Context: an optimization exercise on an open-source flow, tuned for small area and a short achievable clock period. The choices shown serve that exercise and are no tape-out recipe.
Where RTL was checked, it was by simulation tests only, not by an equivalence proof against the original.
Some runs may be left out. An edit can pass the tests and still lose a function that they never use.
No functional check of the RTL was part of runs 9 and 11.
Power and IR drop assume default switching activity.

## flow/design.v in outline (module list and top-level ports)
// module abs_difference: 8 lines
// module SAD_4x8: 1364 lines
// module control: 25 lines
// module top_level: 165 lines
module top_level
#(parameter WIDTH = 8)
(
	input clk, rst, init, finish, ack,
	input [WIDTH-1:0]
		ori_0,
		ori_1,
		ori_2,
		ori_3,
		ori_4,
		ori_5,
		ori_6,
		ori_7,
		ori_8,
		ori_9,
		ori_10,
		ori_11,
		ori_12,
		ori_13,
		ori_14,
		ori_15,
		ori_16,
		ori_17,
		ori_18,
		ori_19,
		ori_20,
		ori_21,
		ori_22,
		ori_23,
		ori_24,
		ori_25,
		ori_26,
		ori_27,
		ori_28,
		ori_29,
		ori_30,
		ori_31,
		can_0,
		can_1,
		can_2,
		can_3,
		can_4,
		can_5,
		can_6,
		can_7,
		can_8,
		can_9,
		can_10,
		can_11,
		can_12,
		can_13,
		can_14,
		can_15,
		can_16,
		can_17,
		can_18,
		can_19,
		can_20,
		can_21,
		can_22,
		can_23,
		can_24,
		can_25,
		can_26,
		can_27,
		can_28,
		can_29,
		can_30,
		can_31,
	output done,
	output [WIDTH+4:0] out_sad
	);
  // ...
==> flow/run.sh <==
#!/bin/bash
# synth_recipe.tcl (not shown) runs the flow's synth.tcl, then flattens the netlist and writes it again
# the make line also repeats each setting of config.mk as NAME=value (left out here)
make -C /OpenROAD-flow-scripts/flow DESIGN_CONFIG=/design/flow/config.mk WORK_HOME=/design/flow/orfs CLKGATE_MAP_FILE= SYNTH_SCRIPT=/design/flow/synth_recipe.tcl finish
==> flow/config.mk <==
export PLATFORM = sky130hd
export DESIGN_NAME = top_level
export DESIGN_NICKNAME = top_level
export VERILOG_FILES = /design/flow/design.v
export SDC_FILE = /design/flow/constraint.sdc
export NUM_CORES = 4
export LEC_CHECK = 0
export CAP_MARGIN = 20
export CORE_MARGIN = 2
export CORE_UTILIZATION = 40
export SETUP_SLACK_MARGIN = 2.5
export SLEW_MARGIN = 20
==> flow/constraint.sdc <==
create_clock -name core_clock -period 5.8 [get_ports {clk}]
set_input_delay 1.1600 -clock core_clock [delete_from_list [all_inputs] [get_ports {clk}]]
set_output_delay 1.1600 -clock core_clock [all_outputs]
set_load 0.01 [all_outputs]
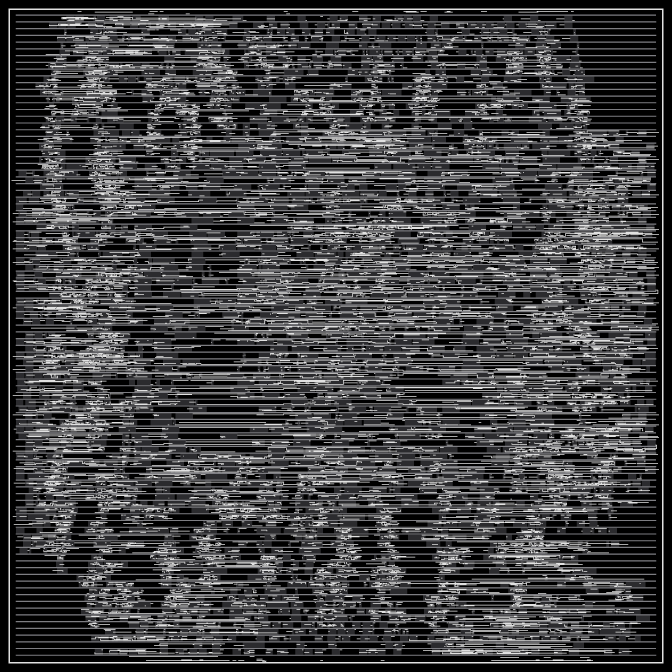
Fig. 1. Signal wires on met1 (run 1).
Supply wires on this layer in grey. Cells faint in the background.
main direction	horizontal
wire length on this layer	35.5 mm
nets with wire on the layer	4364
share of all routed wire	43%
longest straight run	84.2 microns

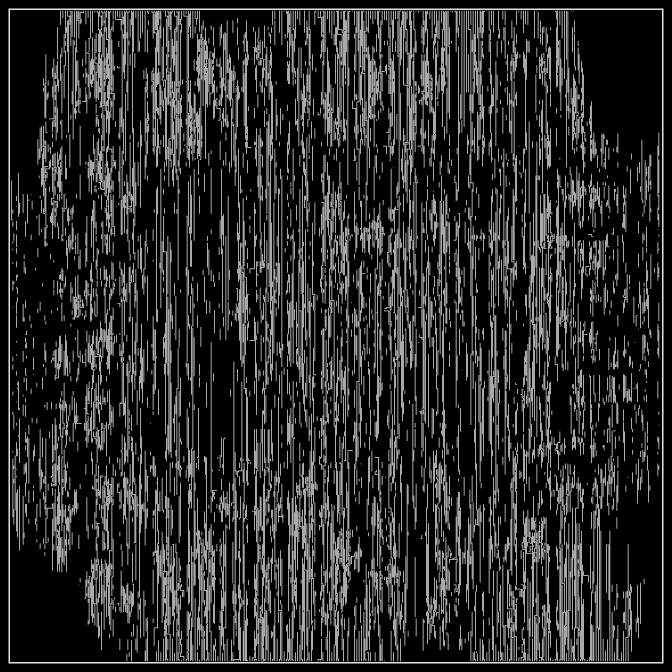
Fig. 2. Metal 2 (run 1).
main direction	vertical
wire length on this layer	43.3 mm
via total after detailed routing: 22000
met2 demand-to-capacity share in global routing: 43.7%
wire length reported by the detailed router: 82600 microns

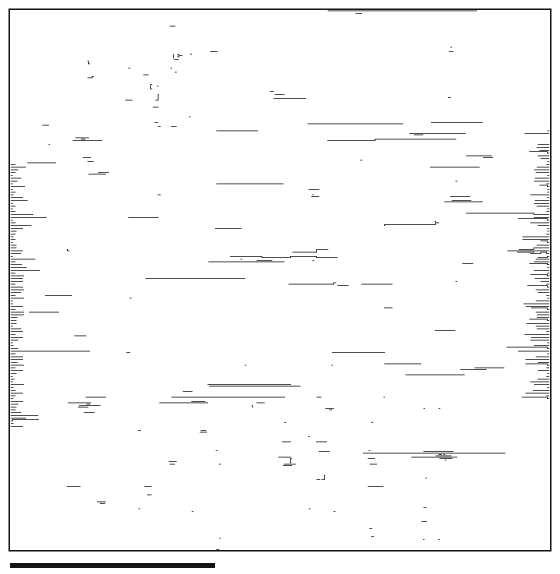
Fig. 3. M3 wires (run 1).
Bar = 100 microns.
longest straight run	72.5 microns
wire length on this layer	2440 microns
nets with wire on the layer	298
share of all routed wire	2.9%
main direction	horizontal
fraction of met3 tracks used by global routing: 1.86%

==> flow_summary.html, run 1 <==
<table>
<tr><th>Metric</th><th>Value</th></tr>
<tr><th colspan="2">Routing</th></tr>
<tr><td>DR WL/cell</td><td>around 19 microns</td></tr>
<tr><td>Detailed router's first-iteration violation count</td><td>approximately 760</td></tr>
<tr><td>Sum of met3 wire segment lengths after detailed routing</td><td>2440 microns</td></tr>
<tr><td>Iteration count of the initial detailed-routing pass</td><td>7</td></tr>
<tr><th colspan="2">Floorplan</th></tr>
<tr><td>Tap cells</td><td>873</td></tr>
<tr><td>Core region area</td><td>66800 sq um</td></tr>
<tr><td>Die extent in y</td><td>roughly 260 microns</td></tr>
<tr><th colspan="2">Timing</th></tr>
<tr><td>Measured slew at the worst slew-check pin</td><td>0.561 ns</td></tr>
<tr><td>Final worst clock skew</td><td>~0.020 ns</td></tr>
<tr><td>Ratio of final minimum period to clock period</td><td>about three fifths</td></tr>
<tr><td>Maximum clock frequency</td><td>~280 MHz</td></tr>
<tr><td>Min Clock Period, post-route</td><td>around 3.6 ns</td></tr>
<tr><th colspan="2">Finish</th></tr>
<tr><td>Register area</td><td>about 5200 sq um</td></tr>
<tr><td>Dominant kind of cell</td><td>multi-input gates</td></tr>
<tr><td>Total area of multi-input combinational cells</td><td>approximately 21000 sq um</td></tr>
<tr><td>Clock tree cell share of total cell area</td><td>2.68%</td></tr>
<tr><td>Layout Area Growth over Synthesis</td><td>38.2%</td></tr>
<tr><td>Sequential cell count</td><td>260</td></tr>
<tr><td>Number of clock-tree buffers in the layout</td><td>38</td></tr>
<tr><td>Non-clock buffer contribution to total cell area</td><td>between 10% and 20%</td></tr>
<tr><td>Util after Layout</td><td>approximately 56%</td></tr>
<tr><td>Total number of multi-input combinational cells</td><td>2024</td></tr>
<tr><td>Register share of the cell area</td><td>14.0%</td></tr>
<tr><th colspan="2">Synth</th></tr>
<tr><td>Yosys top cell area share</td><td>21.7%</td></tr>
<tr><td>Synth unique cells</td><td>81</td></tr>
<tr><td>Average footprint of a synthesized cell</td><td>9.21 sq um</td></tr>
<tr><td>Prevailing post-synth register cell</td><td>dfxtp_1</td></tr>
<tr><td>Warning count from the yosys run</td><td>3</td></tr>
<tr><td>Number of nets in the synthesized netlist</td><td>4007</td></tr>
<tr><td>Synthesis-stage register bit count</td><td>260</td></tr>
<tr><td>Number of enable flip-flop cells after synthesis</td><td>0</td></tr>
<tr><td>Fraction of synthesized cell area in xor and xnor cells</td><td>12.1%</td></tr>
<tr><td>Complex-gate fraction of the synthesized area</td><td>13.8%</td></tr>
<tr><td>Sequential cell area fraction in the yosys report</td><td>19.4%</td></tr>
<tr><th colspan="2">Worst setup path</th></tr>
<tr><td>WP data required</td><td>6.25 ns</td></tr>
<tr><td>Critical path buffers and inverters</td><td>4</td></tr>
<tr><td>Slowest stage cell on the critical path</td><td>fa_1</td></tr>
<tr><td>Setup slack, reg-to-reg</td><td>roughly 2.2 ns</td></tr>
<tr><td>Crit-path cells</td><td>inv_2, fa_1, inv_1, fa_1, inv_2, fa_1, inv_2, ha_4, a21o_1, a21oi_2, or4b_4, a31oi_4, xor2_1, o21ai_1</td></tr>
<tr><td>Depth of the critical timing path with buffers and inverters included</td><td>14</td></tr>
<tr><td>Classification of the worst setup path</td><td>flop to flop</td></tr>
<tr><td>Top Family by Delay on Critical Path</td><td>adder cells</td></tr>
<tr><td>Endpoint type of the worst setup path</td><td>flop</td></tr>
<tr><td>Top fanout value on the critical path</td><td>2</td></tr>
<tr><th colspan="2">Clock network</th></tr>
<tr><td>Max H-tree Level</td><td>1</td></tr>
<tr><td>Number of buffers between clock root and the deepest sink</td><td>3</td></tr>
<tr><td>Number of clock sinks seen by CTS</td><td>260</td></tr>
<tr><td>Clock edge transition at the registers on the reported setup and hold paths</td><td>0.07 ns</td></tr>
<tr><td>Clock tree root driver cell</td><td>clkbuf_16</td></tr>
<tr><th colspan="2">Status</th></tr>
<tr><td>Result of the run</td><td>finished clean</td></tr>
<tr><th colspan="2">Pwr</th></tr>
<tr><td>Total power divided by cell area</td><td>557 nW/um^2</td></tr>
<tr><td>Worst ir drop on vdd</td><td>1.48 mV</td></tr>
<tr><td>Leak pwr</td><td>0.0171 uW</td></tr>
<tr><th colspan="2">GRT</th></tr>
<tr><td>Met1 layer usage reported by global route</td><td>29.0%</td></tr>
<tr><td>Gr busiest metal</td><td>met2</td></tr>
<tr><th colspan="2">Place</th></tr>
<tr><td>I/O Buffers</td><td>530</td></tr>
</table>
run 1: what timing repair did:
action | 4_1_cts | 5_1_grt
pin swaps | 101 | 171
buffers inserted | 52 | 51
resized for setup | 161 | 307
gates cloned | 0 | 0
setup endpoints to repair | 117 | 130
run 1: tightest hold or removal path: stages (launching register included):
cell and delay (ns):
dfxtp_1 0.33, nand2_1 0.04, o21ai_0 0.05
run 1: cells in the mapped netlist (29+ instances only):
library cell	number
nor2_1	147
ha_1	282
dfxtp_1	258
nand2_1	80
a211oi_1	31
o21ai_0	102
a21o_1	59
fa_1	291
inv_1	598
o21bai_1	29
a21oi_1	140
nor2b_1	56
nor3_1	58
xnor2_1	249
xor2_1	116
nand3_1	39
o21a_1	36
run 1: metrics by stage:
step / hold slack [ns] / total power [uW] / instances / area, sq um
finish: 0.452 / 20700 / 4445 / 37200
global route: 0.477 / 23000 / 4445 / 37200
CTS: 0.458 / 19700 / 4392 / 35400
detailed placement: 0.442 / 16500 / 4285 / 33300
global placement: 0.445 / 16100 / 4285 / 33300
floorplan: 0.428 / 12500 / 2917 / 27100
run 1: power by group:
part           internal, uW  switching, uW
clock network          1090            780
registers              2860            525
logic                  7120           8330
Fig. 4: run 1, clock tree after CTS
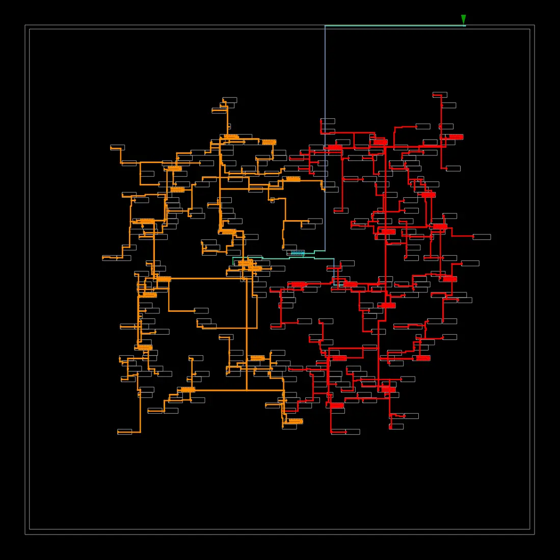

==> inputs of run 2 (changes only) <==
--- a/flow/config.mk
+++ b/flow/config.mk
@@ -8,5 +8,5 @@
 export CAP_MARGIN = 20
 export CORE_MARGIN = 2
 export CORE_UTILIZATION = 40
-export SETUP_SLACK_MARGIN = 2.5
+export SETUP_SLACK_MARGIN = 3.5
 export SLEW_MARGIN = 20
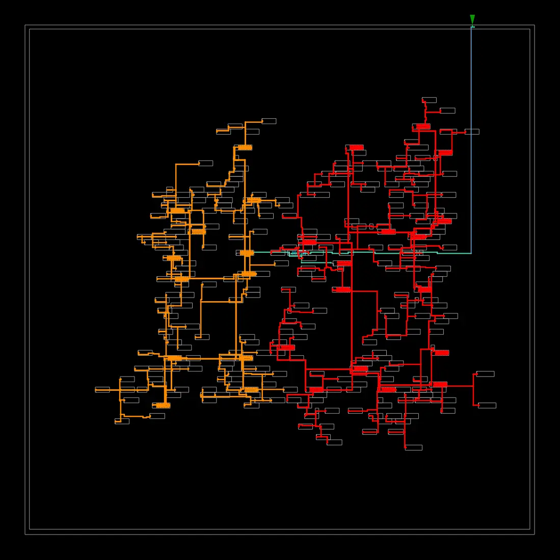
Fig. 5. Clock tree after CTS (run 2).
Max H-tree Level: 1
TritonCTS buffer count: 29

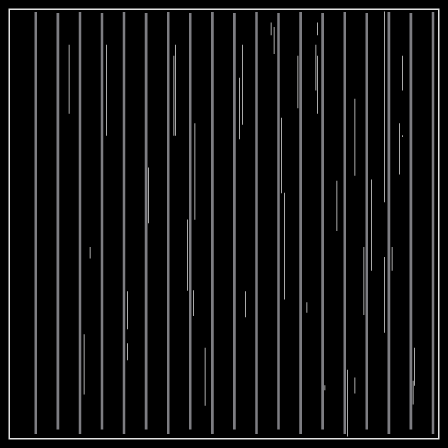
Fig. 6. Metal 4 (run 2).
Supply wires on this layer in grey.
longest straight run	117 microns
nets with wire on the layer	31
main direction	vertical
wire length on this layer	1310 microns
via total after detailed routing: 23700
wire length reported by the detailed router: 92800 microns

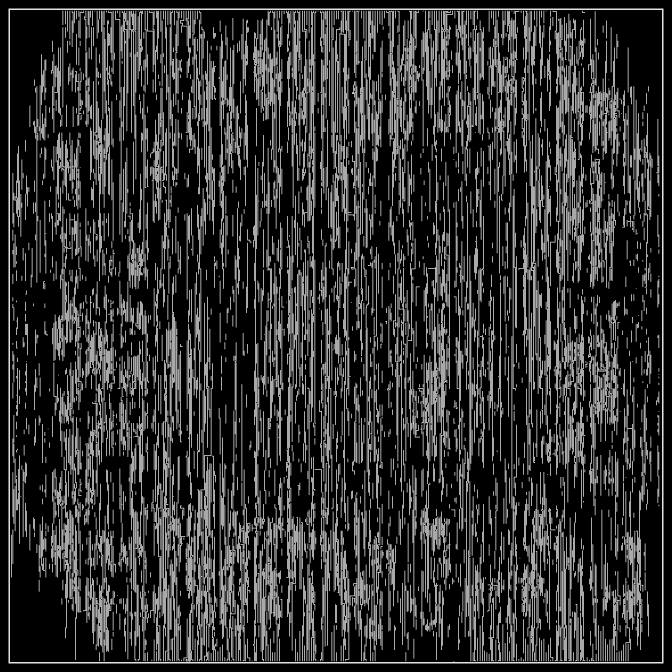
Fig. 7. Metal 2 (run 2).
wire length on this layer	50.6 mm
main direction	vertical
met2 demand-to-capacity share in global routing: 49.5%

==> run 2 against run 1 <==
  * Total power up 13%
  * Clock skew is 0.0027 ns higher
  * Combinational power rose by 17%
  * Global-route usage grew 2.8 points
  * Critical path depth stayed put
  * Fmax shrank 1.7%
  * First-iteration DRC count up 31%
  * Cell area up 24%
  * Sequential power up 1%
  * Worst setup slack got worse by 0.062 ns
  * Routed wire length increased by 12%
==> flow_summary.html, run 2 <==
<table>
<tr><th>Metric</th><th>Value</th></tr>
<tr><th colspan="2">Finish</th></tr>
<tr><td>Count of non-filler cells in the finished layout</td><td>4730 (+6.4%)</td></tr>
<tr><td>Layout Area Growth over Synthesis</td><td>71.5%</td></tr>
<tr><td>Total area of multi-input combinational cells</td><td>27600 sq um (+30%)</td></tr>
<tr><td>Non-clock buffer contribution to total cell area</td><td>18.2% (+1.4 points)</td></tr>
<tr><td>Sequential cell count</td><td>260 (unchanged)</td></tr>
<tr><td>Register share of the cell area</td><td>11.5% (-2.6 points)</td></tr>
<tr><td>Dominant kind of cell</td><td>multi-input gates</td></tr>
<tr><td>Total number of multi-input combinational cells</td><td>2024 (unchanged)</td></tr>
<tr><td>Util after Layout</td><td>69.0% (+13 points)</td></tr>
<tr><td>Number of clock-tree buffers in the layout</td><td>33 (-13%)</td></tr>
<tr><td>Clock tree cell share of total cell area</td><td>2.26% (-0.41 points)</td></tr>
<tr><th colspan="2">Worst setup path</th></tr>
<tr><td>Top Family by Delay on Critical Path</td><td>adder cells</td></tr>
<tr><td>Slowest stage cell on the critical path</td><td>fa_1</td></tr>
<tr><td>Critical path buffers and inverters</td><td>4 (unchanged)</td></tr>
<tr><td>Endpoint type of the worst setup path</td><td>flop</td></tr>
<tr><td>Top fanout value on the critical path</td><td>3 (+1)</td></tr>
<tr><td>Setup slack, reg-to-reg</td><td>2.19 ns (-0.06 ns)</td></tr>
<tr><td>Crit-path cells</td><td>inv_1, fa_1, inv_2, fa_1, inv_1, fa_1, inv_2, ha_4, a21o_1, a21oi_2, or4b_4, a31oi_4, xor2_1, o21ai_1</td></tr>
<tr><td>Depth of the critical timing path with buffers and inverters included</td><td>14 (unchanged)</td></tr>
<tr><td>Classification of the worst setup path</td><td>flop to flop</td></tr>
<tr><th colspan="2">Synth</th></tr>
<tr><td>Warning count from the yosys run</td><td>3 (unchanged)</td></tr>
<tr><td>Number of enable flip-flop cells after synthesis</td><td>0 (unchanged)</td></tr>
<tr><td>Synthesis-stage register bit count</td><td>260 (unchanged)</td></tr>
<tr><td>Yosys top cell area share</td><td>21.7% (unchanged)</td></tr>
<tr><td>Prevailing post-synth register cell</td><td>dfxtp_1</td></tr>
<tr><td>Average footprint of a synthesized cell</td><td>9.21 sq um (unchanged)</td></tr>
<tr><td>Most repeated cell in the gate-level netlist after synthesis</td><td>inv_1</td></tr>
<tr><td>Synth unique cells</td><td>81 (unchanged)</td></tr>
<tr><td>Sequential cell area fraction in the yosys report</td><td>19.4% (unchanged)</td></tr>
<tr><td>Top cells by count, synth</td><td>inv_1 (598), fa_1 (291), ha_1 (282), dfxtp_1 (258), xnor2_1 (249)</td></tr>
<tr><td>Number of nets in the synthesized netlist</td><td>4007 (unchanged)</td></tr>
<tr><th colspan="2">Clock network</th></tr>
<tr><td>Clock edge transition at the registers on the reported setup and hold paths</td><td>0.06 ns (about the same)</td></tr>
<tr><td>Number of buffers between clock root and the deepest sink</td><td>3 (unchanged)</td></tr>
<tr><td>Clock tree root driver cell</td><td>clkbuf_16</td></tr>
<tr><td>Number of clock sinks seen by CTS</td><td>260 (unchanged)</td></tr>
<tr><th colspan="2">Place</th></tr>
<tr><td>Area after detailed placement</td><td>35500 sq um (+6.5%)</td></tr>
<tr><td>I/O Buffers</td><td>530 (unchanged)</td></tr>
<tr><td>Cells after DPL</td><td>4285 (unchanged)</td></tr>
<tr><th colspan="2">Routing</th></tr>
<tr><td>Sum of met3 wire segment lengths after detailed routing</td><td>2370 microns (-2.6%)</td></tr>
<tr><td>Iteration count of the initial detailed-routing pass</td><td>5 (-2)</td></tr>
<tr><td>Detailed router's first-iteration violation count</td><td>994 (+31%)</td></tr>
<tr><th colspan="2">GRT</th></tr>
<tr><td>Total grt overflow</td><td>0</td></tr>
<tr><th colspan="2">Timing</th></tr>
<tr><td>Ratio of final minimum period to clock period</td><td>62.3% (+1.1 points)</td></tr>
<tr><td>Measured slew at the worst slew-check pin</td><td>0.589 ns (+0.0280 ns)</td></tr>
<tr><td>Maximum clock frequency</td><td>277 MHz (-1.7%)</td></tr>
<tr><th colspan="2">Pwr</th></tr>
<tr><td>Total power divided by cell area</td><td>509 nW/um^2 (-8.7%)</td></tr>
<tr><td>Worst ir drop on vdd</td><td>0.878 mV (-41%)</td></tr>
<tr><td>Leak pwr</td><td>0.0200 uW (+17%)</td></tr>
<tr><th colspan="2">Floorplan</th></tr>
<tr><td>Die extent in y</td><td>263 microns (unchanged)</td></tr>
<tr><td>Core region area</td><td>66800 sq um (unchanged)</td></tr>
<tr><th colspan="2">Status</th></tr>
<tr><td>Result of the run</td><td>finished clean</td></tr>
</table>
-- run 2: logic make-up (layout without fill, tap and decap cells) --
kind of cell | Yosys count | in the layout | share of synthesized area [%]
XOR/XNOR | 368 | 368 | 12.1
AND/OR/NAND/NOR | 531 | 531 | 10.3
buffers and inverters | 633 | 1572 | 8.94
multiplexers | 17 | 17 | 0.647
flip-flops | 260 | 260 | 19.4
AO/OA/AOI/OAI | 535 | 535 | 13.8
other | 0 | 1 | 0
adder cells (fa/ha/maj) | 573 | 573 | 34.8
-- run 2: routing by layer --
metal | up-vias | global-route usage [%]
met5 | - | 0
met4 | 2 | 3.74
met3 | 89 | 1.93
met2 | 436 | 49.5
met1 | 11900 | 32.4
li1 | 11300 | -
-- run 2: power breakdown --
group	total (uW)	internal, uW	leakage, uW	switching [uW]
clock	1990	1200	0.000511	795
sequential	3430	2900	0.00220	536
combinational	18000	8720	0.0173	9300
total	23400	12800	0.0200	10600
-- run 2: timing repair --
item                                    4_1_cts  5_1_grt
endpoints found under the setup margin      232      217
pin swaps                                   630      444
cloned                                        0        0
hold buffers                                  0        0
gates resized for setup                    1884      483
setup buffers                               300       90
Fig. 8: run 2, signal wires on met1
Supply wires on this layer in grey. Cells faint in the background.
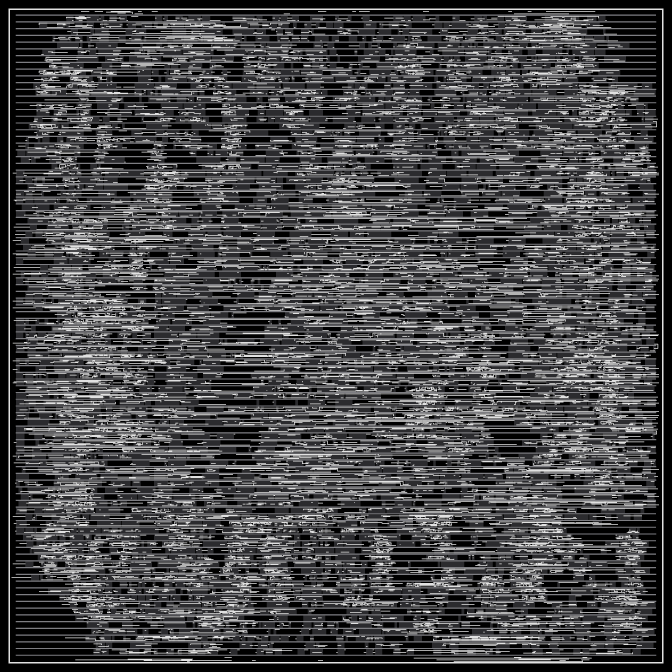

==> inputs of run 3 (changes only) <==
--- a/flow/config.mk
+++ b/flow/config.mk
@@ -8,5 +8,4 @@
 export CAP_MARGIN = 20
 export CORE_MARGIN = 2
 export CORE_UTILIZATION = 40
-export SETUP_SLACK_MARGIN = 3.5
 export SLEW_MARGIN = 20
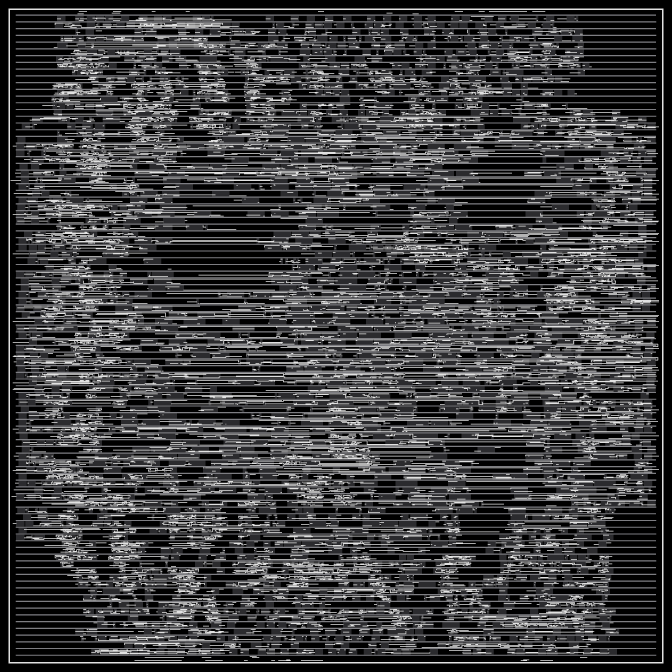
Fig. 9. Signal wires on met1 (run 3).
Supply wires on this layer in grey. Cells faint in the background.
wire length on this layer	32.8 mm
nets with wire on the layer	4242
longest straight run	89.7 microns
main direction	horizontal
share of all routed wire	44%
via total after detailed routing: 20700
met1 layer usage reported by global route: 27.5%

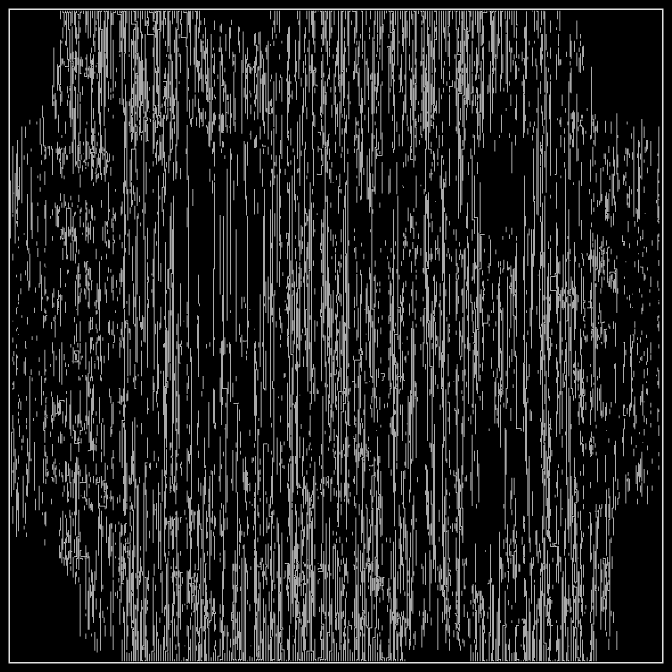
Fig. 10. Metal 2 (run 3).
share of all routed wire	50%
main direction	vertical
wire length on this layer	37.7 mm
longest straight run	93.8 microns

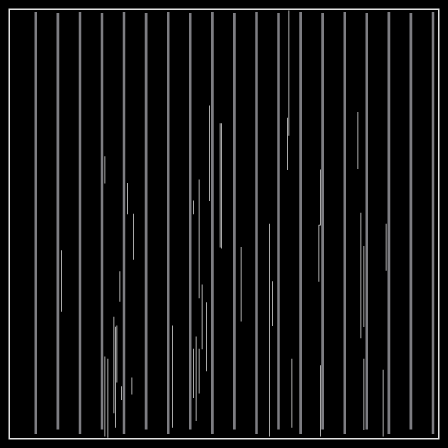
Fig. 11. Metal 4 (run 3).
Supply wires on this layer in grey.
longest straight run	131 microns
nets with wire on the layer	27
wire length on this layer	1680 microns

==> run 3 against run 2 <==
  * Still clean
  * Clock-buffer cell count up 3
  * Critical path depth down 3
  * Routed wire length down 19%
  * Cell count down 8.2%
  * Flip-flop and latch count unchanged
  * Die area unchanged
  * Register-to-register slack worse by 0.17 ns
  * Hold slack worse by 0.00081 ns
==> flow_summary.html, run 3 <==
<table>
<tr><th>Metric</th><th>Value</th></tr>
<tr><th colspan="2">Place</th></tr>
<tr><td>Area after detailed placement</td><td>33100 sq um (-6.8%)</td></tr>
<tr><th colspan="2">Worst setup path</th></tr>
<tr><td>Critical path buffers and inverters</td><td>2 (-2)</td></tr>
<tr><td>Top fanout value on the critical path</td><td>8 (+5)</td></tr>
<tr><td>Setup slack, reg-to-reg</td><td>2.02 ns (-0.17 ns)</td></tr>
<tr><td>Slowest stage cell on the critical path</td><td>clkdlybuf4s50_1</td></tr>
<tr><td>Classification of the worst setup path</td><td>input pin to flop</td></tr>
<tr><th colspan="2">Finish</th></tr>
<tr><td>Total area of multi-input combinational cells</td><td>19300 sq um (-30%)</td></tr>
<tr><td>Layout Area Growth over Synthesis</td><td>27.5%</td></tr>
<tr><th colspan="2">Timing</th></tr>
<tr><td>Ratio of final minimum period to clock period</td><td>65.3% (+3.0 points)</td></tr>
<tr><td>Measured slew at the worst slew-check pin</td><td>0.784 ns (+0.195 ns)</td></tr>
<tr><th colspan="2">Synth</th></tr>
<tr><td>Synth unique cells</td><td>81 (unchanged)</td></tr>
<tr><td>Warning count from the yosys run</td><td>3 (unchanged)</td></tr>
<tr><td>Prevailing post-synth register cell</td><td>dfxtp_1</td></tr>
<tr><td>Average footprint of a synthesized cell</td><td>9.21 sq um (unchanged)</td></tr>
<tr><td>Top cells by count, synth</td><td>inv_1 (598), fa_1 (291), ha_1 (282), dfxtp_1 (258), xnor2_1 (249)</td></tr>
<tr><td>Synthesis-stage register bit count</td><td>260 (unchanged)</td></tr>
<tr><td>Number of enable flip-flop cells after synthesis</td><td>0 (unchanged)</td></tr>
<tr><th colspan="2">Pwr</th></tr>
<tr><td>Part of the total power dissipated in the clock network</td><td>12.0% (+3.5 points)</td></tr>
<tr><td>Worst ir drop on vdd</td><td>0.829 mV (-5.6%)</td></tr>
<tr><td>Total power divided by cell area</td><td>530 nW/um^2 (+4.1%)</td></tr>
<tr><th colspan="2">GRT</th></tr>
<tr><td>Gr busiest metal</td><td>met2</td></tr>
<tr><td>Met2 demand-to-capacity share in global routing</td><td>39.1% (-10 points)</td></tr>
<tr><td>Total grt overflow</td><td>0 (unchanged)</td></tr>
<tr><td>Fraction of met3 tracks used by global routing</td><td>2.54% (+0.62 points)</td></tr>
<tr><th colspan="2">Clock network</th></tr>
<tr><td>Max H-tree Level</td><td>1 (unchanged)</td></tr>
<tr><td>Post-cts repair resize count</td><td>0 (-100%)</td></tr>
<tr><td>Clock edge transition at the registers on the reported setup and hold paths</td><td>0.06 ns (about the same)</td></tr>
<tr><td>Number of hold buffers added after CTS</td><td>0 (unchanged)</td></tr>
<tr><th colspan="2">Routing</th></tr>
<tr><td>Wire length reported by the detailed router</td><td>74900 microns (-19%)</td></tr>
<tr><td>Sum of met3 wire segment lengths after detailed routing</td><td>2780 microns (+17%)</td></tr>
<tr><th colspan="2">Status</th></tr>
<tr><td>Result of the run</td><td>finished clean</td></tr>
<tr><th colspan="2">Floorplan</th></tr>
<tr><td>Core region area</td><td>66800 sq um (unchanged)</td></tr>
</table>
run 3: cell counts after synthesis:
No cell type changed its count.
run 3: kinds of logic after synthesis:
logic type               after synthesis  share of synthesized area (%)
AO/OA/AOI/OAI                        535                           13.8
flip-flops                           260                           19.4
adder cells (fa/ha/maj)              573                           34.8
buffers and inverters                633                           8.94
XOR/XNOR                             368                           12.1
multiplexers                          17                          0.647
AND/OR/NAND/NOR                      531                           10.3
run 3: through the flow:
stage,cells,total power [uW],util (%),setup WS (ns)
floorplan,2917,12200,-,2.15
global route,4343,20500,51.3,1.78
global placement,4285,16000,49.6,1.48
CTS,4340,18500,51.3,1.98
finish,4343,18200,51.3,2.01
detailed placement,4285,16200,49.6,1.44
run 3: layout make-up:
type,instances,share of cell area [%]
Antenna cell,3,0.0219
Clock buffer,36,2.44
Clock inverter,19,0.909
Inverter,598,6.55
Multi-Input combinational cell,2024,56.2
Sequential cell,260,15.2
Tap cell,873,3.19
Timing Repair Buffer,530,15.5
run 3: power groups by stage:
stage	clock [uW]	sequential (uW)	combinational, uW
after floorplan	0	3200	8980
after detailed placement	0	3470	12700
after global routing	2300	3500	14700
after global placement	0	3490	12500
after CTS	2220	3450	12800
final	2180	3410	12600
Fig. 12: run 3, M3 wires
Bar = 100 microns.
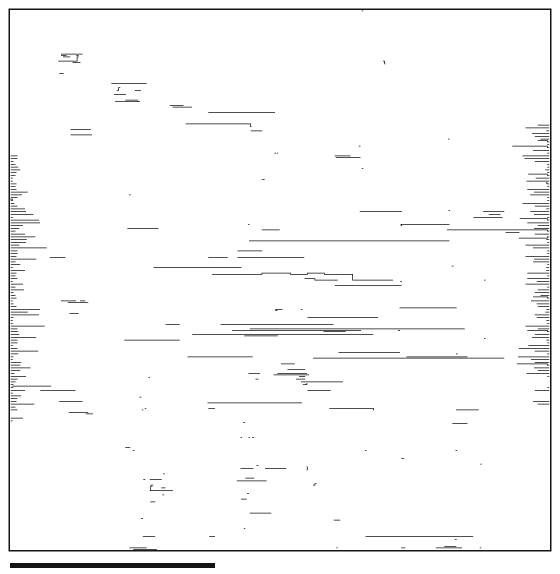

--- run 4: outline of the changes from run 3 ---
flow/design.v: 1562 -> 1585 lines; modules unchanged: 2
  SAD_4x8: edited, 1364 -> 1384 lines
  control: edited, 25 -> 28 lines
==> module control as of run 4 <==
module control
(
	input  clk, rst, init, finish, ack,
	output done,   
	output idle,   
	output en      
);
	reg busy, wait_st, done_st;
	wire calc = busy & ~wait_st;
	always @(posedge clk or posedge rst)
	begin
		if (rst)
		begin
			busy    <= 1'b0;
			wait_st <= 1'b0;
			done_st <= 1'b0;
		end
		else
		begin
			busy    <= (idle & init) | calc | (wait_st & ~finish);
			wait_st <= (calc & ~init) | (wait_st & ~finish);
			done_st <= (wait_st & finish) | (done_st & ~ack);
		end
	end
	assign done = done_st;
	assign idle = ~busy & ~done_st;
	assign en   = busy;
endmodule
==> flow/flow/run.sh (new file) <==
#!/bin/bash
# The standard layout, except that the port buffers are buf_1 cells
# (buffer_ports otherwise picks the slow, large clkdlybuf4s50_1). repair_design
# and repair_timing still resize them as they do any buffer.
set -euo pipefail
export BUFFER_PORTS_ARGS="-buffer_cell sky130_fd_sc_hd__buf_1"
bash standard.sh finish > standard.log 2>&1
==> flow/standard.sh (new file) <==
#!/bin/bash
# synth_recipe.tcl (not shown) runs the flow's synth.tcl, then flattens the netlist and writes it again
# the make line also repeats each setting of config.mk as NAME=value (left out here)
make -C /OpenROAD-flow-scripts/flow DESIGN_CONFIG=/design/flow/config.mk WORK_HOME=/design/flow/orfs CLKGATE_MAP_FILE= SYNTH_SCRIPT=/design/flow/synth_recipe.tcl "${@:-finish}"
--- a/flow/config.mk
+++ b/flow/config.mk
@@ -6,4 +6,5 @@
 export NUM_CORES = 4
 export LEC_CHECK = 0
+export ABC_AREA = 1
 export CAP_MARGIN = 20
 export CORE_MARGIN = 2
removed: flow/run.sh
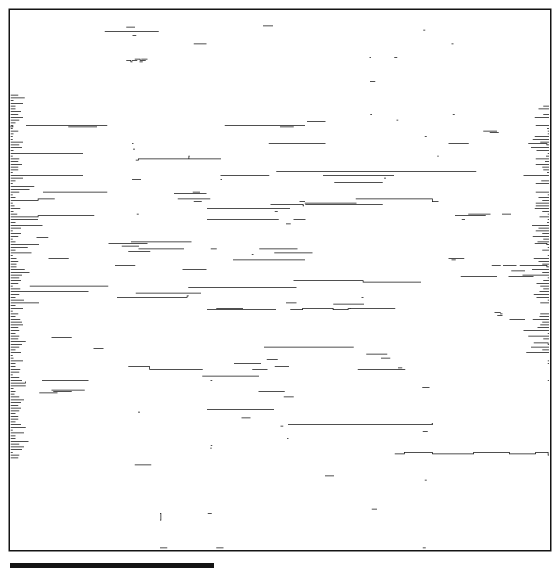
Fig. 13. M3 wires (run 4).
Bar = 100 microns.
share of all routed wire	3.9%
main direction	horizontal
wire length on this layer	2910 microns
nets with wire on the layer	312
longest straight run	98.0 microns

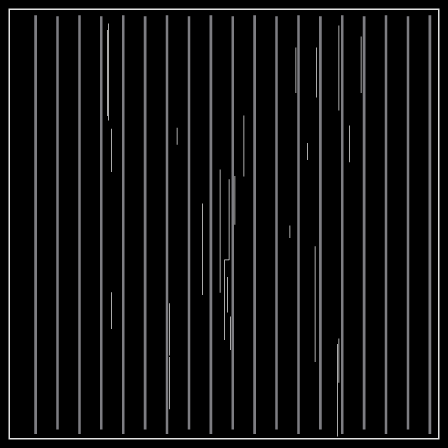
Fig. 14. Metal 4 (run 4).
Supply wires on this layer in grey.
nets with wire on the layer	15
share of all routed wire	1.2%
wire length on this layer	921 microns
longest straight run	76.2 microns
main direction	vertical

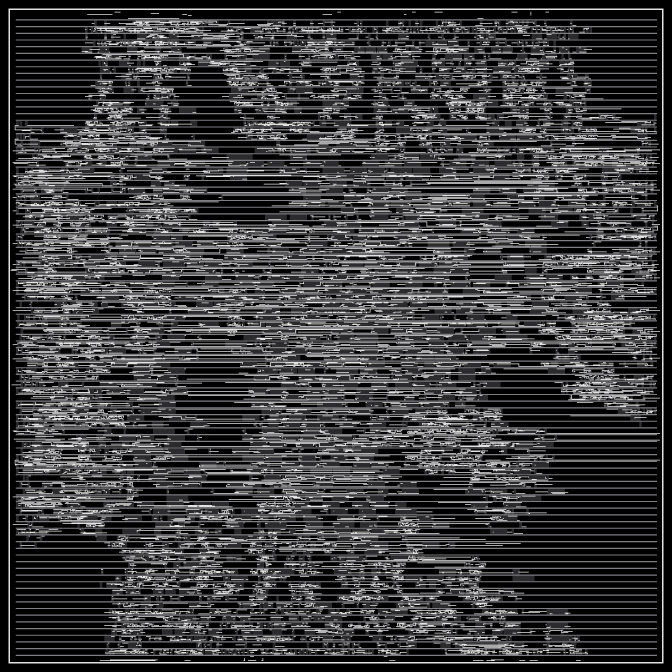
Fig. 15. Signal wires on met1 (run 4).
Supply wires on this layer in grey. Cells faint in the background.
nets with wire on the layer	4759
wire length on this layer	33.8 mm

==> run 4 against run 3 <==
  * Clock skew rose by 0.018 ns
  * Fmax rose by 17%
  * Routed wire length rose by 0.99%
  * Critical path depth fell by 4
  * First-iteration DRC count rose by 31%
  * Critical endpoint is now b_SAD_4x8.rb[35]
  * Largest power group unchanged
  * Highest routed layer unchanged
==> flow_summary.html, run 4 <==
<table>
<tr><th>Metric</th><th>Value</th></tr>
<tr><th colspan="2">Status</th></tr>
<tr><td>Result of the run</td><td>finished clean</td></tr>
<tr><th colspan="2">Timing</th></tr>
<tr><td>Measured slew at the worst slew-check pin</td><td>1.01 ns (+0.223 ns)</td></tr>
<tr><td>Maximum clock frequency</td><td>about 310 MHz</td></tr>
<tr><td>Ratio of final minimum period to clock period</td><td>55.7% (-9.6 points)</td></tr>
<tr><td>Max-slew violations</td><td>0</td></tr>
<tr><td>Unrepaired setup endpoints after global routing</td><td>false</td></tr>
<tr><td>Final worst hold slack</td><td>roughly 0.38 ns</td></tr>
<tr><th colspan="2">Finish</th></tr>
<tr><td>Share of cells above drive strength 1</td><td>4.19%</td></tr>
<tr><td>Layout Area Growth over Synthesis</td><td>15.1%</td></tr>
<tr><td>Util after Layout</td><td>46.6% (-4.7 points)</td></tr>
<tr><td>ANT cells</td><td>0 (-3)</td></tr>
<tr><th colspan="2">GRT</th></tr>
<tr><td>Total grt overflow</td><td>0 (unchanged)</td></tr>
<tr><td>Fraction of met3 tracks used by global routing</td><td>1.93% (-0.61 points)</td></tr>
<tr><td>Met2 demand-to-capacity share in global routing</td><td>38.9% (-0.25 points)</td></tr>
<tr><td>Met1 layer usage reported by global route</td><td>28.0% (+0.49 points)</td></tr>
<tr><td>Gr busiest metal</td><td>met2</td></tr>
<tr><th colspan="2">Synth</th></tr>
<tr><td>Prevailing post-synth register cell</td><td>dfxtp_1</td></tr>
<tr><td>Synthesis-stage register bit count</td><td>259 (-0.38%)</td></tr>
<tr><td>Number of enable flip-flop cells after synthesis</td><td>0 (unchanged)</td></tr>
<tr><td>Warning count from the yosys run</td><td>3 (unchanged)</td></tr>
<tr><td>Synth unique cells</td><td>40 (-51%)</td></tr>
<tr><td>Yosys top cell area share</td><td>a little over a fifth</td></tr>
<tr><td>Top cells by count, synth</td><td>inv_1 (900), nand2_1 (646), fa_1 (291), ha_1 (283), dfxtp_1 (256)</td></tr>
<tr><td>Average footprint of a synthesized cell</td><td>7.97 sq um (-14%)</td></tr>
<tr><td>Sequential cell area fraction in the yosys report</td><td>about a fifth</td></tr>
<tr><th colspan="2">Pwr</th></tr>
<tr><td>Total power divided by cell area</td><td>605 nW/um^2 (+14%)</td></tr>
<tr><td>Worst ir drop on vdd</td><td>0.627 mV (-24%)</td></tr>
<tr><th colspan="2">Floorplan</th></tr>
<tr><td>IO Count</td><td>531</td></tr>
<tr><td>Core region area</td><td>67400 sq um (+0.89%)</td></tr>
<tr><th colspan="2">Worst setup path</th></tr>
<tr><td>Setup slack, reg-to-reg</td><td>2.57 ns (+0.55 ns)</td></tr>
<tr><td>Critical Path Start Type</td><td>flop</td></tr>
<tr><td>Arrival time of data at the critical path endpoint</td><td>3.67 ns</td></tr>
<tr><td>Classification of the worst setup path</td><td>flop to flop</td></tr>
<tr><td>Top fanout value on the critical path</td><td>1 (-7)</td></tr>
<tr><th colspan="2">Clock network</th></tr>
<tr><td>Clock tree root driver cell</td><td>clkbuf_16</td></tr>
<tr><td>Number of buffers between clock root and the deepest sink</td><td>3</td></tr>
<tr><td>Post-cts repair resize count</td><td>0 (unchanged)</td></tr>
<tr><td>Clock latency on the worst-skew pair</td><td>around 0.6 ns</td></tr>
<tr><td>Clock edge transition at the registers on the reported setup and hold paths</td><td>0.07 ns (about the same)</td></tr>
<tr><td>Max H-tree Level</td><td>1 (unchanged)</td></tr>
<tr><td>Number of hold buffers added after CTS</td><td>0 (unchanged)</td></tr>
<tr><th colspan="2">Job</th></tr>
<tr><td>Max capacitance violation total</td><td>0</td></tr>
<tr><th colspan="2">Place</th></tr>
<tr><td>Area after detailed placement</td><td>30300 sq um (-8.4%)</td></tr>
<tr><td>Post-detail-place hpwl</td><td>68500 microns</td></tr>
<tr><td>I/O Buffers</td><td>530</td></tr>
<tr><th colspan="2">Routing</th></tr>
<tr><td>Average via count per standard cell</td><td>~4.6</td></tr>
<tr><td>DR WL/cell</td><td>15.5 microns</td></tr>
<tr><td>Sum of met3 wire segment lengths after detailed routing</td><td>2910 microns (+4.6%)</td></tr>
<tr><td>Antenna-violating nets left</td><td>0</td></tr>
<tr><td>Via total after detailed routing</td><td>22400 (+8.4%)</td></tr>
<tr><td>Detailed router's first-iteration violation count</td><td>1065</td></tr>
<tr><td>Wire length reported by the detailed router</td><td>75600 microns (+0.99%)</td></tr>
<tr><td>Max Used Layer</td><td>met4</td></tr>
<tr><th colspan="2">Worst hold path</th></tr>
<tr><td>WHS Path Cells</td><td>0</td></tr>
</table>
## run 4: critical path, cell delays in order, from the launching register on
cell     delay, ns
dfxtp_1       0.33
fa_1          0.64
inv_1         0.11
fa_1          0.45
fa_1          0.52
fa_1          0.52
inv_1         0.05
fa_1          0.47
## run 4: metrics by stage
step	power, uW	instances	setup WS (ns)
floorplan	12900	3424	2.67
global placement	17100	4824	2.22
detailed placement	17200	4824	2.18
CTS	19300	4878	2.57
global route	21500	4878	2.50
finish	19000	4878	2.57
## run 4: power by group
part / switching (uW) / internal [uW]
sequential: 520 / 2930
clock: 793 / 1210
combinational: 8100 / 5430
total: 9420 / 9570
## run 4: cells by family after synthesis
family | after synthesis | synth area share, %
AOI/OAI and AO/OA | 298 | 6.94
xor gates and xnor gates | 280 | 9.02
adders and majority gates | 574 | 34.3
buffers and inverters | 913 | 12.6
DFF | 259 | 19.1
and+or+nand+nor | 1100 | 18.1
## run 4: final cells by class
cell class | instances | area (sq um)
clock buffer | 40 | 847
clock inverter | 14 | 204
fill | 6744 | 36000
inverter | 910 | 3420
multi-input combinational | 2252 | 18600
sequential | 259 | 5200
tap | 873 | 1090
timing repair buffer | 530 | 1990
Fig. 16: run 4, metal 2
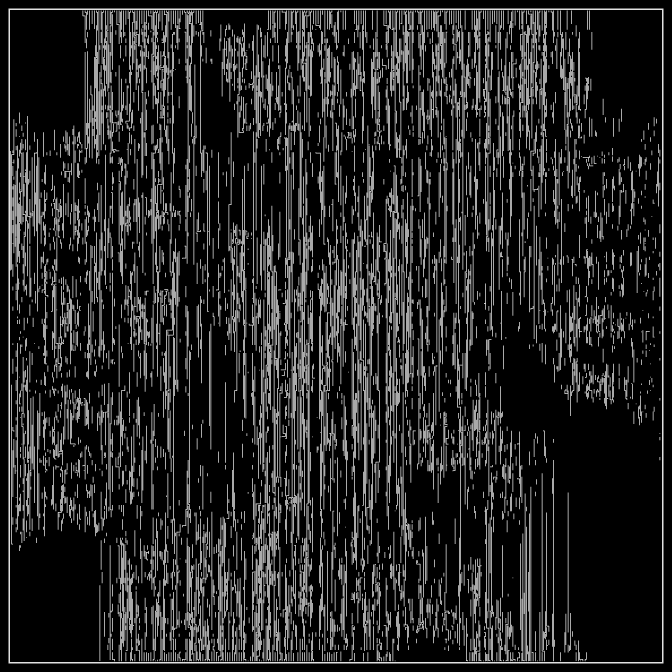

==> inputs of run 5 (changes only) <==
--- a/flow/config.mk
+++ b/flow/config.mk
@@ -8,5 +8,6 @@
 export ABC_AREA = 1
 export CAP_MARGIN = 20
 export CORE_MARGIN = 2
-export CORE_UTILIZATION = 40
+export CORE_UTILIZATION = 60
+export PLACE_DENSITY = 0.75
 export SLEW_MARGIN = 20
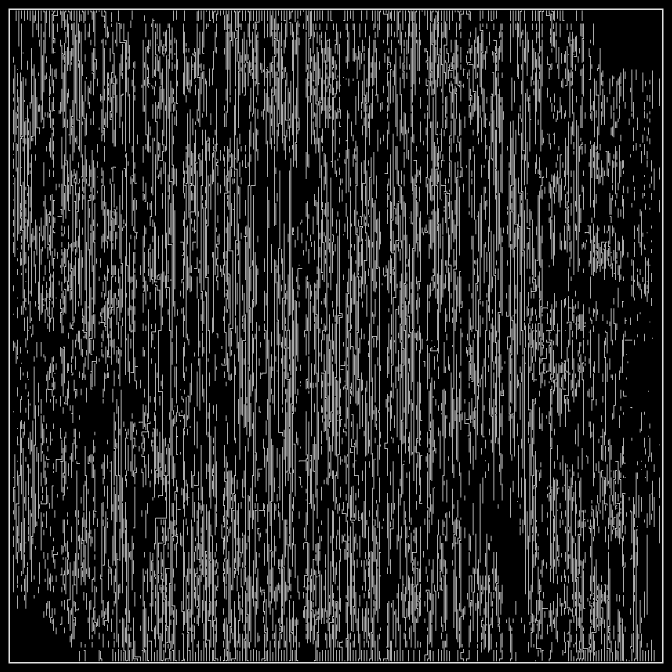
Fig. 17. Metal 2 (run 5).
wire length on this layer	35.5 mm
main direction	vertical
nets with wire on the layer	4226
share of all routed wire	50%
longest straight run	72.8 microns
wire length reported by the detailed router: 71000 microns
met2 demand-to-capacity share in global routing: 55.2%
via total after detailed routing: 22800

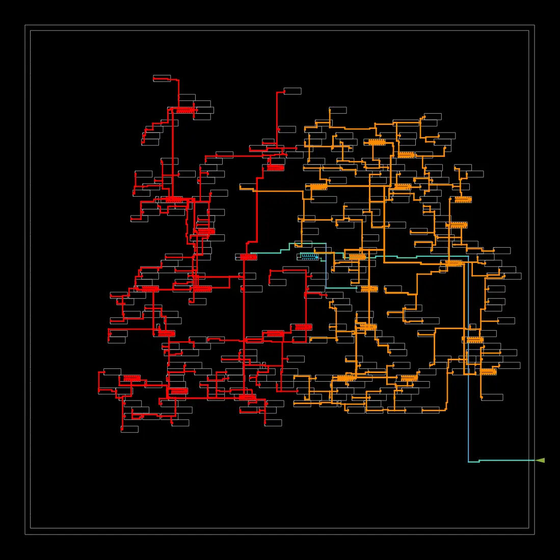
Fig. 18. Clock tree after CTS (run 5).
TritonCTS buffer count: 28
clock tree root driver cell: clkbuf_16
sequential cell count: 259
number of clock sinks seen by CTS: 259

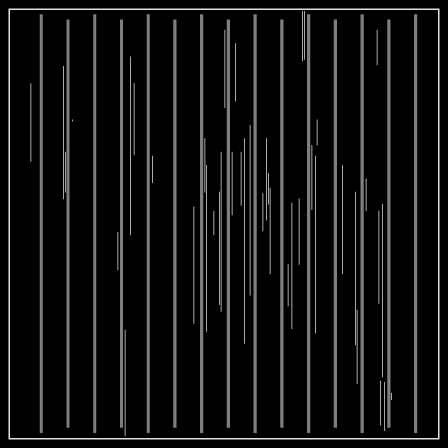
Fig. 19. Metal 4 (run 5).
Supply wires on this layer in grey.
longest straight run	104 microns
nets with wire on the layer	34
main direction	vertical

==> run 5 against run 4 <==
  * Still clean on timing, DRC and antenna
  * Fmax is 1.7% lower
  * Utilization is 22 points higher
  * Via count is 1.9% higher
  * Critical path depth stayed put
  * Area after synthesis stayed put
  * Die area is 33% lower
  * Clock skew is 0.023 ns lower
  * Clock power is 6% lower
  * Hold slack worse by 0.0099 ns
  * Sequential share of layout area is 0.22 points higher
  * Global-route usage is 9.0 points higher
  * Total power is 3.1% higher
==> flow_summary.html, run 5 <==
<table>
<tr><th>Metric</th><th>Value</th></tr>
<tr><th colspan="2">Status</th></tr>
<tr><td>Result of the run</td><td>finished clean</td></tr>
<tr><th colspan="2">Pwr</th></tr>
<tr><td>Total power divided by cell area</td><td>632 nW/um^2 (+4.5%)</td></tr>
<tr><td>Worst ir drop on vdd</td><td>0.727 mV (+16%)</td></tr>
<tr><th colspan="2">Worst setup path</th></tr>
<tr><td>Classification of the worst setup path</td><td>flop to flop</td></tr>
<tr><td>Top fanout value on the critical path</td><td>1 (unchanged)</td></tr>
<tr><td>Setup slack, reg-to-reg</td><td>2.51 ns (-0.06 ns)</td></tr>
<tr><td>Arrival time of data at the critical path endpoint</td><td>3.69 ns (+0.02 ns)</td></tr>
<tr><td>Critical Path Start Type</td><td>flop</td></tr>
<tr><th colspan="2">Timing</th></tr>
<tr><td>Measured slew at the worst slew-check pin</td><td>0.812 ns (-0.195 ns)</td></tr>
<tr><td>Max-slew violations</td><td>0 (unchanged)</td></tr>
<tr><td>Setup slack after layout</td><td>2.51 ns (-0.0572 ns)</td></tr>
<tr><td>Final worst hold slack</td><td>0.369 ns (-0.00989 ns)</td></tr>
<tr><td>Final worst clock skew</td><td>0.00978 ns</td></tr>
<tr><td>Maximum clock frequency</td><td>304 MHz (-1.7%)</td></tr>
<tr><td>Unrepaired setup endpoints after global routing</td><td>false</td></tr>
<tr><th colspan="2">Routing</th></tr>
<tr><td>Average via count per standard cell</td><td>4.96 (+8.0%)</td></tr>
<tr><td>Antenna-violating nets left</td><td>0 (unchanged)</td></tr>
<tr><td>Detailed router's first-iteration violation count</td><td>1201 (+13%)</td></tr>
<tr><td>Iteration count of the initial detailed-routing pass</td><td>5</td></tr>
<tr><th colspan="2">Clock network</th></tr>
<tr><td>Clock latency on the worst-skew pair</td><td>0.54 ns (-0.05 ns)</td></tr>
<tr><td>Clock edge transition at the registers on the reported setup and hold paths</td><td>0.06 ns (about the same)</td></tr>
<tr><td>Max H-tree Level</td><td>1 (unchanged)</td></tr>
<tr><td>Post-cts repair resize count</td><td>0 (unchanged)</td></tr>
<tr><td>Number of hold buffers added after CTS</td><td>0 (unchanged)</td></tr>
<tr><td>Number of buffers between clock root and the deepest sink</td><td>3 (unchanged)</td></tr>
<tr><th colspan="2">Finish</th></tr>
<tr><td>Share of cells above drive strength 1</td><td>4.05% (-0.15 points)</td></tr>
<tr><td>Util after Layout</td><td>68.7% (+22 points)</td></tr>
<tr><td>Count of non-filler cells in the finished layout</td><td>4602 (-5.7%)</td></tr>
<tr><td>Layout Area Growth over Synthesis</td><td>13.5%</td></tr>
<tr><th colspan="2">Job</th></tr>
<tr><td>Max capacitance violation total</td><td>0 (unchanged)</td></tr>
<tr><th colspan="2">Worst hold path</th></tr>
<tr><td>WHS Path Cells</td><td>0 (unchanged)</td></tr>
<tr><th colspan="2">Synth</th></tr>
<tr><td>Number of nets in the synthesized netlist</td><td>4515</td></tr>
<tr><td>Prevailing post-synth register cell</td><td>dfxtp_1</td></tr>
<tr><td>Fraction of the mapped netlist area in simple logic gates</td><td>18.1% (unchanged)</td></tr>
<tr><td>Warning count from the yosys run</td><td>3 (unchanged)</td></tr>
<tr><td>Fraction of synthesized cell area in xor and xnor cells</td><td>9.02% (unchanged)</td></tr>
<tr><td>Synth unique cells</td><td>40 (unchanged)</td></tr>
<tr><td>Top cells by count, synth</td><td>inv_1 (900), nand2_1 (646), fa_1 (291), ha_1 (283), dfxtp_1 (256)</td></tr>
<tr><td>Proportion of synthesized area in mux cells</td><td>0% (unchanged)</td></tr>
<tr><td>Yosys top cell area share</td><td>21.4% (unchanged)</td></tr>
<tr><td>Synthesis-stage register bit count</td><td>259 (unchanged)</td></tr>
<tr><td>Average footprint of a synthesized cell</td><td>7.97 sq um (unchanged)</td></tr>
<tr><td>Largest family of logic cells by synthesized area</td><td>adder cells</td></tr>
<tr><td>Number of enable flip-flop cells after synthesis</td><td>0 (unchanged)</td></tr>
<tr><td>Complex-gate fraction of the synthesized area</td><td>6.94% (unchanged)</td></tr>
<tr><td>Adder-cell share of the synthesized area</td><td>34.3% (unchanged)</td></tr>
<tr><td>Sequential cell area fraction in the yosys report</td><td>19.1% (unchanged)</td></tr>
<tr><th colspan="2">Place</th></tr>
<tr><td>I/O Buffers</td><td>530 (unchanged)</td></tr>
<tr><td>Area after detailed placement</td><td>30000 sq um (-1.1%)</td></tr>
<tr><td>Cells after DPL</td><td>4551 (-5.7%)</td></tr>
<tr><td>Worst Setup Slack post-DPL</td><td>2.22 ns (+0.0347 ns)</td></tr>
<tr><td>Post-detail-place hpwl</td><td>62900 microns (-8.2%)</td></tr>
<tr><th colspan="2">Floorplan</th></tr>
<tr><td>Core region area</td><td>45100 sq um (-33%)</td></tr>
<tr><td>Die X</td><td>217 microns</td></tr>
</table>
[run 5: final cells by class]
| type | count | area, sq um |
|---|---|---|
| Clock inverter | 15 | 213 |
| Multi-Input combinational cell | 2252 | 18600 |
| Clock buffer | 35 | 758 |
| Inverter | 910 | 3420 |
| Antenna cell | 1 | 2.50 |
| Fill cell | 3961 | 14100 |
| Timing Repair Buffer | 530 | 1990 |
| Sequential cell | 259 | 5200 |
| Tap cell | 600 | 751 |
[run 5: worst max-delay path, cell delays in order (launching register included)]
cell and delay [ns]:
dfxtp_1 0.31, inv_1 0.07, fa_1 0.59, fa_1 0.55, fa_1 0.54, fa_1 0.55
inv_1 0.05, fa_1 0.50
[run 5: layer usage]
layer | GRT usage (%) | wire, microns | up-vias
li1 | - | - | 11600
met1 | 38.6 | 30100 | 10600
met2 | 55.2 | 35500 | 604
met3 | 3.52 | 3590 | 93
met4 | 6.94 | 1790 | 2
met5 | 0 | 13 | -
[run 5: power by group]
group	switching [uW]	internal (uW)	total [uW]
combinational	8480	5730	14200
clock	747	1150	1890
sequential	538	2930	3470
total	9770	9810	19600
Fig. 20: run 5, full-chip view from the flow's report step
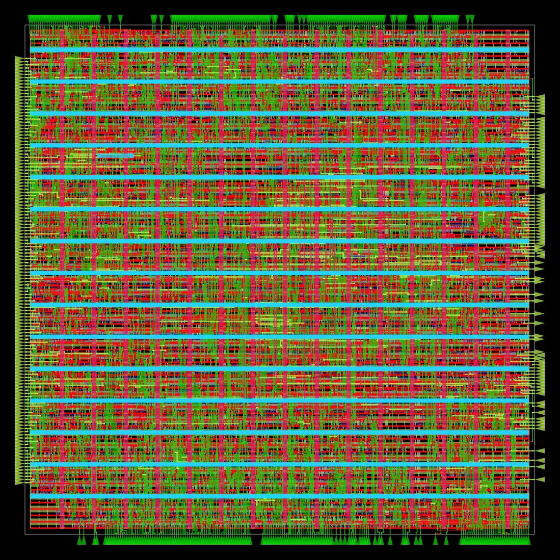

==> inputs of run 6 (changes only) <==
--- a/flow/config.mk
+++ b/flow/config.mk
@@ -8,6 +8,6 @@
 export ABC_AREA = 1
 export CAP_MARGIN = 20
 export CORE_MARGIN = 2
-export CORE_UTILIZATION = 60
-export PLACE_DENSITY = 0.75
+export CORE_UTILIZATION = 45
+export PLACE_DENSITY = 0.9
 export SLEW_MARGIN = 20
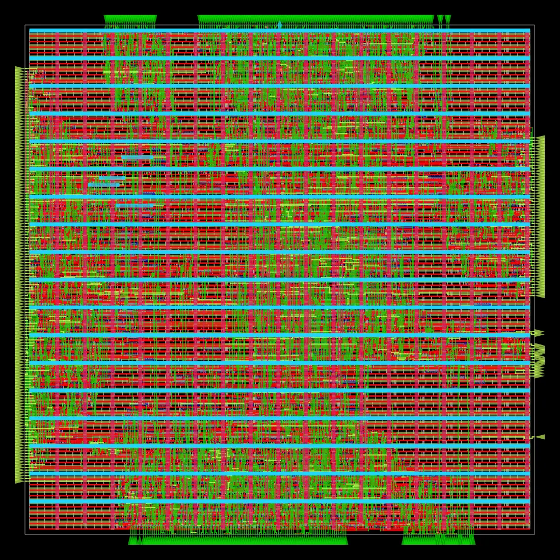
Fig. 21. Full-chip view from the flow's report step (run 6).
wire length reported by the detailed router: 77000 microns
IO Count: 531
Rows: 90

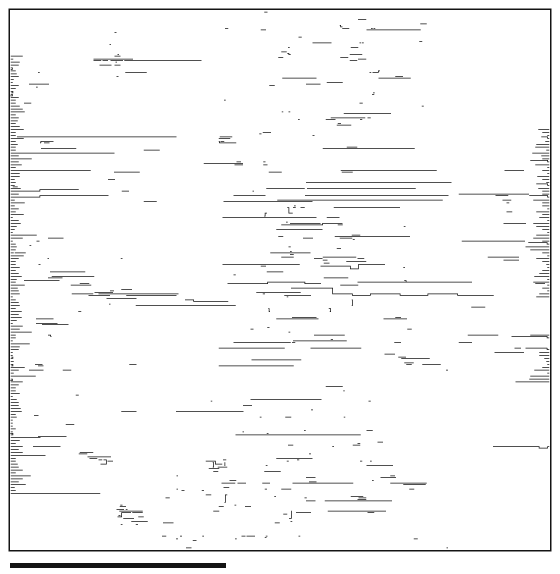
Fig. 22. M3 wires (run 6).
Bar = 100 microns.
longest straight run	76.4 microns
main direction	horizontal
share of all routed wire	5.0%
nets with wire on the layer	461
via total after detailed routing: 23300
fraction of met3 tracks used by global routing: 3.08%

==> run 6 against run 5 <==
  * Sequential share of layout area decreased by 0.083 points
  * Via count rose by 1.9%
  * Utilization down 17 points
  * Non-clock buffer count is the same
  * Largest power group unchanged
  * First-iteration DRC count up 9.9%
  * Critical endpoint is now b_SAD_4x8.rb[23]
  * Clock skew grew 0.0063 ns
  * Fmax increased by 2.0%
  * Critical path type unchanged
==> flow_summary.html, run 6 <==
<table>
<tr><th>Metric</th><th>Value</th></tr>
<tr><th colspan="2">Routing</th></tr>
<tr><td>Detailed router's first-iteration violation count</td><td>1320 (+9.9%)</td></tr>
<tr><td>Iteration count of the initial detailed-routing pass</td><td>6 (+1)</td></tr>
<tr><td>Average via count per standard cell</td><td>4.86 (-2.0%)</td></tr>
<tr><td>Antenna-violating nets left</td><td>0 (unchanged)</td></tr>
<tr><th colspan="2">Finish</th></tr>
<tr><td>Share of cells above drive strength 1</td><td>4.05% (about the same)</td></tr>
<tr><td>Layout Area Growth over Synthesis</td><td>14.1%</td></tr>
<tr><th colspan="2">Worst hold path</th></tr>
<tr><td>WHS Path Cells</td><td>0 (unchanged)</td></tr>
<tr><th colspan="2">Worst setup path</th></tr>
<tr><td>Setup slack, reg-to-reg</td><td>2.58 ns (+0.06 ns)</td></tr>
<tr><td>Crit-path cells</td><td>inv_1, fa_1, inv_1, fa_1, inv_1, fa_1, fa_1, inv_1, fa_1</td></tr>
<tr><td>Top fanout value on the critical path</td><td>1 (unchanged)</td></tr>
<tr><td>Slowest stage cell on the critical path</td><td>fa_1</td></tr>
<tr><td>Most prevalent standard cell on the critical path</td><td>fa_1</td></tr>
<tr><td>Biggest cell delay along the critical path</td><td>0.53 ns (-0.06 ns)</td></tr>
<tr><td>Critical Path Start Type</td><td>flop</td></tr>
<tr><td>Critical path buffers and inverters</td><td>4 (+2)</td></tr>
<tr><td>Top Family by Delay on Critical Path</td><td>adder cells</td></tr>
<tr><td>Classification of the worst setup path</td><td>flop to flop</td></tr>
<tr><td>Arrival time of data at the critical path endpoint</td><td>3.63 ns (-0.06 ns)</td></tr>
<tr><th colspan="2">Place</th></tr>
<tr><td>Worst Setup Slack post-DPL</td><td>2.27 ns (+0.0509 ns)</td></tr>
<tr><td>I/O Buffers</td><td>530 (unchanged)</td></tr>
<tr><td>Area after detailed placement</td><td>30200 sq um (+0.76%)</td></tr>
<tr><th colspan="2">Synth</th></tr>
<tr><td>Yosys top cell area share</td><td>21.4% (unchanged)</td></tr>
<tr><td>Average footprint of a synthesized cell</td><td>7.97 sq um (unchanged)</td></tr>
<tr><td>Sequential cell area fraction in the yosys report</td><td>19.1% (unchanged)</td></tr>
<tr><td>Number of enable flip-flop cells after synthesis</td><td>0 (unchanged)</td></tr>
<tr><td>Number of nets in the synthesized netlist</td><td>4515 (unchanged)</td></tr>
<tr><th colspan="2">Timing</th></tr>
<tr><td>Maximum clock frequency</td><td>310 MHz (+2.0%)</td></tr>
<tr><td>Unrepaired setup endpoints after global routing</td><td>false</td></tr>
<tr><td>Setup slack after layout</td><td>2.58 ns (+0.0649 ns)</td></tr>
<tr><td>Final worst clock skew</td><td>0.0161 ns (+0.00633 ns)</td></tr>
<tr><td>Measured slew at the worst slew-check pin</td><td>0.897 ns (+0.0848 ns)</td></tr>
<tr><th colspan="2">Status</th></tr>
<tr><td>Result of the run</td><td>finished clean</td></tr>
<tr><th colspan="2">Floorplan</th></tr>
<tr><td>Core region area</td><td>60100 sq um (+33%)</td></tr>
<tr><td>Die X</td><td>250 microns (+15%)</td></tr>
<tr><th colspan="2">Clock network</th></tr>
<tr><td>Max H-tree Level</td><td>1 (unchanged)</td></tr>
<tr><td>Number of hold buffers added after CTS</td><td>0 (unchanged)</td></tr>
<tr><td>Clock latency on the worst-skew pair</td><td>0.55 ns (about the same)</td></tr>
<tr><td>Clock edge transition at the registers on the reported setup and hold paths</td><td>0.07 ns (about the same)</td></tr>
<tr><td>Number of buffers between clock root and the deepest sink</td><td>3 (unchanged)</td></tr>
<tr><td>Number of clock sinks seen by CTS</td><td>259 (unchanged)</td></tr>
<tr><td>Post-cts repair resize count</td><td>0 (unchanged)</td></tr>
<tr><th colspan="2">Job</th></tr>
<tr><td>Max capacitance violation total</td><td>0 (unchanged)</td></tr>
</table>
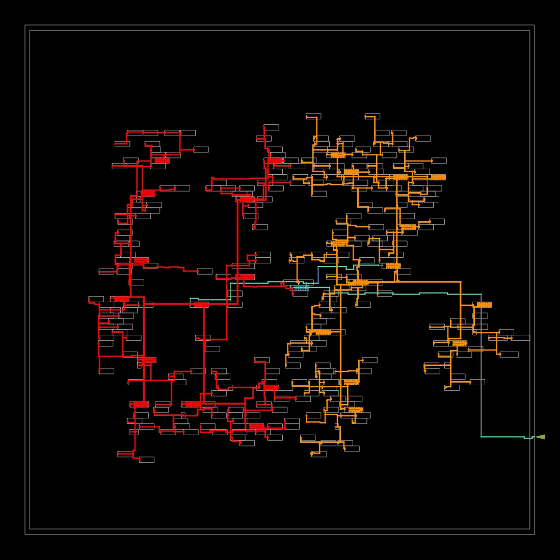
Fig. 23. Clock tree after CTS (run 6).
TritonCTS buffer count: 27

## run 6: cell counts after synthesis
Identical to the previous run, type by type.
## run 6: power by group
part	switching (uW)	internal, uW	leakage (uW)
Clock	734	1020	0.000446
Sequential	526	2930	0.00219
Combinational	8660	5740	0.0142
## run 6: area by class of cell
class,instances,area (sq um),share of cell area [%]
multi-input cells,2252,18600,59.9
flip-flops and latches,259,5200,16.7
inverters,910,3420,11.0
repair buffers,530,1990,6.39
well taps,782,978,3.14
clock buffers,36,769,2.47
clock inverters,12,123,0.394
diodes,3,7.51,0.0241
## run 6: metrics by stage
step / cells / total power, uW
after CTS: 4781 / 19700
after global placement: 4733 / 16700
after floorplan: 3424 / 12900
final: 4784 / 19600
after global routing: 4784 / 21900
after detailed placement: 4733 / 17800
## run 6: kinds of logic after synthesis
kind of cell / synth area share, %
AO/OA/AOI/OAI: 6.94
XOR/XNOR: 9.02
adder cells (fa/ha/maj): 34.3
buffers and inverters: 12.6
flip-flops: 19.1
AND/OR/NAND/NOR: 18.1
## run 6: layer usage
layer	track usage, %	up-vias	wire [microns]
li1	-	11600	-
met1	30.4	10700	32200
met2	43.5	746	37800
met3	3.08	186	3850
met4	8.78	8	3090
met5	0	-	55
Fig. 24: run 6, metal 2
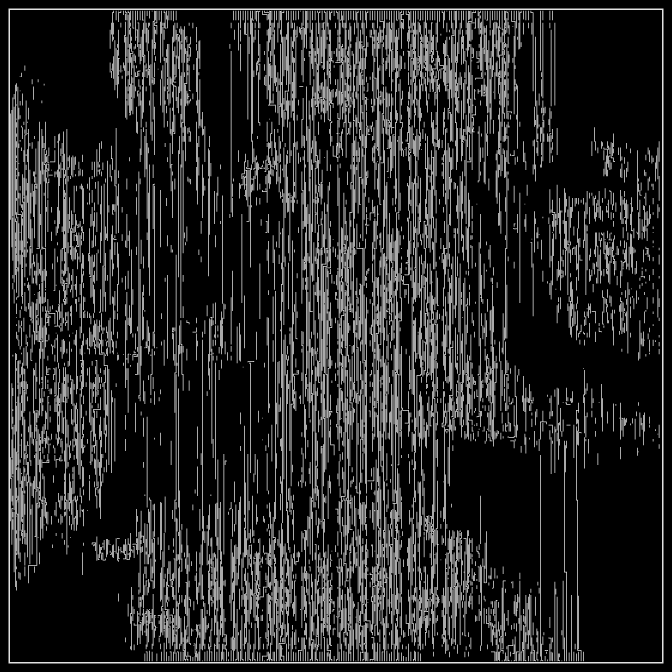

==> inputs of run 7 (changes only) <==
--- a/flow/config.mk
+++ b/flow/config.mk
@@ -10,4 +10,5 @@
 export CORE_MARGIN = 2
 export CORE_UTILIZATION = 45
 export PLACE_DENSITY = 0.9
+export SETUP_SLACK_MARGIN = 2.8
 export SLEW_MARGIN = 20
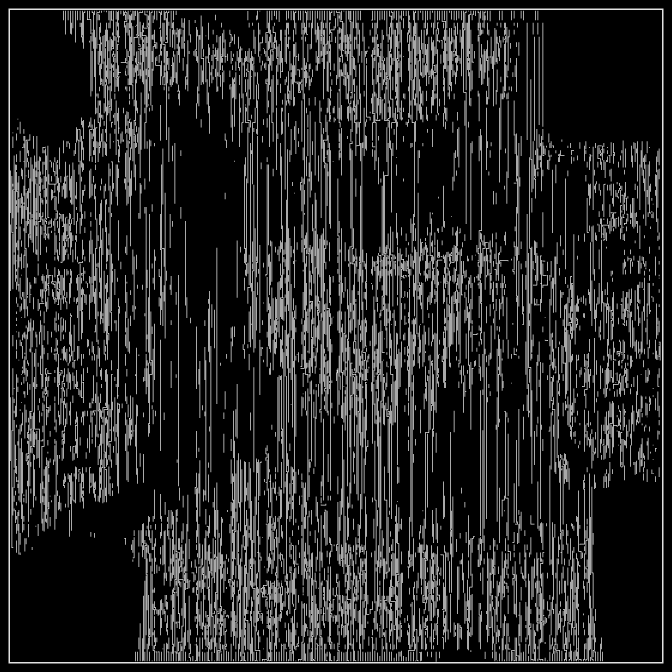
Fig. 25. Metal 2 (run 7).
wire length on this layer	36.7 mm
longest straight run	80.9 microns
main direction	vertical

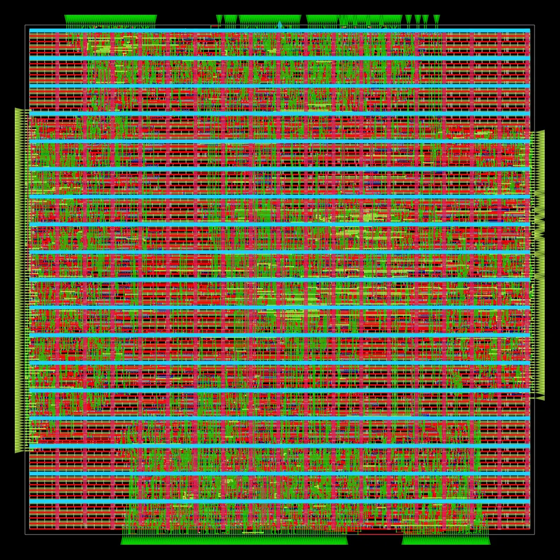
Fig. 26. Full-chip view from the flow's report step (run 7).
Die X: 250 microns
Util after Layout: 52.9%
wire length reported by the detailed router: 73600 microns
die extent in y: 250 microns
count of non-filler cells in the finished layout: 4787

==> run 7 against run 6 <==
  * Combinational power hardly changed
  * Hold slack got worse by 0.0032 ns
  * Area after synthesis unchanged
  * Utilization rose by 1.1 points
  * Sequential power hardly changed
  * Non-clock buffer count stayed put
  * Sequential share of layout area decreased by 0.29 points
  * Clock skew fell by 0.0021 ns
  * Cell area rose by 2.1%
  * Critical path depth fell by 2
  * Critical path type unchanged
  * Critical endpoint is now b_SAD_4x8.rb[19]
  * Largest cell class unchanged
==> flow_summary.html, run 7 <==
<table>
<tr><th>Metric</th><th>Value</th></tr>
<tr><th colspan="2">Synth</th></tr>
<tr><td>Number of enable flip-flop cells after synthesis</td><td>0 (unchanged)</td></tr>
<tr><td>Adder-cell share of the synthesized area</td><td>34.3% (unchanged)</td></tr>
<tr><td>Number of nets in the synthesized netlist</td><td>4515 (unchanged)</td></tr>
<tr><td>Average footprint of a synthesized cell</td><td>7.97 sq um (unchanged)</td></tr>
<tr><td>Yosys top cell area share</td><td>21.4% (unchanged)</td></tr>
<tr><td>Fraction of the mapped netlist area in simple logic gates</td><td>18.1% (unchanged)</td></tr>
<tr><th colspan="2">Worst setup path</th></tr>
<tr><td>Crit-path cells</td><td>fa_2, inv_2, fa_1, fa_1, fa_1, inv_2, fa_1</td></tr>
<tr><td>Biggest cell delay along the critical path</td><td>0.63 ns (+0.10 ns)</td></tr>
<tr><td>Arrival time of data at the critical path endpoint</td><td>3.54 ns (-0.09 ns)</td></tr>
<tr><td>Critical Path Start Type</td><td>flop</td></tr>
<tr><td>Most prevalent standard cell on the critical path</td><td>fa_1</td></tr>
<tr><td>Top Family by Delay on Critical Path</td><td>adder cells</td></tr>
<tr><td>Setup slack, reg-to-reg</td><td>2.69 ns (+0.11 ns)</td></tr>
<tr><td>Critical path buffers and inverters</td><td>2 (-2)</td></tr>
<tr><th colspan="2">Timing</th></tr>
<tr><td>Setup slack after layout</td><td>2.69 ns (+0.112 ns)</td></tr>
<tr><td>Unrepaired setup endpoints after global routing</td><td>true</td></tr>
<tr><td>Final worst clock skew</td><td>0.0140 ns (-0.00212 ns)</td></tr>
<tr><th colspan="2">Pwr</th></tr>
<tr><td>Part of the total power dissipated in combinational logic</td><td>72.5% (-0.9 points)</td></tr>
<tr><td>Power dissipated by switching net loads</td><td>9890 uW (-0.29%)</td></tr>
<tr><td>Sw Share</td><td>49.7% (-0.90 points)</td></tr>
<tr><td>Share of total power in sequential cells</td><td>17.4% (-0.2 points)</td></tr>
<tr><td>Part of the total power dissipated in the clock network</td><td>10.2% (+1.2 points)</td></tr>
<tr><th colspan="2">Finish</th></tr>
<tr><td>Share of cells above drive strength 1</td><td>8.34% (+4.3 points)</td></tr>
<tr><td>Total area of multi-input combinational cells</td><td>19100 sq um (+2.4%)</td></tr>
<tr><td>Dominant kind of cell</td><td>multi-input gates</td></tr>
<tr><td>Total number of multi-input combinational cells</td><td>2252 (unchanged)</td></tr>
<tr><td>Layout Area Growth over Synthesis</td><td>16.5%</td></tr>
<tr><td>Number of clock-tree buffers in the layout</td><td>37 (+2.8%)</td></tr>
<tr><td>Clock tree cell share of total cell area</td><td>3.30% (+0.43 points)</td></tr>
<tr><td>ANT cells</td><td>2 (-1)</td></tr>
<tr><td>Non-clock buffer contribution to total cell area</td><td>6.27% (-0.12 points)</td></tr>
<tr><th colspan="2">Floorplan</th></tr>
<tr><td>Rows</td><td>90 (unchanged)</td></tr>
<tr><td>Core region area</td><td>60100 sq um (unchanged)</td></tr>
<tr><td>Tap cells</td><td>782 (unchanged)</td></tr>
<tr><td>IO Count</td><td>531 (unchanged)</td></tr>
<tr><th colspan="2">Job</th></tr>
<tr><td>Max capacitance violation total</td><td>0 (unchanged)</td></tr>
<tr><th colspan="2">Routing</th></tr>
<tr><td>Average via count per standard cell</td><td>4.83 (-0.80%)</td></tr>
<tr><td>Iteration count of the initial detailed-routing pass</td><td>6 (unchanged)</td></tr>
<tr><td>Antenna-violating nets left</td><td>0 (unchanged)</td></tr>
<tr><td>Detailed router's first-iteration violation count</td><td>1077 (-18%)</td></tr>
<tr><th colspan="2">Place</th></tr>
<tr><td>Cells after DPL</td><td>4733 (unchanged)</td></tr>
<tr><td>Area after detailed placement</td><td>30600 sq um (+1.3%)</td></tr>
<tr><th colspan="2">Clock network</th></tr>
<tr><td>Number of hold buffers added after CTS</td><td>0 (unchanged)</td></tr>
<tr><td>Clock edge transition at the registers on the reported setup and hold paths</td><td>0.06 ns (about the same)</td></tr>
<tr><th colspan="2">Status</th></tr>
<tr><td>Result of the run</td><td>finished clean</td></tr>
<tr><th colspan="2">Worst hold path</th></tr>
<tr><td>WHS Path Cells</td><td>0 (unchanged)</td></tr>
</table>
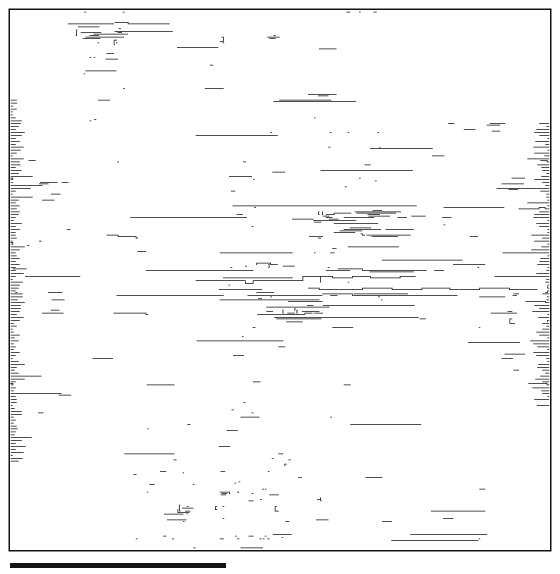
Fig. 27. M3 wires (run 7).
Bar = 100 microns.
share of all routed wire	4.7%
wire length on this layer	3430 microns
longest straight run	85.1 microns
via total after detailed routing: 23100
fraction of met3 tracks used by global routing: 2.51%

==> run 7: cell count changes in the layout (fill, tap and decap cells not counted), sizes merged <==
cell,before,now
buf,530,528
diode,3,2
clkbuf,36,39
bufinv,2,6
inv,911,910
==> run 7: timing repair <==
action,in CTS,in global routing
endpoints found under the setup margin,16,17
resized for setup,41,33
pin swaps,32,31
==> run 7: kinds of logic (layout without fill, tap and decap cells) <==
family	Yosys count	in the layout
other	0	2
xor gates and xnor gates	280	280
buffers and inverters	913	1492
DFF	259	259
AOI/OAI and AO/OA	298	298
adders and majority gates	574	574
and+or+nand+nor	1100	1100
==> run 7: metal layers <==
metal	global-route usage [%]	routed length, microns	vias to the layer above	part of all wire [%]
li1	-	-	11600	-
met1	29.1	30800	10700	42
met2	42.5	36700	655	50
met3	2.51	3430	145	4.7
met4	7.63	2710	0	3.7
met5	0	0	-	0
==> run 7: power groups by stage <==
| stage | clock network (uW) | logic (uW) | registers (uW) |
|---|---|---|---|
| finish | 2020 | 14400 | 3460 |
| global route | 2130 | 16600 | 3550 |
| CTS | 2060 | 14200 | 3490 |
| detailed placement | 0 | 13700 | 3500 |
| global placement | 0 | 12900 | 3510 |
| floorplan | 0 | 9670 | 3240 |
Fig. 28: run 7, clock tree after CTS
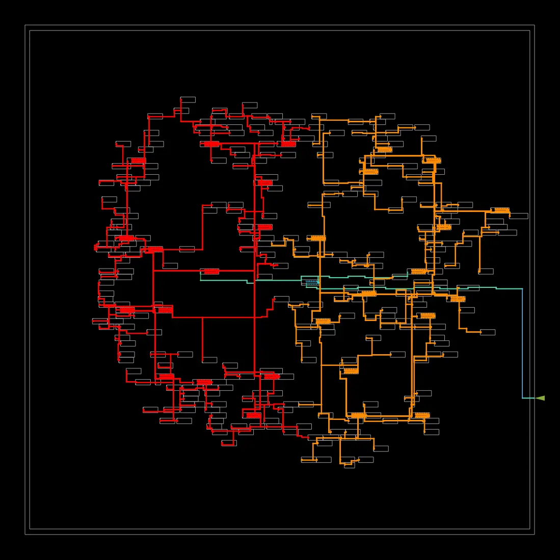

==> inputs of run 8 (changes only) <==
==> flow/config.mk (replaced) <==
export PLATFORM = sky130hd
export DESIGN_NAME = top_level
export DESIGN_NICKNAME = top_level
export VERILOG_FILES = /design/flow/design.v
export SDC_FILE = /design/flow/constraint.sdc
export NUM_CORES = 4
export LEC_CHECK = 0
export CAP_MARGIN = 20
export CORE_MARGIN = 2
export CORE_UTILIZATION = 40
export SLEW_MARGIN = 20
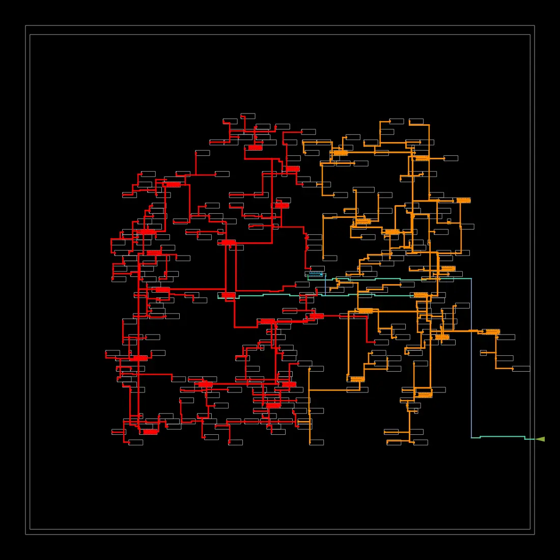
Fig. 29. Clock tree after CTS (run 8).
TritonCTS buffer count: 29

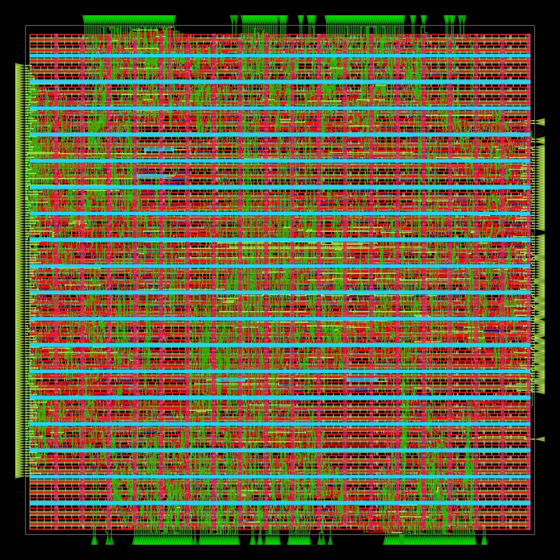
Fig. 30. Full-chip view from the flow's report step (run 8).
die extent in y: 263 microns
Rows: 94

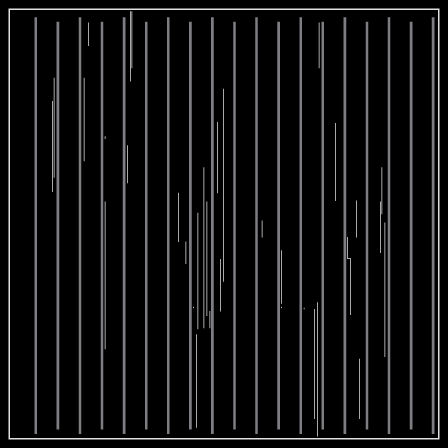
Fig. 31. Metal 4 (run 8).
Supply wires on this layer in grey.
nets with wire on the layer	22
share of all routed wire	1.9%
main direction	vertical
longest straight run	118 microns
wire length on this layer	1440 microns
via total after detailed routing: 21000
wire length reported by the detailed router: 75200 microns

==> run 8 against run 7 <==
  * Largest power group unchanged
  * Global-route usage shrank 2.1 points
  * Cell area is 3.0% lower
  * Critical endpoint is now total[12]
  * Clock-buffer cell count unchanged
  * Flip-flop and latch count stayed put
  * Via count down 9.1%
  * Area after synthesis is 1.6% lower
==> flow_summary.html, run 8 <==
<table>
<tr><th>Metric</th><th>Value</th></tr>
<tr><th colspan="2">Pwr</th></tr>
<tr><td>P_seq</td><td>3480 uW (about the same)</td></tr>
<tr><td>Part of the total power dissipated in combinational logic</td><td>71.5% (-1.0 points)</td></tr>
<tr><td>Highest-power group</td><td>combinational cells</td></tr>
<tr><td>Int Pwr</td><td>9900 uW</td></tr>
<tr><td>Share of total power in sequential cells</td><td>18.3% (+0.9 points)</td></tr>
<tr><td>Power of the combinational group</td><td>13600 uW (-6%)</td></tr>
<tr><td>Power dissipated by switching net loads</td><td>9150 uW (-7.5%)</td></tr>
<tr><td>Part of the total power dissipated in the clock network</td><td>10.2% (about the same)</td></tr>
<tr><td>Sw Share</td><td>48.0% (-1.7 points)</td></tr>
<tr><td>Power Clock</td><td>1950 uW (-3%)</td></tr>
<tr><th colspan="2">Job</th></tr>
<tr><td>Max capacitance violation total</td><td>0 (unchanged)</td></tr>
<tr><th colspan="2">Floorplan</th></tr>
<tr><td>Die X</td><td>263 microns (+5.1%)</td></tr>
<tr><td>Effective utilization at floorplan</td><td>40.6%</td></tr>
<tr><td>IO Count</td><td>531 (unchanged)</td></tr>
<tr><td>Core region area</td><td>66100 sq um (+9.9%)</td></tr>
<tr><td>Tap cells</td><td>864 (+10%)</td></tr>
<tr><th colspan="2">Finish</th></tr>
<tr><td>Register share of the cell area</td><td>about 17%</td></tr>
<tr><td>Dominant kind of cell</td><td>multi-input gates</td></tr>
<tr><td>Total area of multi-input combinational cells</td><td>19100 sq um (about the same)</td></tr>
<tr><td>ANT cells</td><td>0 (-2)</td></tr>
<tr><td>Share of cells above drive strength 1</td><td>3.22% (-5.1 points)</td></tr>
<tr><td>Total number of multi-input combinational cells</td><td>2017 (-10%)</td></tr>
<tr><td>Total of plain and repair buffers excluding clock buffers</td><td>530</td></tr>
<tr><td>Clock tree cell share of total cell area</td><td>3.27% (-0.032 points)</td></tr>
<tr><td>Sequential cell count</td><td>259</td></tr>
<tr><td>Number of clock-tree buffers in the layout</td><td>37 (unchanged)</td></tr>
<tr><td>Non-clock buffer contribution to total cell area</td><td>6.45% (+0.19 points)</td></tr>
<tr><th colspan="2">Clock network</th></tr>
<tr><td>Post-cts repair resize count</td><td>0 (-100%)</td></tr>
<tr><td>Number of hold buffers added after CTS</td><td>0 (unchanged)</td></tr>
<tr><td>Clock edge transition at the registers on the reported setup and hold paths</td><td>0.06 ns (about the same)</td></tr>
<tr><th colspan="2">Synth</th></tr>
<tr><td>Yosys top cell area share</td><td>21.7% (+0.34 points)</td></tr>
<tr><td>Area leader, netlist</td><td>fa_1</td></tr>
<tr><td>Average footprint of a synthesized cell</td><td>9.10 sq um (+14%)</td></tr>
<tr><td>Number of nets in the synthesized netlist</td><td>4041 (-10%)</td></tr>
<tr><td>Gate Count Post-Synth</td><td>2950</td></tr>
<tr><td>Top cells by count, synth</td><td>inv_1 (653), fa_1 (291), ha_1 (283), xnor2_1 (263), dfxtp_1 (256)</td></tr>
<tr><td>Adder-cell share of the synthesized area</td><td>34.9% (+0.55 points)</td></tr>
<tr><td>Fraction of the mapped netlist area in simple logic gates</td><td>9.88% (-8.2 points)</td></tr>
<tr><td>Most repeated cell in the gate-level netlist after synthesis</td><td>inv_1</td></tr>
<tr><th colspan="2">Routing</th></tr>
<tr><td>Antenna-violating nets left</td><td>0 (unchanged)</td></tr>
<tr><td>Sum of met3 wire segment lengths after detailed routing</td><td>3250 microns (-5.0%)</td></tr>
<tr><td>Average via count per standard cell</td><td>4.80 (-0.53%)</td></tr>
<tr><td>Max Used Layer</td><td>met5</td></tr>
<tr><td>DRT met1 WL</td><td>33600 microns (+9.0%)</td></tr>
<tr><td>Detailed router's first-iteration violation count</td><td>878 (-18%)</td></tr>
<tr><th colspan="2">Worst setup path</th></tr>
<tr><td>Setup slack, reg-to-reg</td><td>2.45 ns (-0.24 ns)</td></tr>
<tr><td>Arrival time of data at the critical path endpoint</td><td>3.78 ns (+0.24 ns)</td></tr>
<tr><td>Critical Path Start Type</td><td>flop</td></tr>
<tr><th colspan="2">Timing</th></tr>
<tr><td>Final setup fails</td><td>0</td></tr>
<tr><td>Final worst clock skew</td><td>0.0282 ns (+0.0142 ns)</td></tr>
<tr><td>Ratio of final minimum period to clock period</td><td>57.7%</td></tr>
<tr><th colspan="2">Status</th></tr>
<tr><td>Result of the run</td><td>finished clean</td></tr>
</table>
run 8: through the flow:
stage               utilization, %  total power, uW  setup WS [ns]  area (sq um)  cells
detailed placement            45.1            17300           1.84         29800   4323
floorplan                        -            12900           2.27         26900   2950
CTS                           46.6            19300           2.46         30800   4375
global route                  46.6            21400           2.23         30800   4375
global placement              45.1            16900           1.89         29800   4323
finish                        46.6            19000           2.45         30800   4375
run 8: layer usage:
layer	GRT usage, %	vias up
met4	3.94	8
met5	0	-
met3	2.85	78
li1	-	10600
met1	28.0	9803
met2	37.9	479
run 8: kinds of logic after synthesis:
| kind of cell | after synthesis |
|---|---|
| compound gates | 539 |
| xor+xnor | 357 |
| simple gates | 525 |
| buf+inv | 674 |
| fa+ha+maj | 574 |
| flops | 259 |
| mux | 22 |
run 8: worst max-delay path: stages (launching register included):
cell and delay (ns):
dfxtp_1 0.31, inv_1 0.06, fa_1 0.50, inv_1 0.05, fa_1 0.50, fa_1 0.45, a211oi_1 0.28, o21bai_1 0.17
o2111a_1 0.30, o41ai_2 0.30, xor2_1 0.21, o21ai_1 0.07
Fig. 32: run 8, M3 wires
Bar = 100 microns.
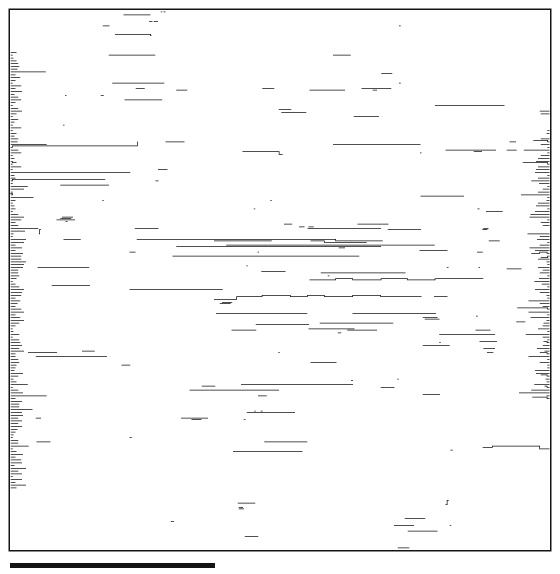

==> inputs of run 9 (changes only) <==
--- a/flow/design.v
+++ b/flow/design.v
@@ -74,7 +74,10 @@
 		can_29,
 		can_30,
 		can_31,
-	output [12:0] sum_out
+	input clr,    
+	input upd,    
+	input take,   
+	output [12:0] out_sad
 );
 	wire [8:0] t_0 = {1'b0, ori_0} + {1'b0, ~can_0};
 	wire c_0 = t_0[8];
@@ -1388,7 +1391,26 @@
 	assign c556 = rb[44] & c532;
 	wire [12:0] op_a = {c556, c554, c552, c550, c548, c546, c544, c542, c540, c538, c536, c534, s511};
 	wire [12:0] op_b = {1'b0, s555, s553, s551, s549, s547, s545, s543, s541, s539, s537, s535, s533};
-	assign sum_out = op_a + op_b;
+	wire [6:0] lo = op_a[5:0] + op_b[5:0];
+	wire [6:0] nxt_a = op_a[12:6];
+	wire [5:0] nxt_b = {op_b[11], op_b[10], op_b[9], op_b[8], op_b[7], op_b[6]};
+	reg [5:0] t_lo;
+	reg t_c;
+	reg [6:0] t_a;
+	reg [5:0] t_b;
+	always @(posedge clk)
+	begin
+		if (clr | (upd & ~take))
+		begin
+			t_lo <= 0; t_c <= 0; t_a <= 0; t_b <= 0;
+		end
+		else if (upd)
+		begin
+			t_lo <= lo[5:0]; t_c <= lo[6]; t_a <= nxt_a; t_b <= nxt_b;
+		end
+	end
+	wire [6:0] hi_b = {1'b0, t_b[5], t_b[4], t_b[3], t_b[2], t_b[1], t_b[0]};
+	assign out_sad = {t_a + hi_b + t_c, t_lo};
 endmodule
 module control
 (
@@ -1491,7 +1513,6 @@
 	output [WIDTH+4:0] out_sad
 	);
 	wire idle, en;
-	wire [12:0] sum;
 	control b_control(
 		.clk(clk),
 		.rst(rst),
@@ -1502,6 +1523,12 @@
 		.idle(idle),
 		.en(en)
 		);
+	reg en_1, en_2;
+	always @(posedge clk)
+	begin
+		en_1 <= en;
+		en_2 <= en_1;
+	end
 	SAD_4x8 b_SAD_4x8(
 		.clk(clk),
 		.ori_0(ori_0),
@@ -1568,18 +1595,9 @@
 		.can_29(can_29),
 		.can_30(can_30),
 		.can_31(can_31),
-		.sum_out(sum)
+		.clr(idle),
+		.upd(en_1),
+		.take(en_2),
+		.out_sad(out_sad)
 		);
-	reg en_1, en_2;
-	reg [12:0] total;
-	always @(posedge clk)
-	begin
-		en_1 <= en;
-		en_2 <= en_1;
-		if (idle)
-			total <= 0;
-		else if (en_1)
-			total <= en_2 ? sum : 13'd0;
-	end
-	assign out_sad = total;
 endmodule
--- a/flow/config.mk
+++ b/flow/config.mk
@@ -5,6 +5,7 @@
 export SDC_FILE = /design/flow/constraint.sdc
 export NUM_CORES = 4
 export LEC_CHECK = 0
+export ABC_AREA = 1
 export CAP_MARGIN = 20
 export CORE_MARGIN = 2
 export CORE_UTILIZATION = 40
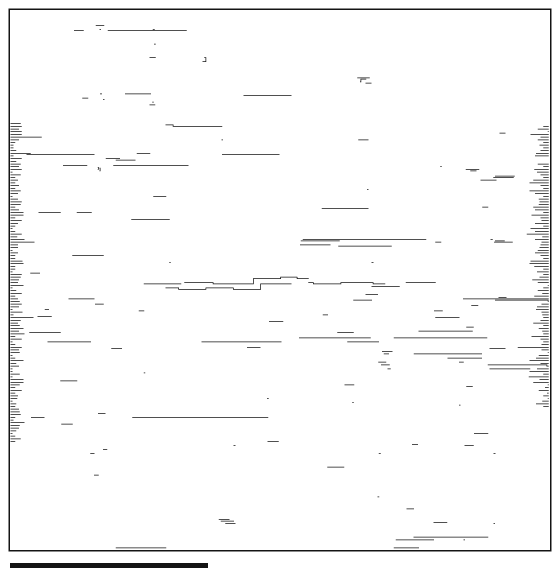
Fig. 33. M3 wires (run 9).
Bar = 100 microns.
main direction	horizontal
share of all routed wire	3.2%
wire length on this layer	2470 microns
wire length reported by the detailed router: 77000 microns
via total after detailed routing: 24200
fraction of met3 tracks used by global routing: 1.42%

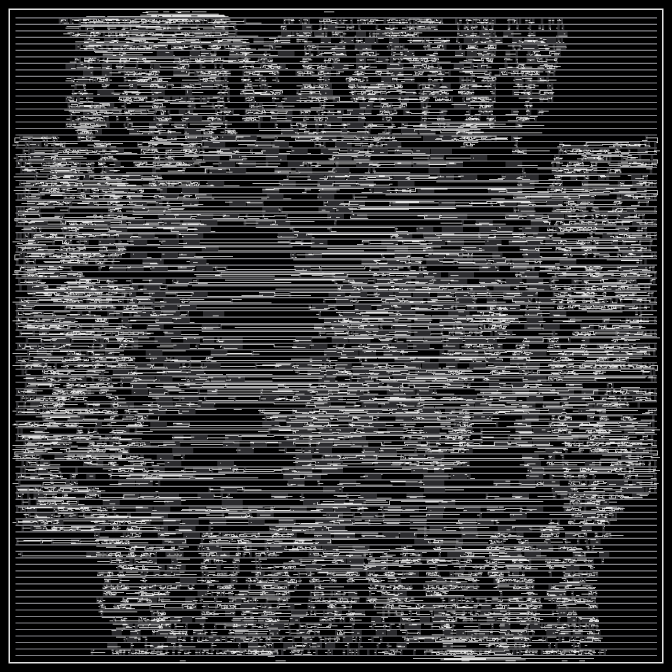
Fig. 34. Signal wires on met1 (run 9).
Supply wires on this layer in grey. Cells faint in the background.
nets with wire on the layer	5193
wire length on this layer	36.7 mm
longest straight run	93.4 microns
met1 layer usage reported by global route: 28.5%

==> run 9 against run 8 <==
  * Sequential power rose by 2%
  * Worst setup slack worse by 0.099 ns
  * Clock-buffer cell count is 7 higher
  * Clock skew decreased by 0.019 ns
  * Sequential share of layout area is 0.67 points lower
  * Hold slack better by 0.026 ns
  * Routed wire length is 2.5% higher
  * Total power decreased by 8.0%
  * Via count increased by 15%
  * Non-clock buffer count stayed put
  * Cell area is 6.9% higher
  * Critical endpoint is now out_sad[12]
  * Largest power group unchanged
==> flow_summary.html, run 9 <==
<table>
<tr><th>Metric</th><th>Value</th></tr>
<tr><th colspan="2">Routing</th></tr>
<tr><td>DRT met1 WL</td><td>36700 microns (+9.4%)</td></tr>
<tr><td>Detailed router's first-iteration violation count</td><td>995 (+13%)</td></tr>
<tr><td>Max Used Layer</td><td>met4</td></tr>
<tr><th colspan="2">Place</th></tr>
<tr><td>Worst Setup Slack post-DPL</td><td>2.47 ns (+0.627 ns)</td></tr>
<tr><td>Cells after DPL</td><td>5393 (+25%)</td></tr>
<tr><td>Area after detailed placement</td><td>32000 sq um (+7.3%)</td></tr>
<tr><th colspan="2">Clock network</th></tr>
<tr><td>Post-cts repair resize count</td><td>0 (unchanged)</td></tr>
<tr><td>Number of hold buffers added after CTS</td><td>0 (unchanged)</td></tr>
<tr><td>Clock edge transition at the registers on the reported setup and hold paths</td><td>0.06 ns (about the same)</td></tr>
<tr><th colspan="2">Worst setup path</th></tr>
<tr><td>Setup slack, reg-to-reg</td><td>2.57 ns (+0.12 ns)</td></tr>
<tr><td>Crit-path cells</td><td>inv_1, fa_1, inv_1, fa_1, nand4_1, nand3_1, xor2_1, buf_1</td></tr>
<tr><td>Slowest stage cell on the critical path</td><td>fa_1</td></tr>
<tr><td>Biggest cell delay along the critical path</td><td>0.42 ns (-0.08 ns)</td></tr>
<tr><th colspan="2">Floorplan</th></tr>
<tr><td>Effective utilization at floorplan</td><td>40.4% (-0.26 points)</td></tr>
<tr><td>Rows</td><td>98 (+4.3%)</td></tr>
<tr><th colspan="2">Finish</th></tr>
<tr><td>Util after Layout</td><td>46.1% (-0.52 points)</td></tr>
<tr><td>Share of cells above drive strength 1</td><td>4.05% (+0.83 points)</td></tr>
<tr><td>Final design instance area without fill</td><td>33000 sq um (+6.9%)</td></tr>
<tr><th colspan="2">Synth</th></tr>
<tr><td>Area leader, netlist</td><td>fa_1</td></tr>
<tr><td>Gate Count Post-Synth</td><td>3919 (+33%)</td></tr>
<tr><td>Yosys top cell area share</td><td>20.3% (-1.4 points)</td></tr>
<tr><th colspan="2">Pwr</th></tr>
<tr><td>Power consumption</td><td>17500 uW (-8.0%)</td></tr>
<tr><th colspan="2">Timing</th></tr>
<tr><td>Setup slack after layout</td><td>2.35 ns (-0.0990 ns)</td></tr>
<tr><td>Ratio of final minimum period to clock period</td><td>59.4% (+1.7 points)</td></tr>
<tr><th colspan="2">Status</th></tr>
<tr><td>Result of the run</td><td>finished clean</td></tr>
<tr><th colspan="2">Job</th></tr>
<tr><td>Max capacitance violation total</td><td>0 (unchanged)</td></tr>
</table>
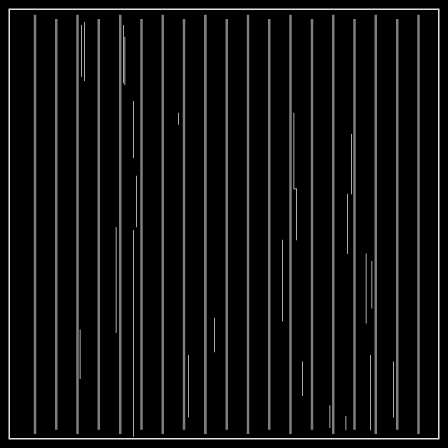
Fig. 35. Metal 4 (run 9).
Supply wires on this layer in grey.
wire length on this layer	917 microns
nets with wire on the layer	15
longest straight run	131 microns
share of all routed wire	1.2%

-- run 9: area by class of cell --
cell class,count,area (sq um)
Fill cell,7335,38500
Multi-Input combinational cell,2590,19500
Sequential cell,266,5340
Inverter,1057,3970
Timing Repair Buffer,530,1990
Tap cell,950,1190
Clock buffer,44,862
Clock inverter,7,110
Antenna cell,1,2.50
-- run 9: power breakdown --
part	switching (uW)	total (uW)	internal, uW
registers	579	3550	2970
clock network	734	1880	1150
logic	7120	12100	4980
-- run 9: critical path: cells and delay by family, from the launching register on --
kind | cells | cell delay [ns]
adder cells (fa/ha/maj) | 2 | 0.67
buffers and inverters | 3 | 0.42
flip-flops | 1 | 0.31
AND/OR/NAND/NOR | 2 | 0.20
XOR/XNOR | 1 | 0.15
-- run 9: logic make-up (layout without fill, tap and decap cells) --
| group | count (synthesis) | in the layout | synth area share [%] |
|---|---|---|---|
| buffers and inverters | 1063 | 1638 | 13.9 |
| AO/OA/AOI/OAI | 186 | 186 | 4.20 |
| AND/OR/NAND/NOR | 1613 | 1613 | 24.3 |
| XOR/XNOR | 216 | 216 | 6.56 |
| flip-flops | 266 | 266 | 18.5 |
| adder cells (fa/ha/maj) | 575 | 575 | 32.6 |
| other | 0 | 1 | 0 |
Fig. 36: run 9, clock tree after CTS
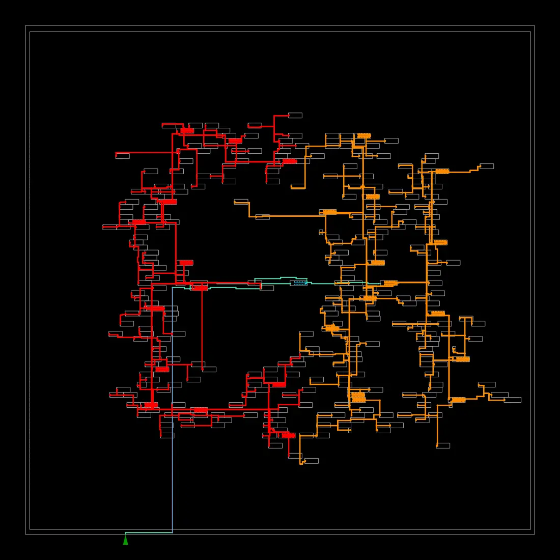

==> inputs of run 10 (changes only) <==
--- a/flow/design.v
+++ b/flow/design.v
@@ -74,10 +74,7 @@
 		can_29,
 		can_30,
 		can_31,
-	input clr,    
-	input upd,    
-	input take,   
-	output [12:0] out_sad
+	output [12:0] sum_out
 );
 	wire [8:0] t_0 = {1'b0, ori_0} + {1'b0, ~can_0};
 	wire c_0 = t_0[8];
@@ -1391,26 +1388,7 @@
 	assign c556 = rb[44] & c532;
 	wire [12:0] op_a = {c556, c554, c552, c550, c548, c546, c544, c542, c540, c538, c536, c534, s511};
 	wire [12:0] op_b = {1'b0, s555, s553, s551, s549, s547, s545, s543, s541, s539, s537, s535, s533};
-	wire [6:0] lo = op_a[5:0] + op_b[5:0];
-	wire [6:0] nxt_a = op_a[12:6];
-	wire [5:0] nxt_b = {op_b[11], op_b[10], op_b[9], op_b[8], op_b[7], op_b[6]};
-	reg [5:0] t_lo;
-	reg t_c;
-	reg [6:0] t_a;
-	reg [5:0] t_b;
-	always @(posedge clk)
-	begin
-		if (clr | (upd & ~take))
-		begin
-			t_lo <= 0; t_c <= 0; t_a <= 0; t_b <= 0;
-		end
-		else if (upd)
-		begin
-			t_lo <= lo[5:0]; t_c <= lo[6]; t_a <= nxt_a; t_b <= nxt_b;
-		end
-	end
-	wire [6:0] hi_b = {1'b0, t_b[5], t_b[4], t_b[3], t_b[2], t_b[1], t_b[0]};
-	assign out_sad = {t_a + hi_b + t_c, t_lo};
+	assign sum_out = op_a + op_b;
 endmodule
 module control
 (
@@ -1513,6 +1491,7 @@
 	output [WIDTH+4:0] out_sad
 	);
 	wire idle, en;
+	wire [12:0] sum;
 	control b_control(
 		.clk(clk),
 		.rst(rst),
@@ -1523,12 +1502,6 @@
 		.idle(idle),
 		.en(en)
 		);
-	reg en_1, en_2;
-	always @(posedge clk)
-	begin
-		en_1 <= en;
-		en_2 <= en_1;
-	end
 	SAD_4x8 b_SAD_4x8(
 		.clk(clk),
 		.ori_0(ori_0),
@@ -1595,9 +1568,18 @@
 		.can_29(can_29),
 		.can_30(can_30),
 		.can_31(can_31),
-		.clr(idle),
-		.upd(en_1),
-		.take(en_2),
-		.out_sad(out_sad)
+		.sum_out(sum)
 		);
+	reg en_1, en_2;
+	reg [12:0] total;
+	always @(posedge clk)
+	begin
+		en_1 <= en;
+		en_2 <= en_1;
+		if (idle)
+			total <= 0;
+		else if (en_1)
+			total <= en_2 ? sum : 13'd0;
+	end
+	assign out_sad = total;
 endmodule
==> flow/flow/run.sh (replaced) <==
#!/bin/bash
# The standard layout with two changes:
#  - the port buffers are buf_1 cells (buffer_ports otherwise picks the slow,
#    large clkdlybuf4s50_1); repair_design and repair_timing still resize them.
#  - synthesis maps the logic with abc_speed.script from this folder: the
#    standard script's delay mapping without its final buffering and sizing
#    passes, so the netlist starts small and the layout's repair_timing sizes
#    up only the paths that need it. Registers, flattening and renaming are
#    exactly as in the standard flow's synthesis (synth_recipe.tcl is used unchanged).
set -euo pipefail
export BUFFER_PORTS_ARGS="-buffer_cell sky130_fd_sc_hd__buf_1"
rm -rf scripts_abc
cp -r "$FLOW_HOME/scripts" scripts_abc
cp flow/abc_speed.script scripts_abc/abc_speed.script
export SCRIPTS_DIR="$PWD/scripts_abc"
bash standard.sh finish > standard.log 2>&1
==> flow/flow/abc_speed.script (new file) <==
strash
&get -n
&st
&dch
&nf
&put
--- a/flow/config.mk
+++ b/flow/config.mk
@@ -5,8 +5,8 @@
 export SDC_FILE = /design/flow/constraint.sdc
 export NUM_CORES = 4
 export LEC_CHECK = 0
-export ABC_AREA = 1
 export CAP_MARGIN = 20
 export CORE_MARGIN = 2
 export CORE_UTILIZATION = 40
+export SETUP_SLACK_MARGIN = 2.8
 export SLEW_MARGIN = 20
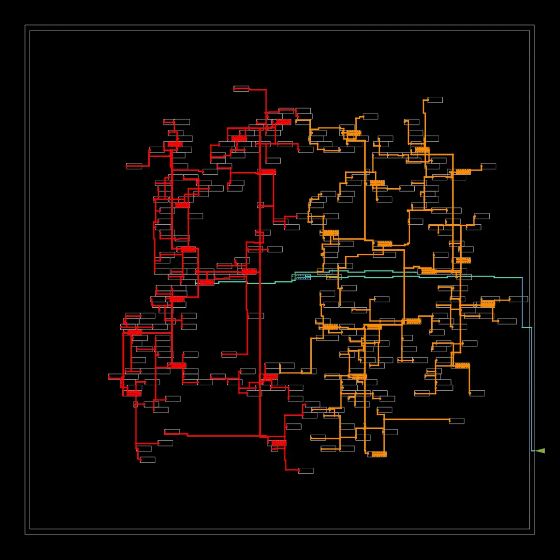
Fig. 37. Clock tree after CTS (run 10).
TritonCTS buffer count: 30

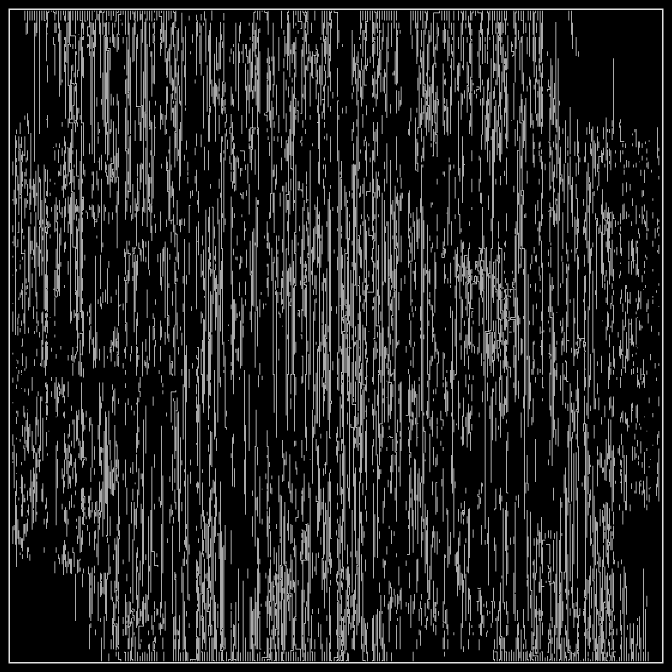
Fig. 38. Metal 2 (run 10).
share of all routed wire	51%
wire length on this layer	36.0 mm
main direction	vertical
nets with wire on the layer	3720
longest straight run	121 microns
met2 demand-to-capacity share in global routing: 41.2%
wire length reported by the detailed router: 70700 microns

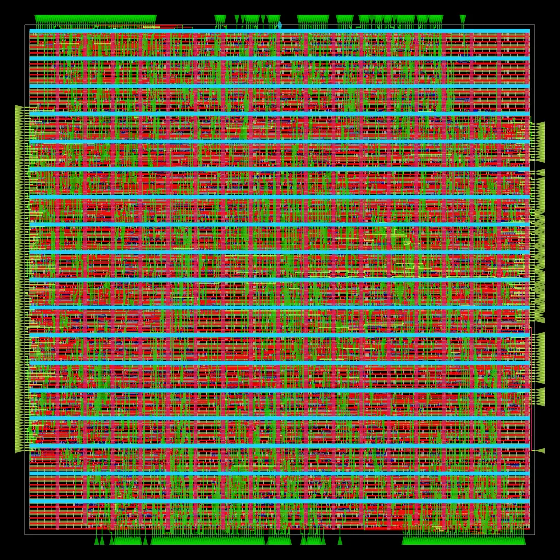
Fig. 39. Full-chip view from the flow's report step (run 10).
final design instance area without fill: 32400 sq um
die area: 62700 sq um
count of non-filler cells in the finished layout: 3966

==> run 10 against run 9 <==
  * Combinational power is 34% higher
  * Synthesized cell count down 36%
  * Clock skew shrank 0.00065 ns
  * Clock power hardly changed
  * Hold slack worse by 0.053 ns
  * Total power rose by 24%
  * Via count decreased by 23%
  * Largest cell class unchanged
  * Non-clock buffer count is 81 higher
  * Critical endpoint is now b_SAD_4x8.rb[19]
  * Cell count decreased by 27%
  * Worst setup slack better by 0.34 ns
  * Sequential power hardly changed
==> flow_summary.html, run 10 <==
<table>
<tr><th>Metric</th><th>Value</th></tr>
<tr><th colspan="2">Status</th></tr>
<tr><td>Result of the run</td><td>finished clean</td></tr>
<tr><th colspan="2">Floorplan</th></tr>
<tr><td>Effective utilization at floorplan</td><td>40.4% (about the same)</td></tr>
<tr><td>IO Count</td><td>531</td></tr>
<tr><td>Core region area</td><td>between 60000 and 70000 sq um</td></tr>
<tr><td>Rows</td><td>90 (-8.2%)</td></tr>
<tr><th colspan="2">Finish</th></tr>
<tr><td>Share of cells above drive strength 1</td><td>21.5% (+17 points)</td></tr>
<tr><td>Util after Layout</td><td>53.9% (+7.8 points)</td></tr>
<tr><td>Fill cell instance count of the final layout</td><td>5466 (-25%)</td></tr>
<tr><td>ANT cells</td><td>0 (-1)</td></tr>
<tr><th colspan="2">Timing</th></tr>
<tr><td>Final setup fails</td><td>0</td></tr>
<tr><td>Setup slack after layout</td><td>2.69 ns (+0.336 ns)</td></tr>
<tr><td>Measured slew at the worst slew-check pin</td><td>between 0.9 and 1 ns</td></tr>
<tr><td>Ratio of final minimum period to clock period</td><td>53.6% (-5.8 points)</td></tr>
<tr><td>Unrepaired setup endpoints after global routing</td><td>true</td></tr>
<tr><th colspan="2">Worst hold path</th></tr>
<tr><td>Worst min-delay path category</td><td>flop to flop</td></tr>
<tr><th colspan="2">Synth</th></tr>
<tr><td>Number of enable flip-flop cells after synthesis</td><td>0</td></tr>
<tr><td>Fraction of the mapped netlist area in simple logic gates</td><td>3.76% (-21 points)</td></tr>
<tr><td>Adder-cell share of the synthesized area</td><td>38.6% (+6.0 points)</td></tr>
<tr><td>Gate Count Post-Synth</td><td>2520 (-36%)</td></tr>
<tr><td>Largest cells by area after synthesis</td><td>fa_1 (24%), dfxtp_1 (21%), ha_1 (15%)</td></tr>
<tr><td>Synthesis-stage register bit count</td><td>roughly 260</td></tr>
<tr><td>Top cells by count, synth</td><td>clkinv_1 (636), xnor2_1 (351), fa_1 (291), ha_1 (283), dfxtp_1 (256)</td></tr>
<tr><td>Fraction of synthesized cell area in xor and xnor cells</td><td>15.2% (+8.6 points)</td></tr>
<tr><td>Warning count from the yosys run</td><td>3</td></tr>
<tr><td>Area leader, netlist</td><td>fa_1</td></tr>
<tr><td>Proportion of synthesized area in mux cells</td><td>0.330% (+0.33 points)</td></tr>
<tr><td>Netlist area before placement</td><td>approximately 24000 sq um</td></tr>
<tr><td>Yosys top cell area share</td><td>24.0% (+3.7 points)</td></tr>
<tr><td>Complex-gate fraction of the synthesized area</td><td>10.9% (+6.7 points)</td></tr>
<tr><td>Largest family of logic cells by synthesized area</td><td>adder cells</td></tr>
<tr><th colspan="2">Clock network</th></tr>
<tr><td>Number of hold buffers added after CTS</td><td>0 (unchanged)</td></tr>
<tr><td>Number of buffers between clock root and the deepest sink</td><td>3</td></tr>
<tr><td>Clock edge transition at the registers on the reported setup and hold paths</td><td>0.06 ns (about the same)</td></tr>
<tr><th colspan="2">Place</th></tr>
<tr><td>Area after detailed placement</td><td>29600 sq um (-7.6%)</td></tr>
<tr><td>I/O Buffers</td><td>530</td></tr>
<tr><td>Cells after DPL</td><td>3832 (-29%)</td></tr>
<tr><td>Worst Setup Slack post-DPL</td><td>2.01 ns (-0.460 ns)</td></tr>
<tr><th colspan="2">Routing</th></tr>
<tr><td>DR WL/cell</td><td>17.8 microns</td></tr>
<tr><td>Detailed router's first-iteration violation count</td><td>506 (-49%)</td></tr>
<tr><td>Remaining design rule violation count</td><td>0</td></tr>
<tr><td>Via total after detailed routing</td><td>18600 (-23%)</td></tr>
<tr><th colspan="2">Worst setup path</th></tr>
<tr><td>Depth of the critical timing path with buffers and inverters included</td><td>7 (-1)</td></tr>
<tr><td>Slowest stage cell on the critical path</td><td>fa_1</td></tr>
<tr><td>Depth of the worst register-to-register path</td><td>7</td></tr>
<tr><td>Top Family by Delay on Critical Path</td><td>adder cells</td></tr>
<tr><td>Top fanout value on the critical path</td><td>1</td></tr>
<tr><td>Critical path buffers and inverters</td><td>2 (-1)</td></tr>
<tr><td>Biggest cell delay along the critical path</td><td>0.58 ns (+0.16 ns)</td></tr>
<tr><td>Crit-path cells</td><td>fa_1, clkinv_2, fa_1, fa_1, fa_1, clkinv_2, fa_2</td></tr>
<tr><td>Setup slack, reg-to-reg</td><td>2.69 ns (+0.12 ns)</td></tr>
<tr><th colspan="2">GRT</th></tr>
<tr><td>First-pass GRT wire length</td><td>about 110000 microns</td></tr>
<tr><td>Antenna violations before repair</td><td>0</td></tr>
<tr><th colspan="2">Pwr</th></tr>
<tr><td>Total power divided by cell area</td><td>approximately 670 nW/um^2</td></tr>
<tr><td>Worst ir drop on vdd</td><td>between 0.6 and 0.7 mV</td></tr>
<tr><td>Power consumption</td><td>21700 uW (+24%)</td></tr>
<tr><th colspan="2">Job</th></tr>
<tr><td>Max capacitance violation total</td><td>0 (unchanged)</td></tr>
</table>
==> run 10: per-layer routing <==
metal,GRT usage (%),share of wire [%],vias to the layer above
met4,2.60,1.2,0
li1,-,-,9166
met1,30.2,45,9012
met2,41.2,51,333
met3,2.07,2.8,52
met5,0,0,-
==> run 10: layout make-up <==
| class | count | area, sq um | share of cell area [%] |
|---|---|---|---|
| flip-flops and latches | 259 | 5220 | 16.1 |
| inverters | 636 | 2750 | 8.47 |
| multi-input cells | 1626 | 19500 | 60.2 |
| well taps | 782 | 978 | 3.02 |
| repair buffers | 611 | 2960 | 9.13 |
| clock buffers | 44 | 885 | 2.73 |
| clock inverters | 8 | 97.6 | 0.301 |
==> run 10: power breakdown <==
part	leakage (uW)	switching (uW)	internal (uW)	total, uW
registers	0.00219	532	3000	3530
logic	0.0105	8980	7260	16200
clock network	0.000486	758	1140	1890
total	0.0131	10300	11400	21700
==> run 10: timing repair <==
item / 4_1_cts / 5_1_grt
pin swaps: 80 / 124
setup buffers: 54 / 27
gates resized for setup: 91 / 158
cloned: 1 / 0
hold endpoints to repair: 0 / 0
endpoints found under the setup margin: 123 / 100
Fig. 40: run 10, signal wires on met1
Supply wires on this layer in grey. Cells faint in the background.
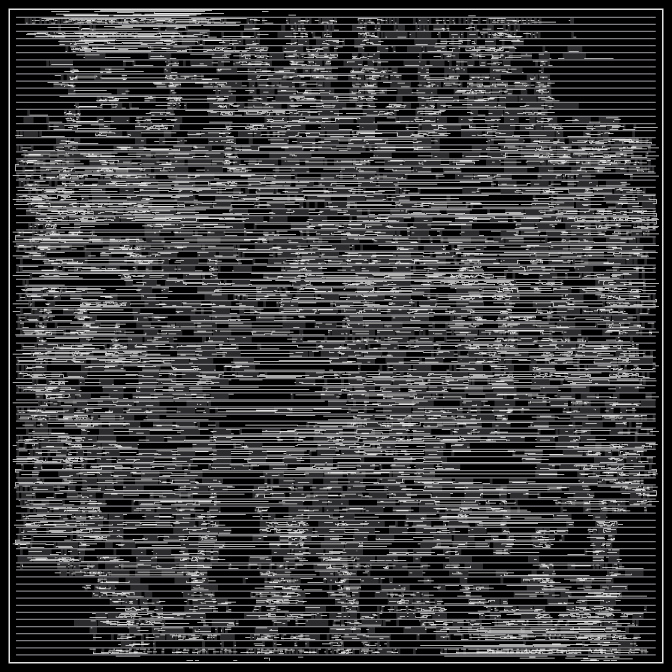

==> run 11: too many edits to list; what changed since run 10 <==
flow/design.v: 1585 -> 1603 lines; modules unchanged: 2
  SAD_4x8: edited, 1384 -> 1406 lines
  top_level: edited, 165 -> 161 lines
==> module top_level as of run 11 <==
module top_level
#(parameter WIDTH = 8)
(
	input clk, rst, init, finish, ack,
	input [WIDTH-1:0]
		ori_0,
		ori_1,
		ori_2,
		ori_3,
		ori_4,
		ori_5,
		ori_6,
		ori_7,
		ori_8,
		ori_9,
		ori_10,
		ori_11,
		ori_12,
		ori_13,
		ori_14,
		ori_15,
		ori_16,
		ori_17,
		ori_18,
		ori_19,
		ori_20,
		ori_21,
		ori_22,
		ori_23,
		ori_24,
		ori_25,
		ori_26,
		ori_27,
		ori_28,
		ori_29,
		ori_30,
		ori_31,
		can_0,
		can_1,
		can_2,
		can_3,
		can_4,
		can_5,
		can_6,
		can_7,
		can_8,
		can_9,
		can_10,
		can_11,
		can_12,
		can_13,
		can_14,
		can_15,
		can_16,
		can_17,
		can_18,
		can_19,
		can_20,
		can_21,
		can_22,
		can_23,
		can_24,
		can_25,
		can_26,
		can_27,
		can_28,
		can_29,
		can_30,
		can_31,
	output done,
	output [WIDTH+4:0] out_sad
	);
	wire idle, en;
	control b_control(
		.clk(clk),
		.rst(rst),
		.init(init),
		.finish(finish),
		.ack(ack),
		.done(done),
		.idle(idle),
		.en(en)
		);
	reg en_1, en_2;
	always @(posedge clk)
	begin
		en_1 <= en;
		en_2 <= en_1;
	end
	SAD_4x8 b_SAD_4x8(
		.clk(clk),
		.ori_0(ori_0),
		.ori_1(ori_1),
		.ori_2(ori_2),
		.ori_3(ori_3),
		.ori_4(ori_4),
		.ori_5(ori_5),
		.ori_6(ori_6),
		.ori_7(ori_7),
		.ori_8(ori_8),
		.ori_9(ori_9),
		.ori_10(ori_10),
		.ori_11(ori_11),
		.ori_12(ori_12),
		.ori_13(ori_13),
		.ori_14(ori_14),
		.ori_15(ori_15),
		.ori_16(ori_16),
		.ori_17(ori_17),
		.ori_18(ori_18),
		.ori_19(ori_19),
		.ori_20(ori_20),
		.ori_21(ori_21),
		.ori_22(ori_22),
		.ori_23(ori_23),
		.ori_24(ori_24),
		.ori_25(ori_25),
		.ori_26(ori_26),
		.ori_27(ori_27),
		.ori_28(ori_28),
		.ori_29(ori_29),
		.ori_30(ori_30),
		.ori_31(ori_31),
		.can_0(can_0),
		.can_1(can_1),
		.can_2(can_2),
		.can_3(can_3),
		.can_4(can_4),
		.can_5(can_5),
		.can_6(can_6),
		.can_7(can_7),
		.can_8(can_8),
		.can_9(can_9),
		.can_10(can_10),
		.can_11(can_11),
		.can_12(can_12),
		.can_13(can_13),
		.can_14(can_14),
		.can_15(can_15),
		.can_16(can_16),
		.can_17(can_17),
		.can_18(can_18),
		.can_19(can_19),
		.can_20(can_20),
		.can_21(can_21),
		.can_22(can_22),
		.can_23(can_23),
		.can_24(can_24),
		.can_25(can_25),
		.can_26(can_26),
		.can_27(can_27),
		.can_28(can_28),
		.can_29(can_29),
		.can_30(can_30),
		.can_31(can_31),
		.clr(idle),
		.upd(en_1),
		.take(en_2),
		.out_sad(out_sad)
		);
endmodule
==> flow/flow/run.sh (replaced) <==
#!/bin/bash
# The standard layout, except that the port buffers are buf_1 cells
# (buffer_ports otherwise picks the slow, large clkdlybuf4s50_1). repair_design
# and repair_timing still resize them as they do any buffer.
set -euo pipefail
export BUFFER_PORTS_ARGS="-buffer_cell sky130_fd_sc_hd__buf_1"
bash standard.sh finish > standard.log 2>&1
--- a/flow/config.mk
+++ b/flow/config.mk
@@ -6,7 +6,7 @@
 export NUM_CORES = 4
 export LEC_CHECK = 0
+export ABC_AREA = 1
 export CAP_MARGIN = 20
 export CORE_MARGIN = 2
 export CORE_UTILIZATION = 40
-export SETUP_SLACK_MARGIN = 2.8
 export SLEW_MARGIN = 20
removed: flow/flow/abc_speed.script
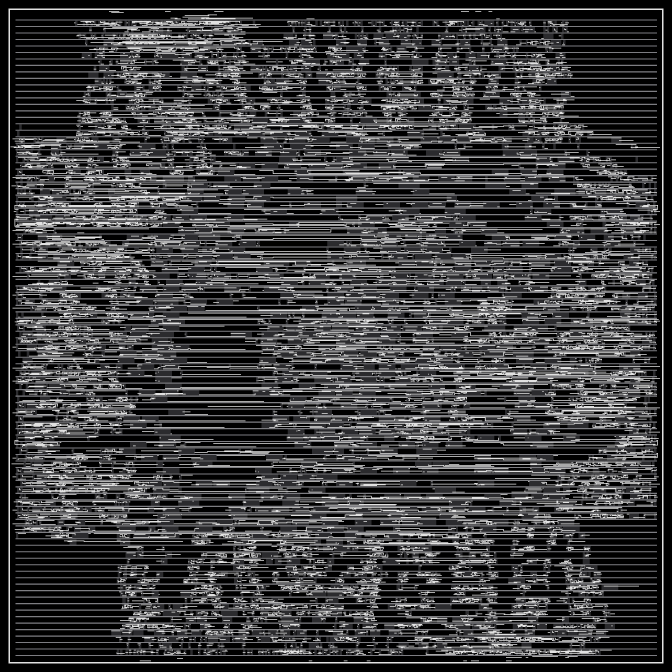
Fig. 41. Signal wires on met1 (run 11).
Supply wires on this layer in grey. Cells faint in the background.
main direction	horizontal
nets with wire on the layer	5207
wire length on this layer	36.3 mm
share of all routed wire	46%

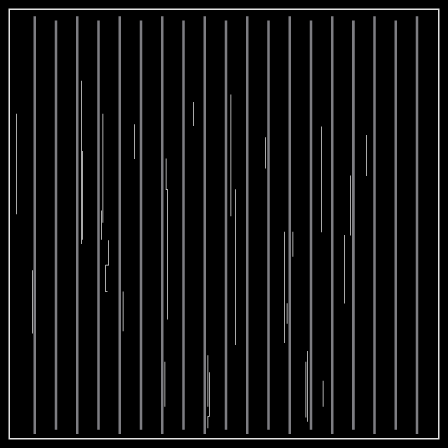
Fig. 42. Metal 4 (run 11).
Supply wires on this layer in grey.
main direction	vertical
nets with wire on the layer	16
longest straight run	104 microns

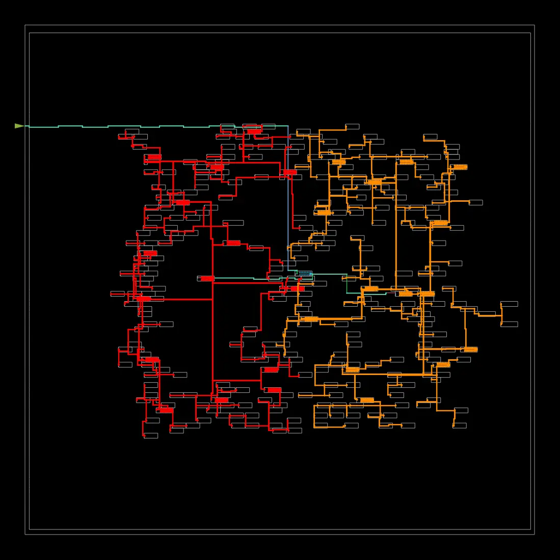
Fig. 43. Clock tree after CTS (run 11).
sequential cell count: 284
number of clock sinks seen by CTS: 284

==> run 11 against run 10 <==
  * Cell area is 2.3% higher
  * Area after synthesis up 20%
  * Sequential power up 3%
  * Critical path type is now flop to output port
  * Largest power group unchanged
==> flow_summary.html, run 11 <==
<table>
<tr><th>Metric</th><th>Value</th></tr>
<tr><th colspan="2">Finish</th></tr>
<tr><td>Share of cells above drive strength 1</td><td>3.65% (-18 points)</td></tr>
<tr><td>Util after Layout</td><td>46.2% (-7.7 points)</td></tr>
<tr><td>Count of non-filler cells in the finished layout</td><td>5445 (+37%)</td></tr>
<tr><td>Final design instance area without fill</td><td>33200 sq um (+2.3%)</td></tr>
<tr><th colspan="2">Synth</th></tr>
<tr><td>Gate Count Post-Synth</td><td>3919 (+56%)</td></tr>
<tr><td>Netlist area before placement</td><td>29100 sq um (+20%)</td></tr>
<tr><td>Complex-gate fraction of the synthesized area</td><td>4.01% (-6.9 points)</td></tr>
<tr><td>Adder-cell share of the synthesized area</td><td>32.3% (-6.3 points)</td></tr>
<tr><td>Warning count from the yosys run</td><td>3 (unchanged)</td></tr>
<tr><th colspan="2">Floorplan</th></tr>
<tr><td>IO Count</td><td>531 (unchanged)</td></tr>
<tr><td>Rows</td><td>98 (+8.9%)</td></tr>
<tr><td>Core region area</td><td>71700 sq um (+19%)</td></tr>
<tr><td>Effective utilization at floorplan</td><td>40.5% (+0.14 points)</td></tr>
<tr><th colspan="2">Clock network</th></tr>
<tr><td>Number of buffers between clock root and the deepest sink</td><td>3 (unchanged)</td></tr>
<tr><td>TritonCTS buffer count</td><td>30 (unchanged)</td></tr>
<tr><th colspan="2">Worst setup path</th></tr>
<tr><td>Depth of the worst register-to-register path</td><td>12 (+5)</td></tr>
<tr><td>Setup slack, reg-to-reg</td><td>2.56 ns (-0.13 ns)</td></tr>
<tr><th colspan="2">Pwr</th></tr>
<tr><td>Part of the total power dissipated in the clock network</td><td>11.7% (+3.0 points)</td></tr>
<tr><td>P_seq</td><td>3630 uW (+3%)</td></tr>
<tr><td>Share of total power in sequential cells</td><td>22.2% (+5.9 points)</td></tr>
<tr><td>Worst ir drop on vdd</td><td>0.513 mV (-20%)</td></tr>
<tr><td>Sw Share</td><td>47.9% (+0.47 points)</td></tr>
<tr><td>Highest-power group</td><td>combinational cells</td></tr>
<tr><td>Power dissipated by switching net loads</td><td>7820 uW (-24%)</td></tr>
<tr><td>Part of the total power dissipated in combinational logic</td><td>66.0% (-9.0 points)</td></tr>
<tr><td>Power Clock</td><td>1920 uW (about the same)</td></tr>
<tr><th colspan="2">Status</th></tr>
<tr><td>Result of the run</td><td>finished clean</td></tr>
<tr><th colspan="2">Routing</th></tr>
<tr><td>DR WL/cell</td><td>14.5 microns (-19%)</td></tr>
<tr><td>Detailed router's first-iteration violation count</td><td>1040 (+110%)</td></tr>
<tr><td>Via total after detailed routing</td><td>24200 (+30%)</td></tr>
<tr><th colspan="2">Timing</th></tr>
<tr><td>Measured slew at the worst slew-check pin</td><td>0.892 ns (-0.0717 ns)</td></tr>
<tr><td>Final setup fails</td><td>0 (unchanged)</td></tr>
<tr><th colspan="2">Place</th></tr>
<tr><td>Area after detailed placement</td><td>32200 sq um (+8.9%)</td></tr>
</table>
-- run 11: cell count changes after synthesis, sizes merged, moves of 35 or more --
| cell | before | now |
|---|---|---|
| clkinv | 636 | 0 |
| xnor2 | 351 | 90 |
| a31oi | 48 | 2 |
| nand3 | 27 | 313 |
| inv | 0 | 1070 |
| nand2 | 91 | 1096 |
| xor2 | 69 | 137 |
| nor2 | 51 | 86 |
| a21o | 105 | 8 |
-- run 11: layer usage --
metal / routed length, microns / vias to the layer above / global-route usage [%]
met3: 2460 / 62 / 1.84
met2: 38700 / 398 / 37.6
met1: 36300 / 11000 / 27.8
li1: - / 12700 / -
met5: 0 / - / 0
met4: 1220 / 0 / 3.18
-- run 11: area by class of cell --
class                      instances  area share, %
multi-input combinational       2559           58.2
clock inverter                    10          0.317
sequential                       284           17.2
timing repair buffer             530           6.00
clock buffer                      42           2.62
tap                              950           3.58
inverter                        1070           12.1
-- run 11: cells by family (layout without fill, tap and decap cells) --
| group | Yosys count | count (layout) |
|---|---|---|
| flops | 284 | 284 |
| simple gates | 1571 | 1571 |
| fa+ha+maj | 575 | 575 |
| buf+inv | 1076 | 1652 |
| xor+xnor | 227 | 227 |
| compound gates | 186 | 186 |

[afterwards: timing with drivers on the ports]
No port has a modelled driver above. Below, the same layouts with a new extraction and two added sets of constraints. Step 1 assumes that a clkbuf_16 drives the clock port and a buf_2 every other input. Step 2 also shifts input and output timing later by t, the mid clock arrival at the registers, as if the neighbouring blocks saw the same clock. a / b / c = ideal / step 1 / step 2; a / b = the first two.
run	t (ns)	setup WS [ns]	hold slack, ns	worst setup path at the end
run 1	0.613	2.248 / 2.248 / 1.946	0.452 / 0.452 / 0.452	input to register
run 2	0.615	2.186 / 2.186 / 1.946	0.452 / 0.452 / 0.452	input to register
run 3	0.605	2.013 / 2.021 / 1.426	0.451 / 0.451 / 0.451	input to register
run 4	0.625	2.570 / 2.570 / 2.180	0.379 / 0.379 / 0.379	input to register
run 5	0.596	2.513 / 2.513 / 2.199	0.369 / 0.369 / 0.369	input to register
run 6	0.589	2.578 / 2.578 / 2.298	0.405 / 0.405 / 0.405	input to register
run 7	0.604	2.690 / 2.690 / 2.376	0.402 / 0.402 / 0.402	input to register
run 8	0.625	2.453 / 2.453 / 1.890	0.441 / 0.405 / 0.450	input to register
run 9	0.598	2.354 / 2.297 / 2.495	0.467 / 0.431 / 0.467	input to register
run 10	0.619	2.690 / 2.690 / 2.149	0.414 / 0.383 / 0.414	input to register
run 11	0.624	2.339 / 2.277 / 2.379	0.332 / 0.332 / 0.332	input to register
After both steps setup and hold are still met in every run listed. For run 3, which loses most, drivers alone change the setup slack by +0.008 ns; drivers and shift together by -0.587 ns.
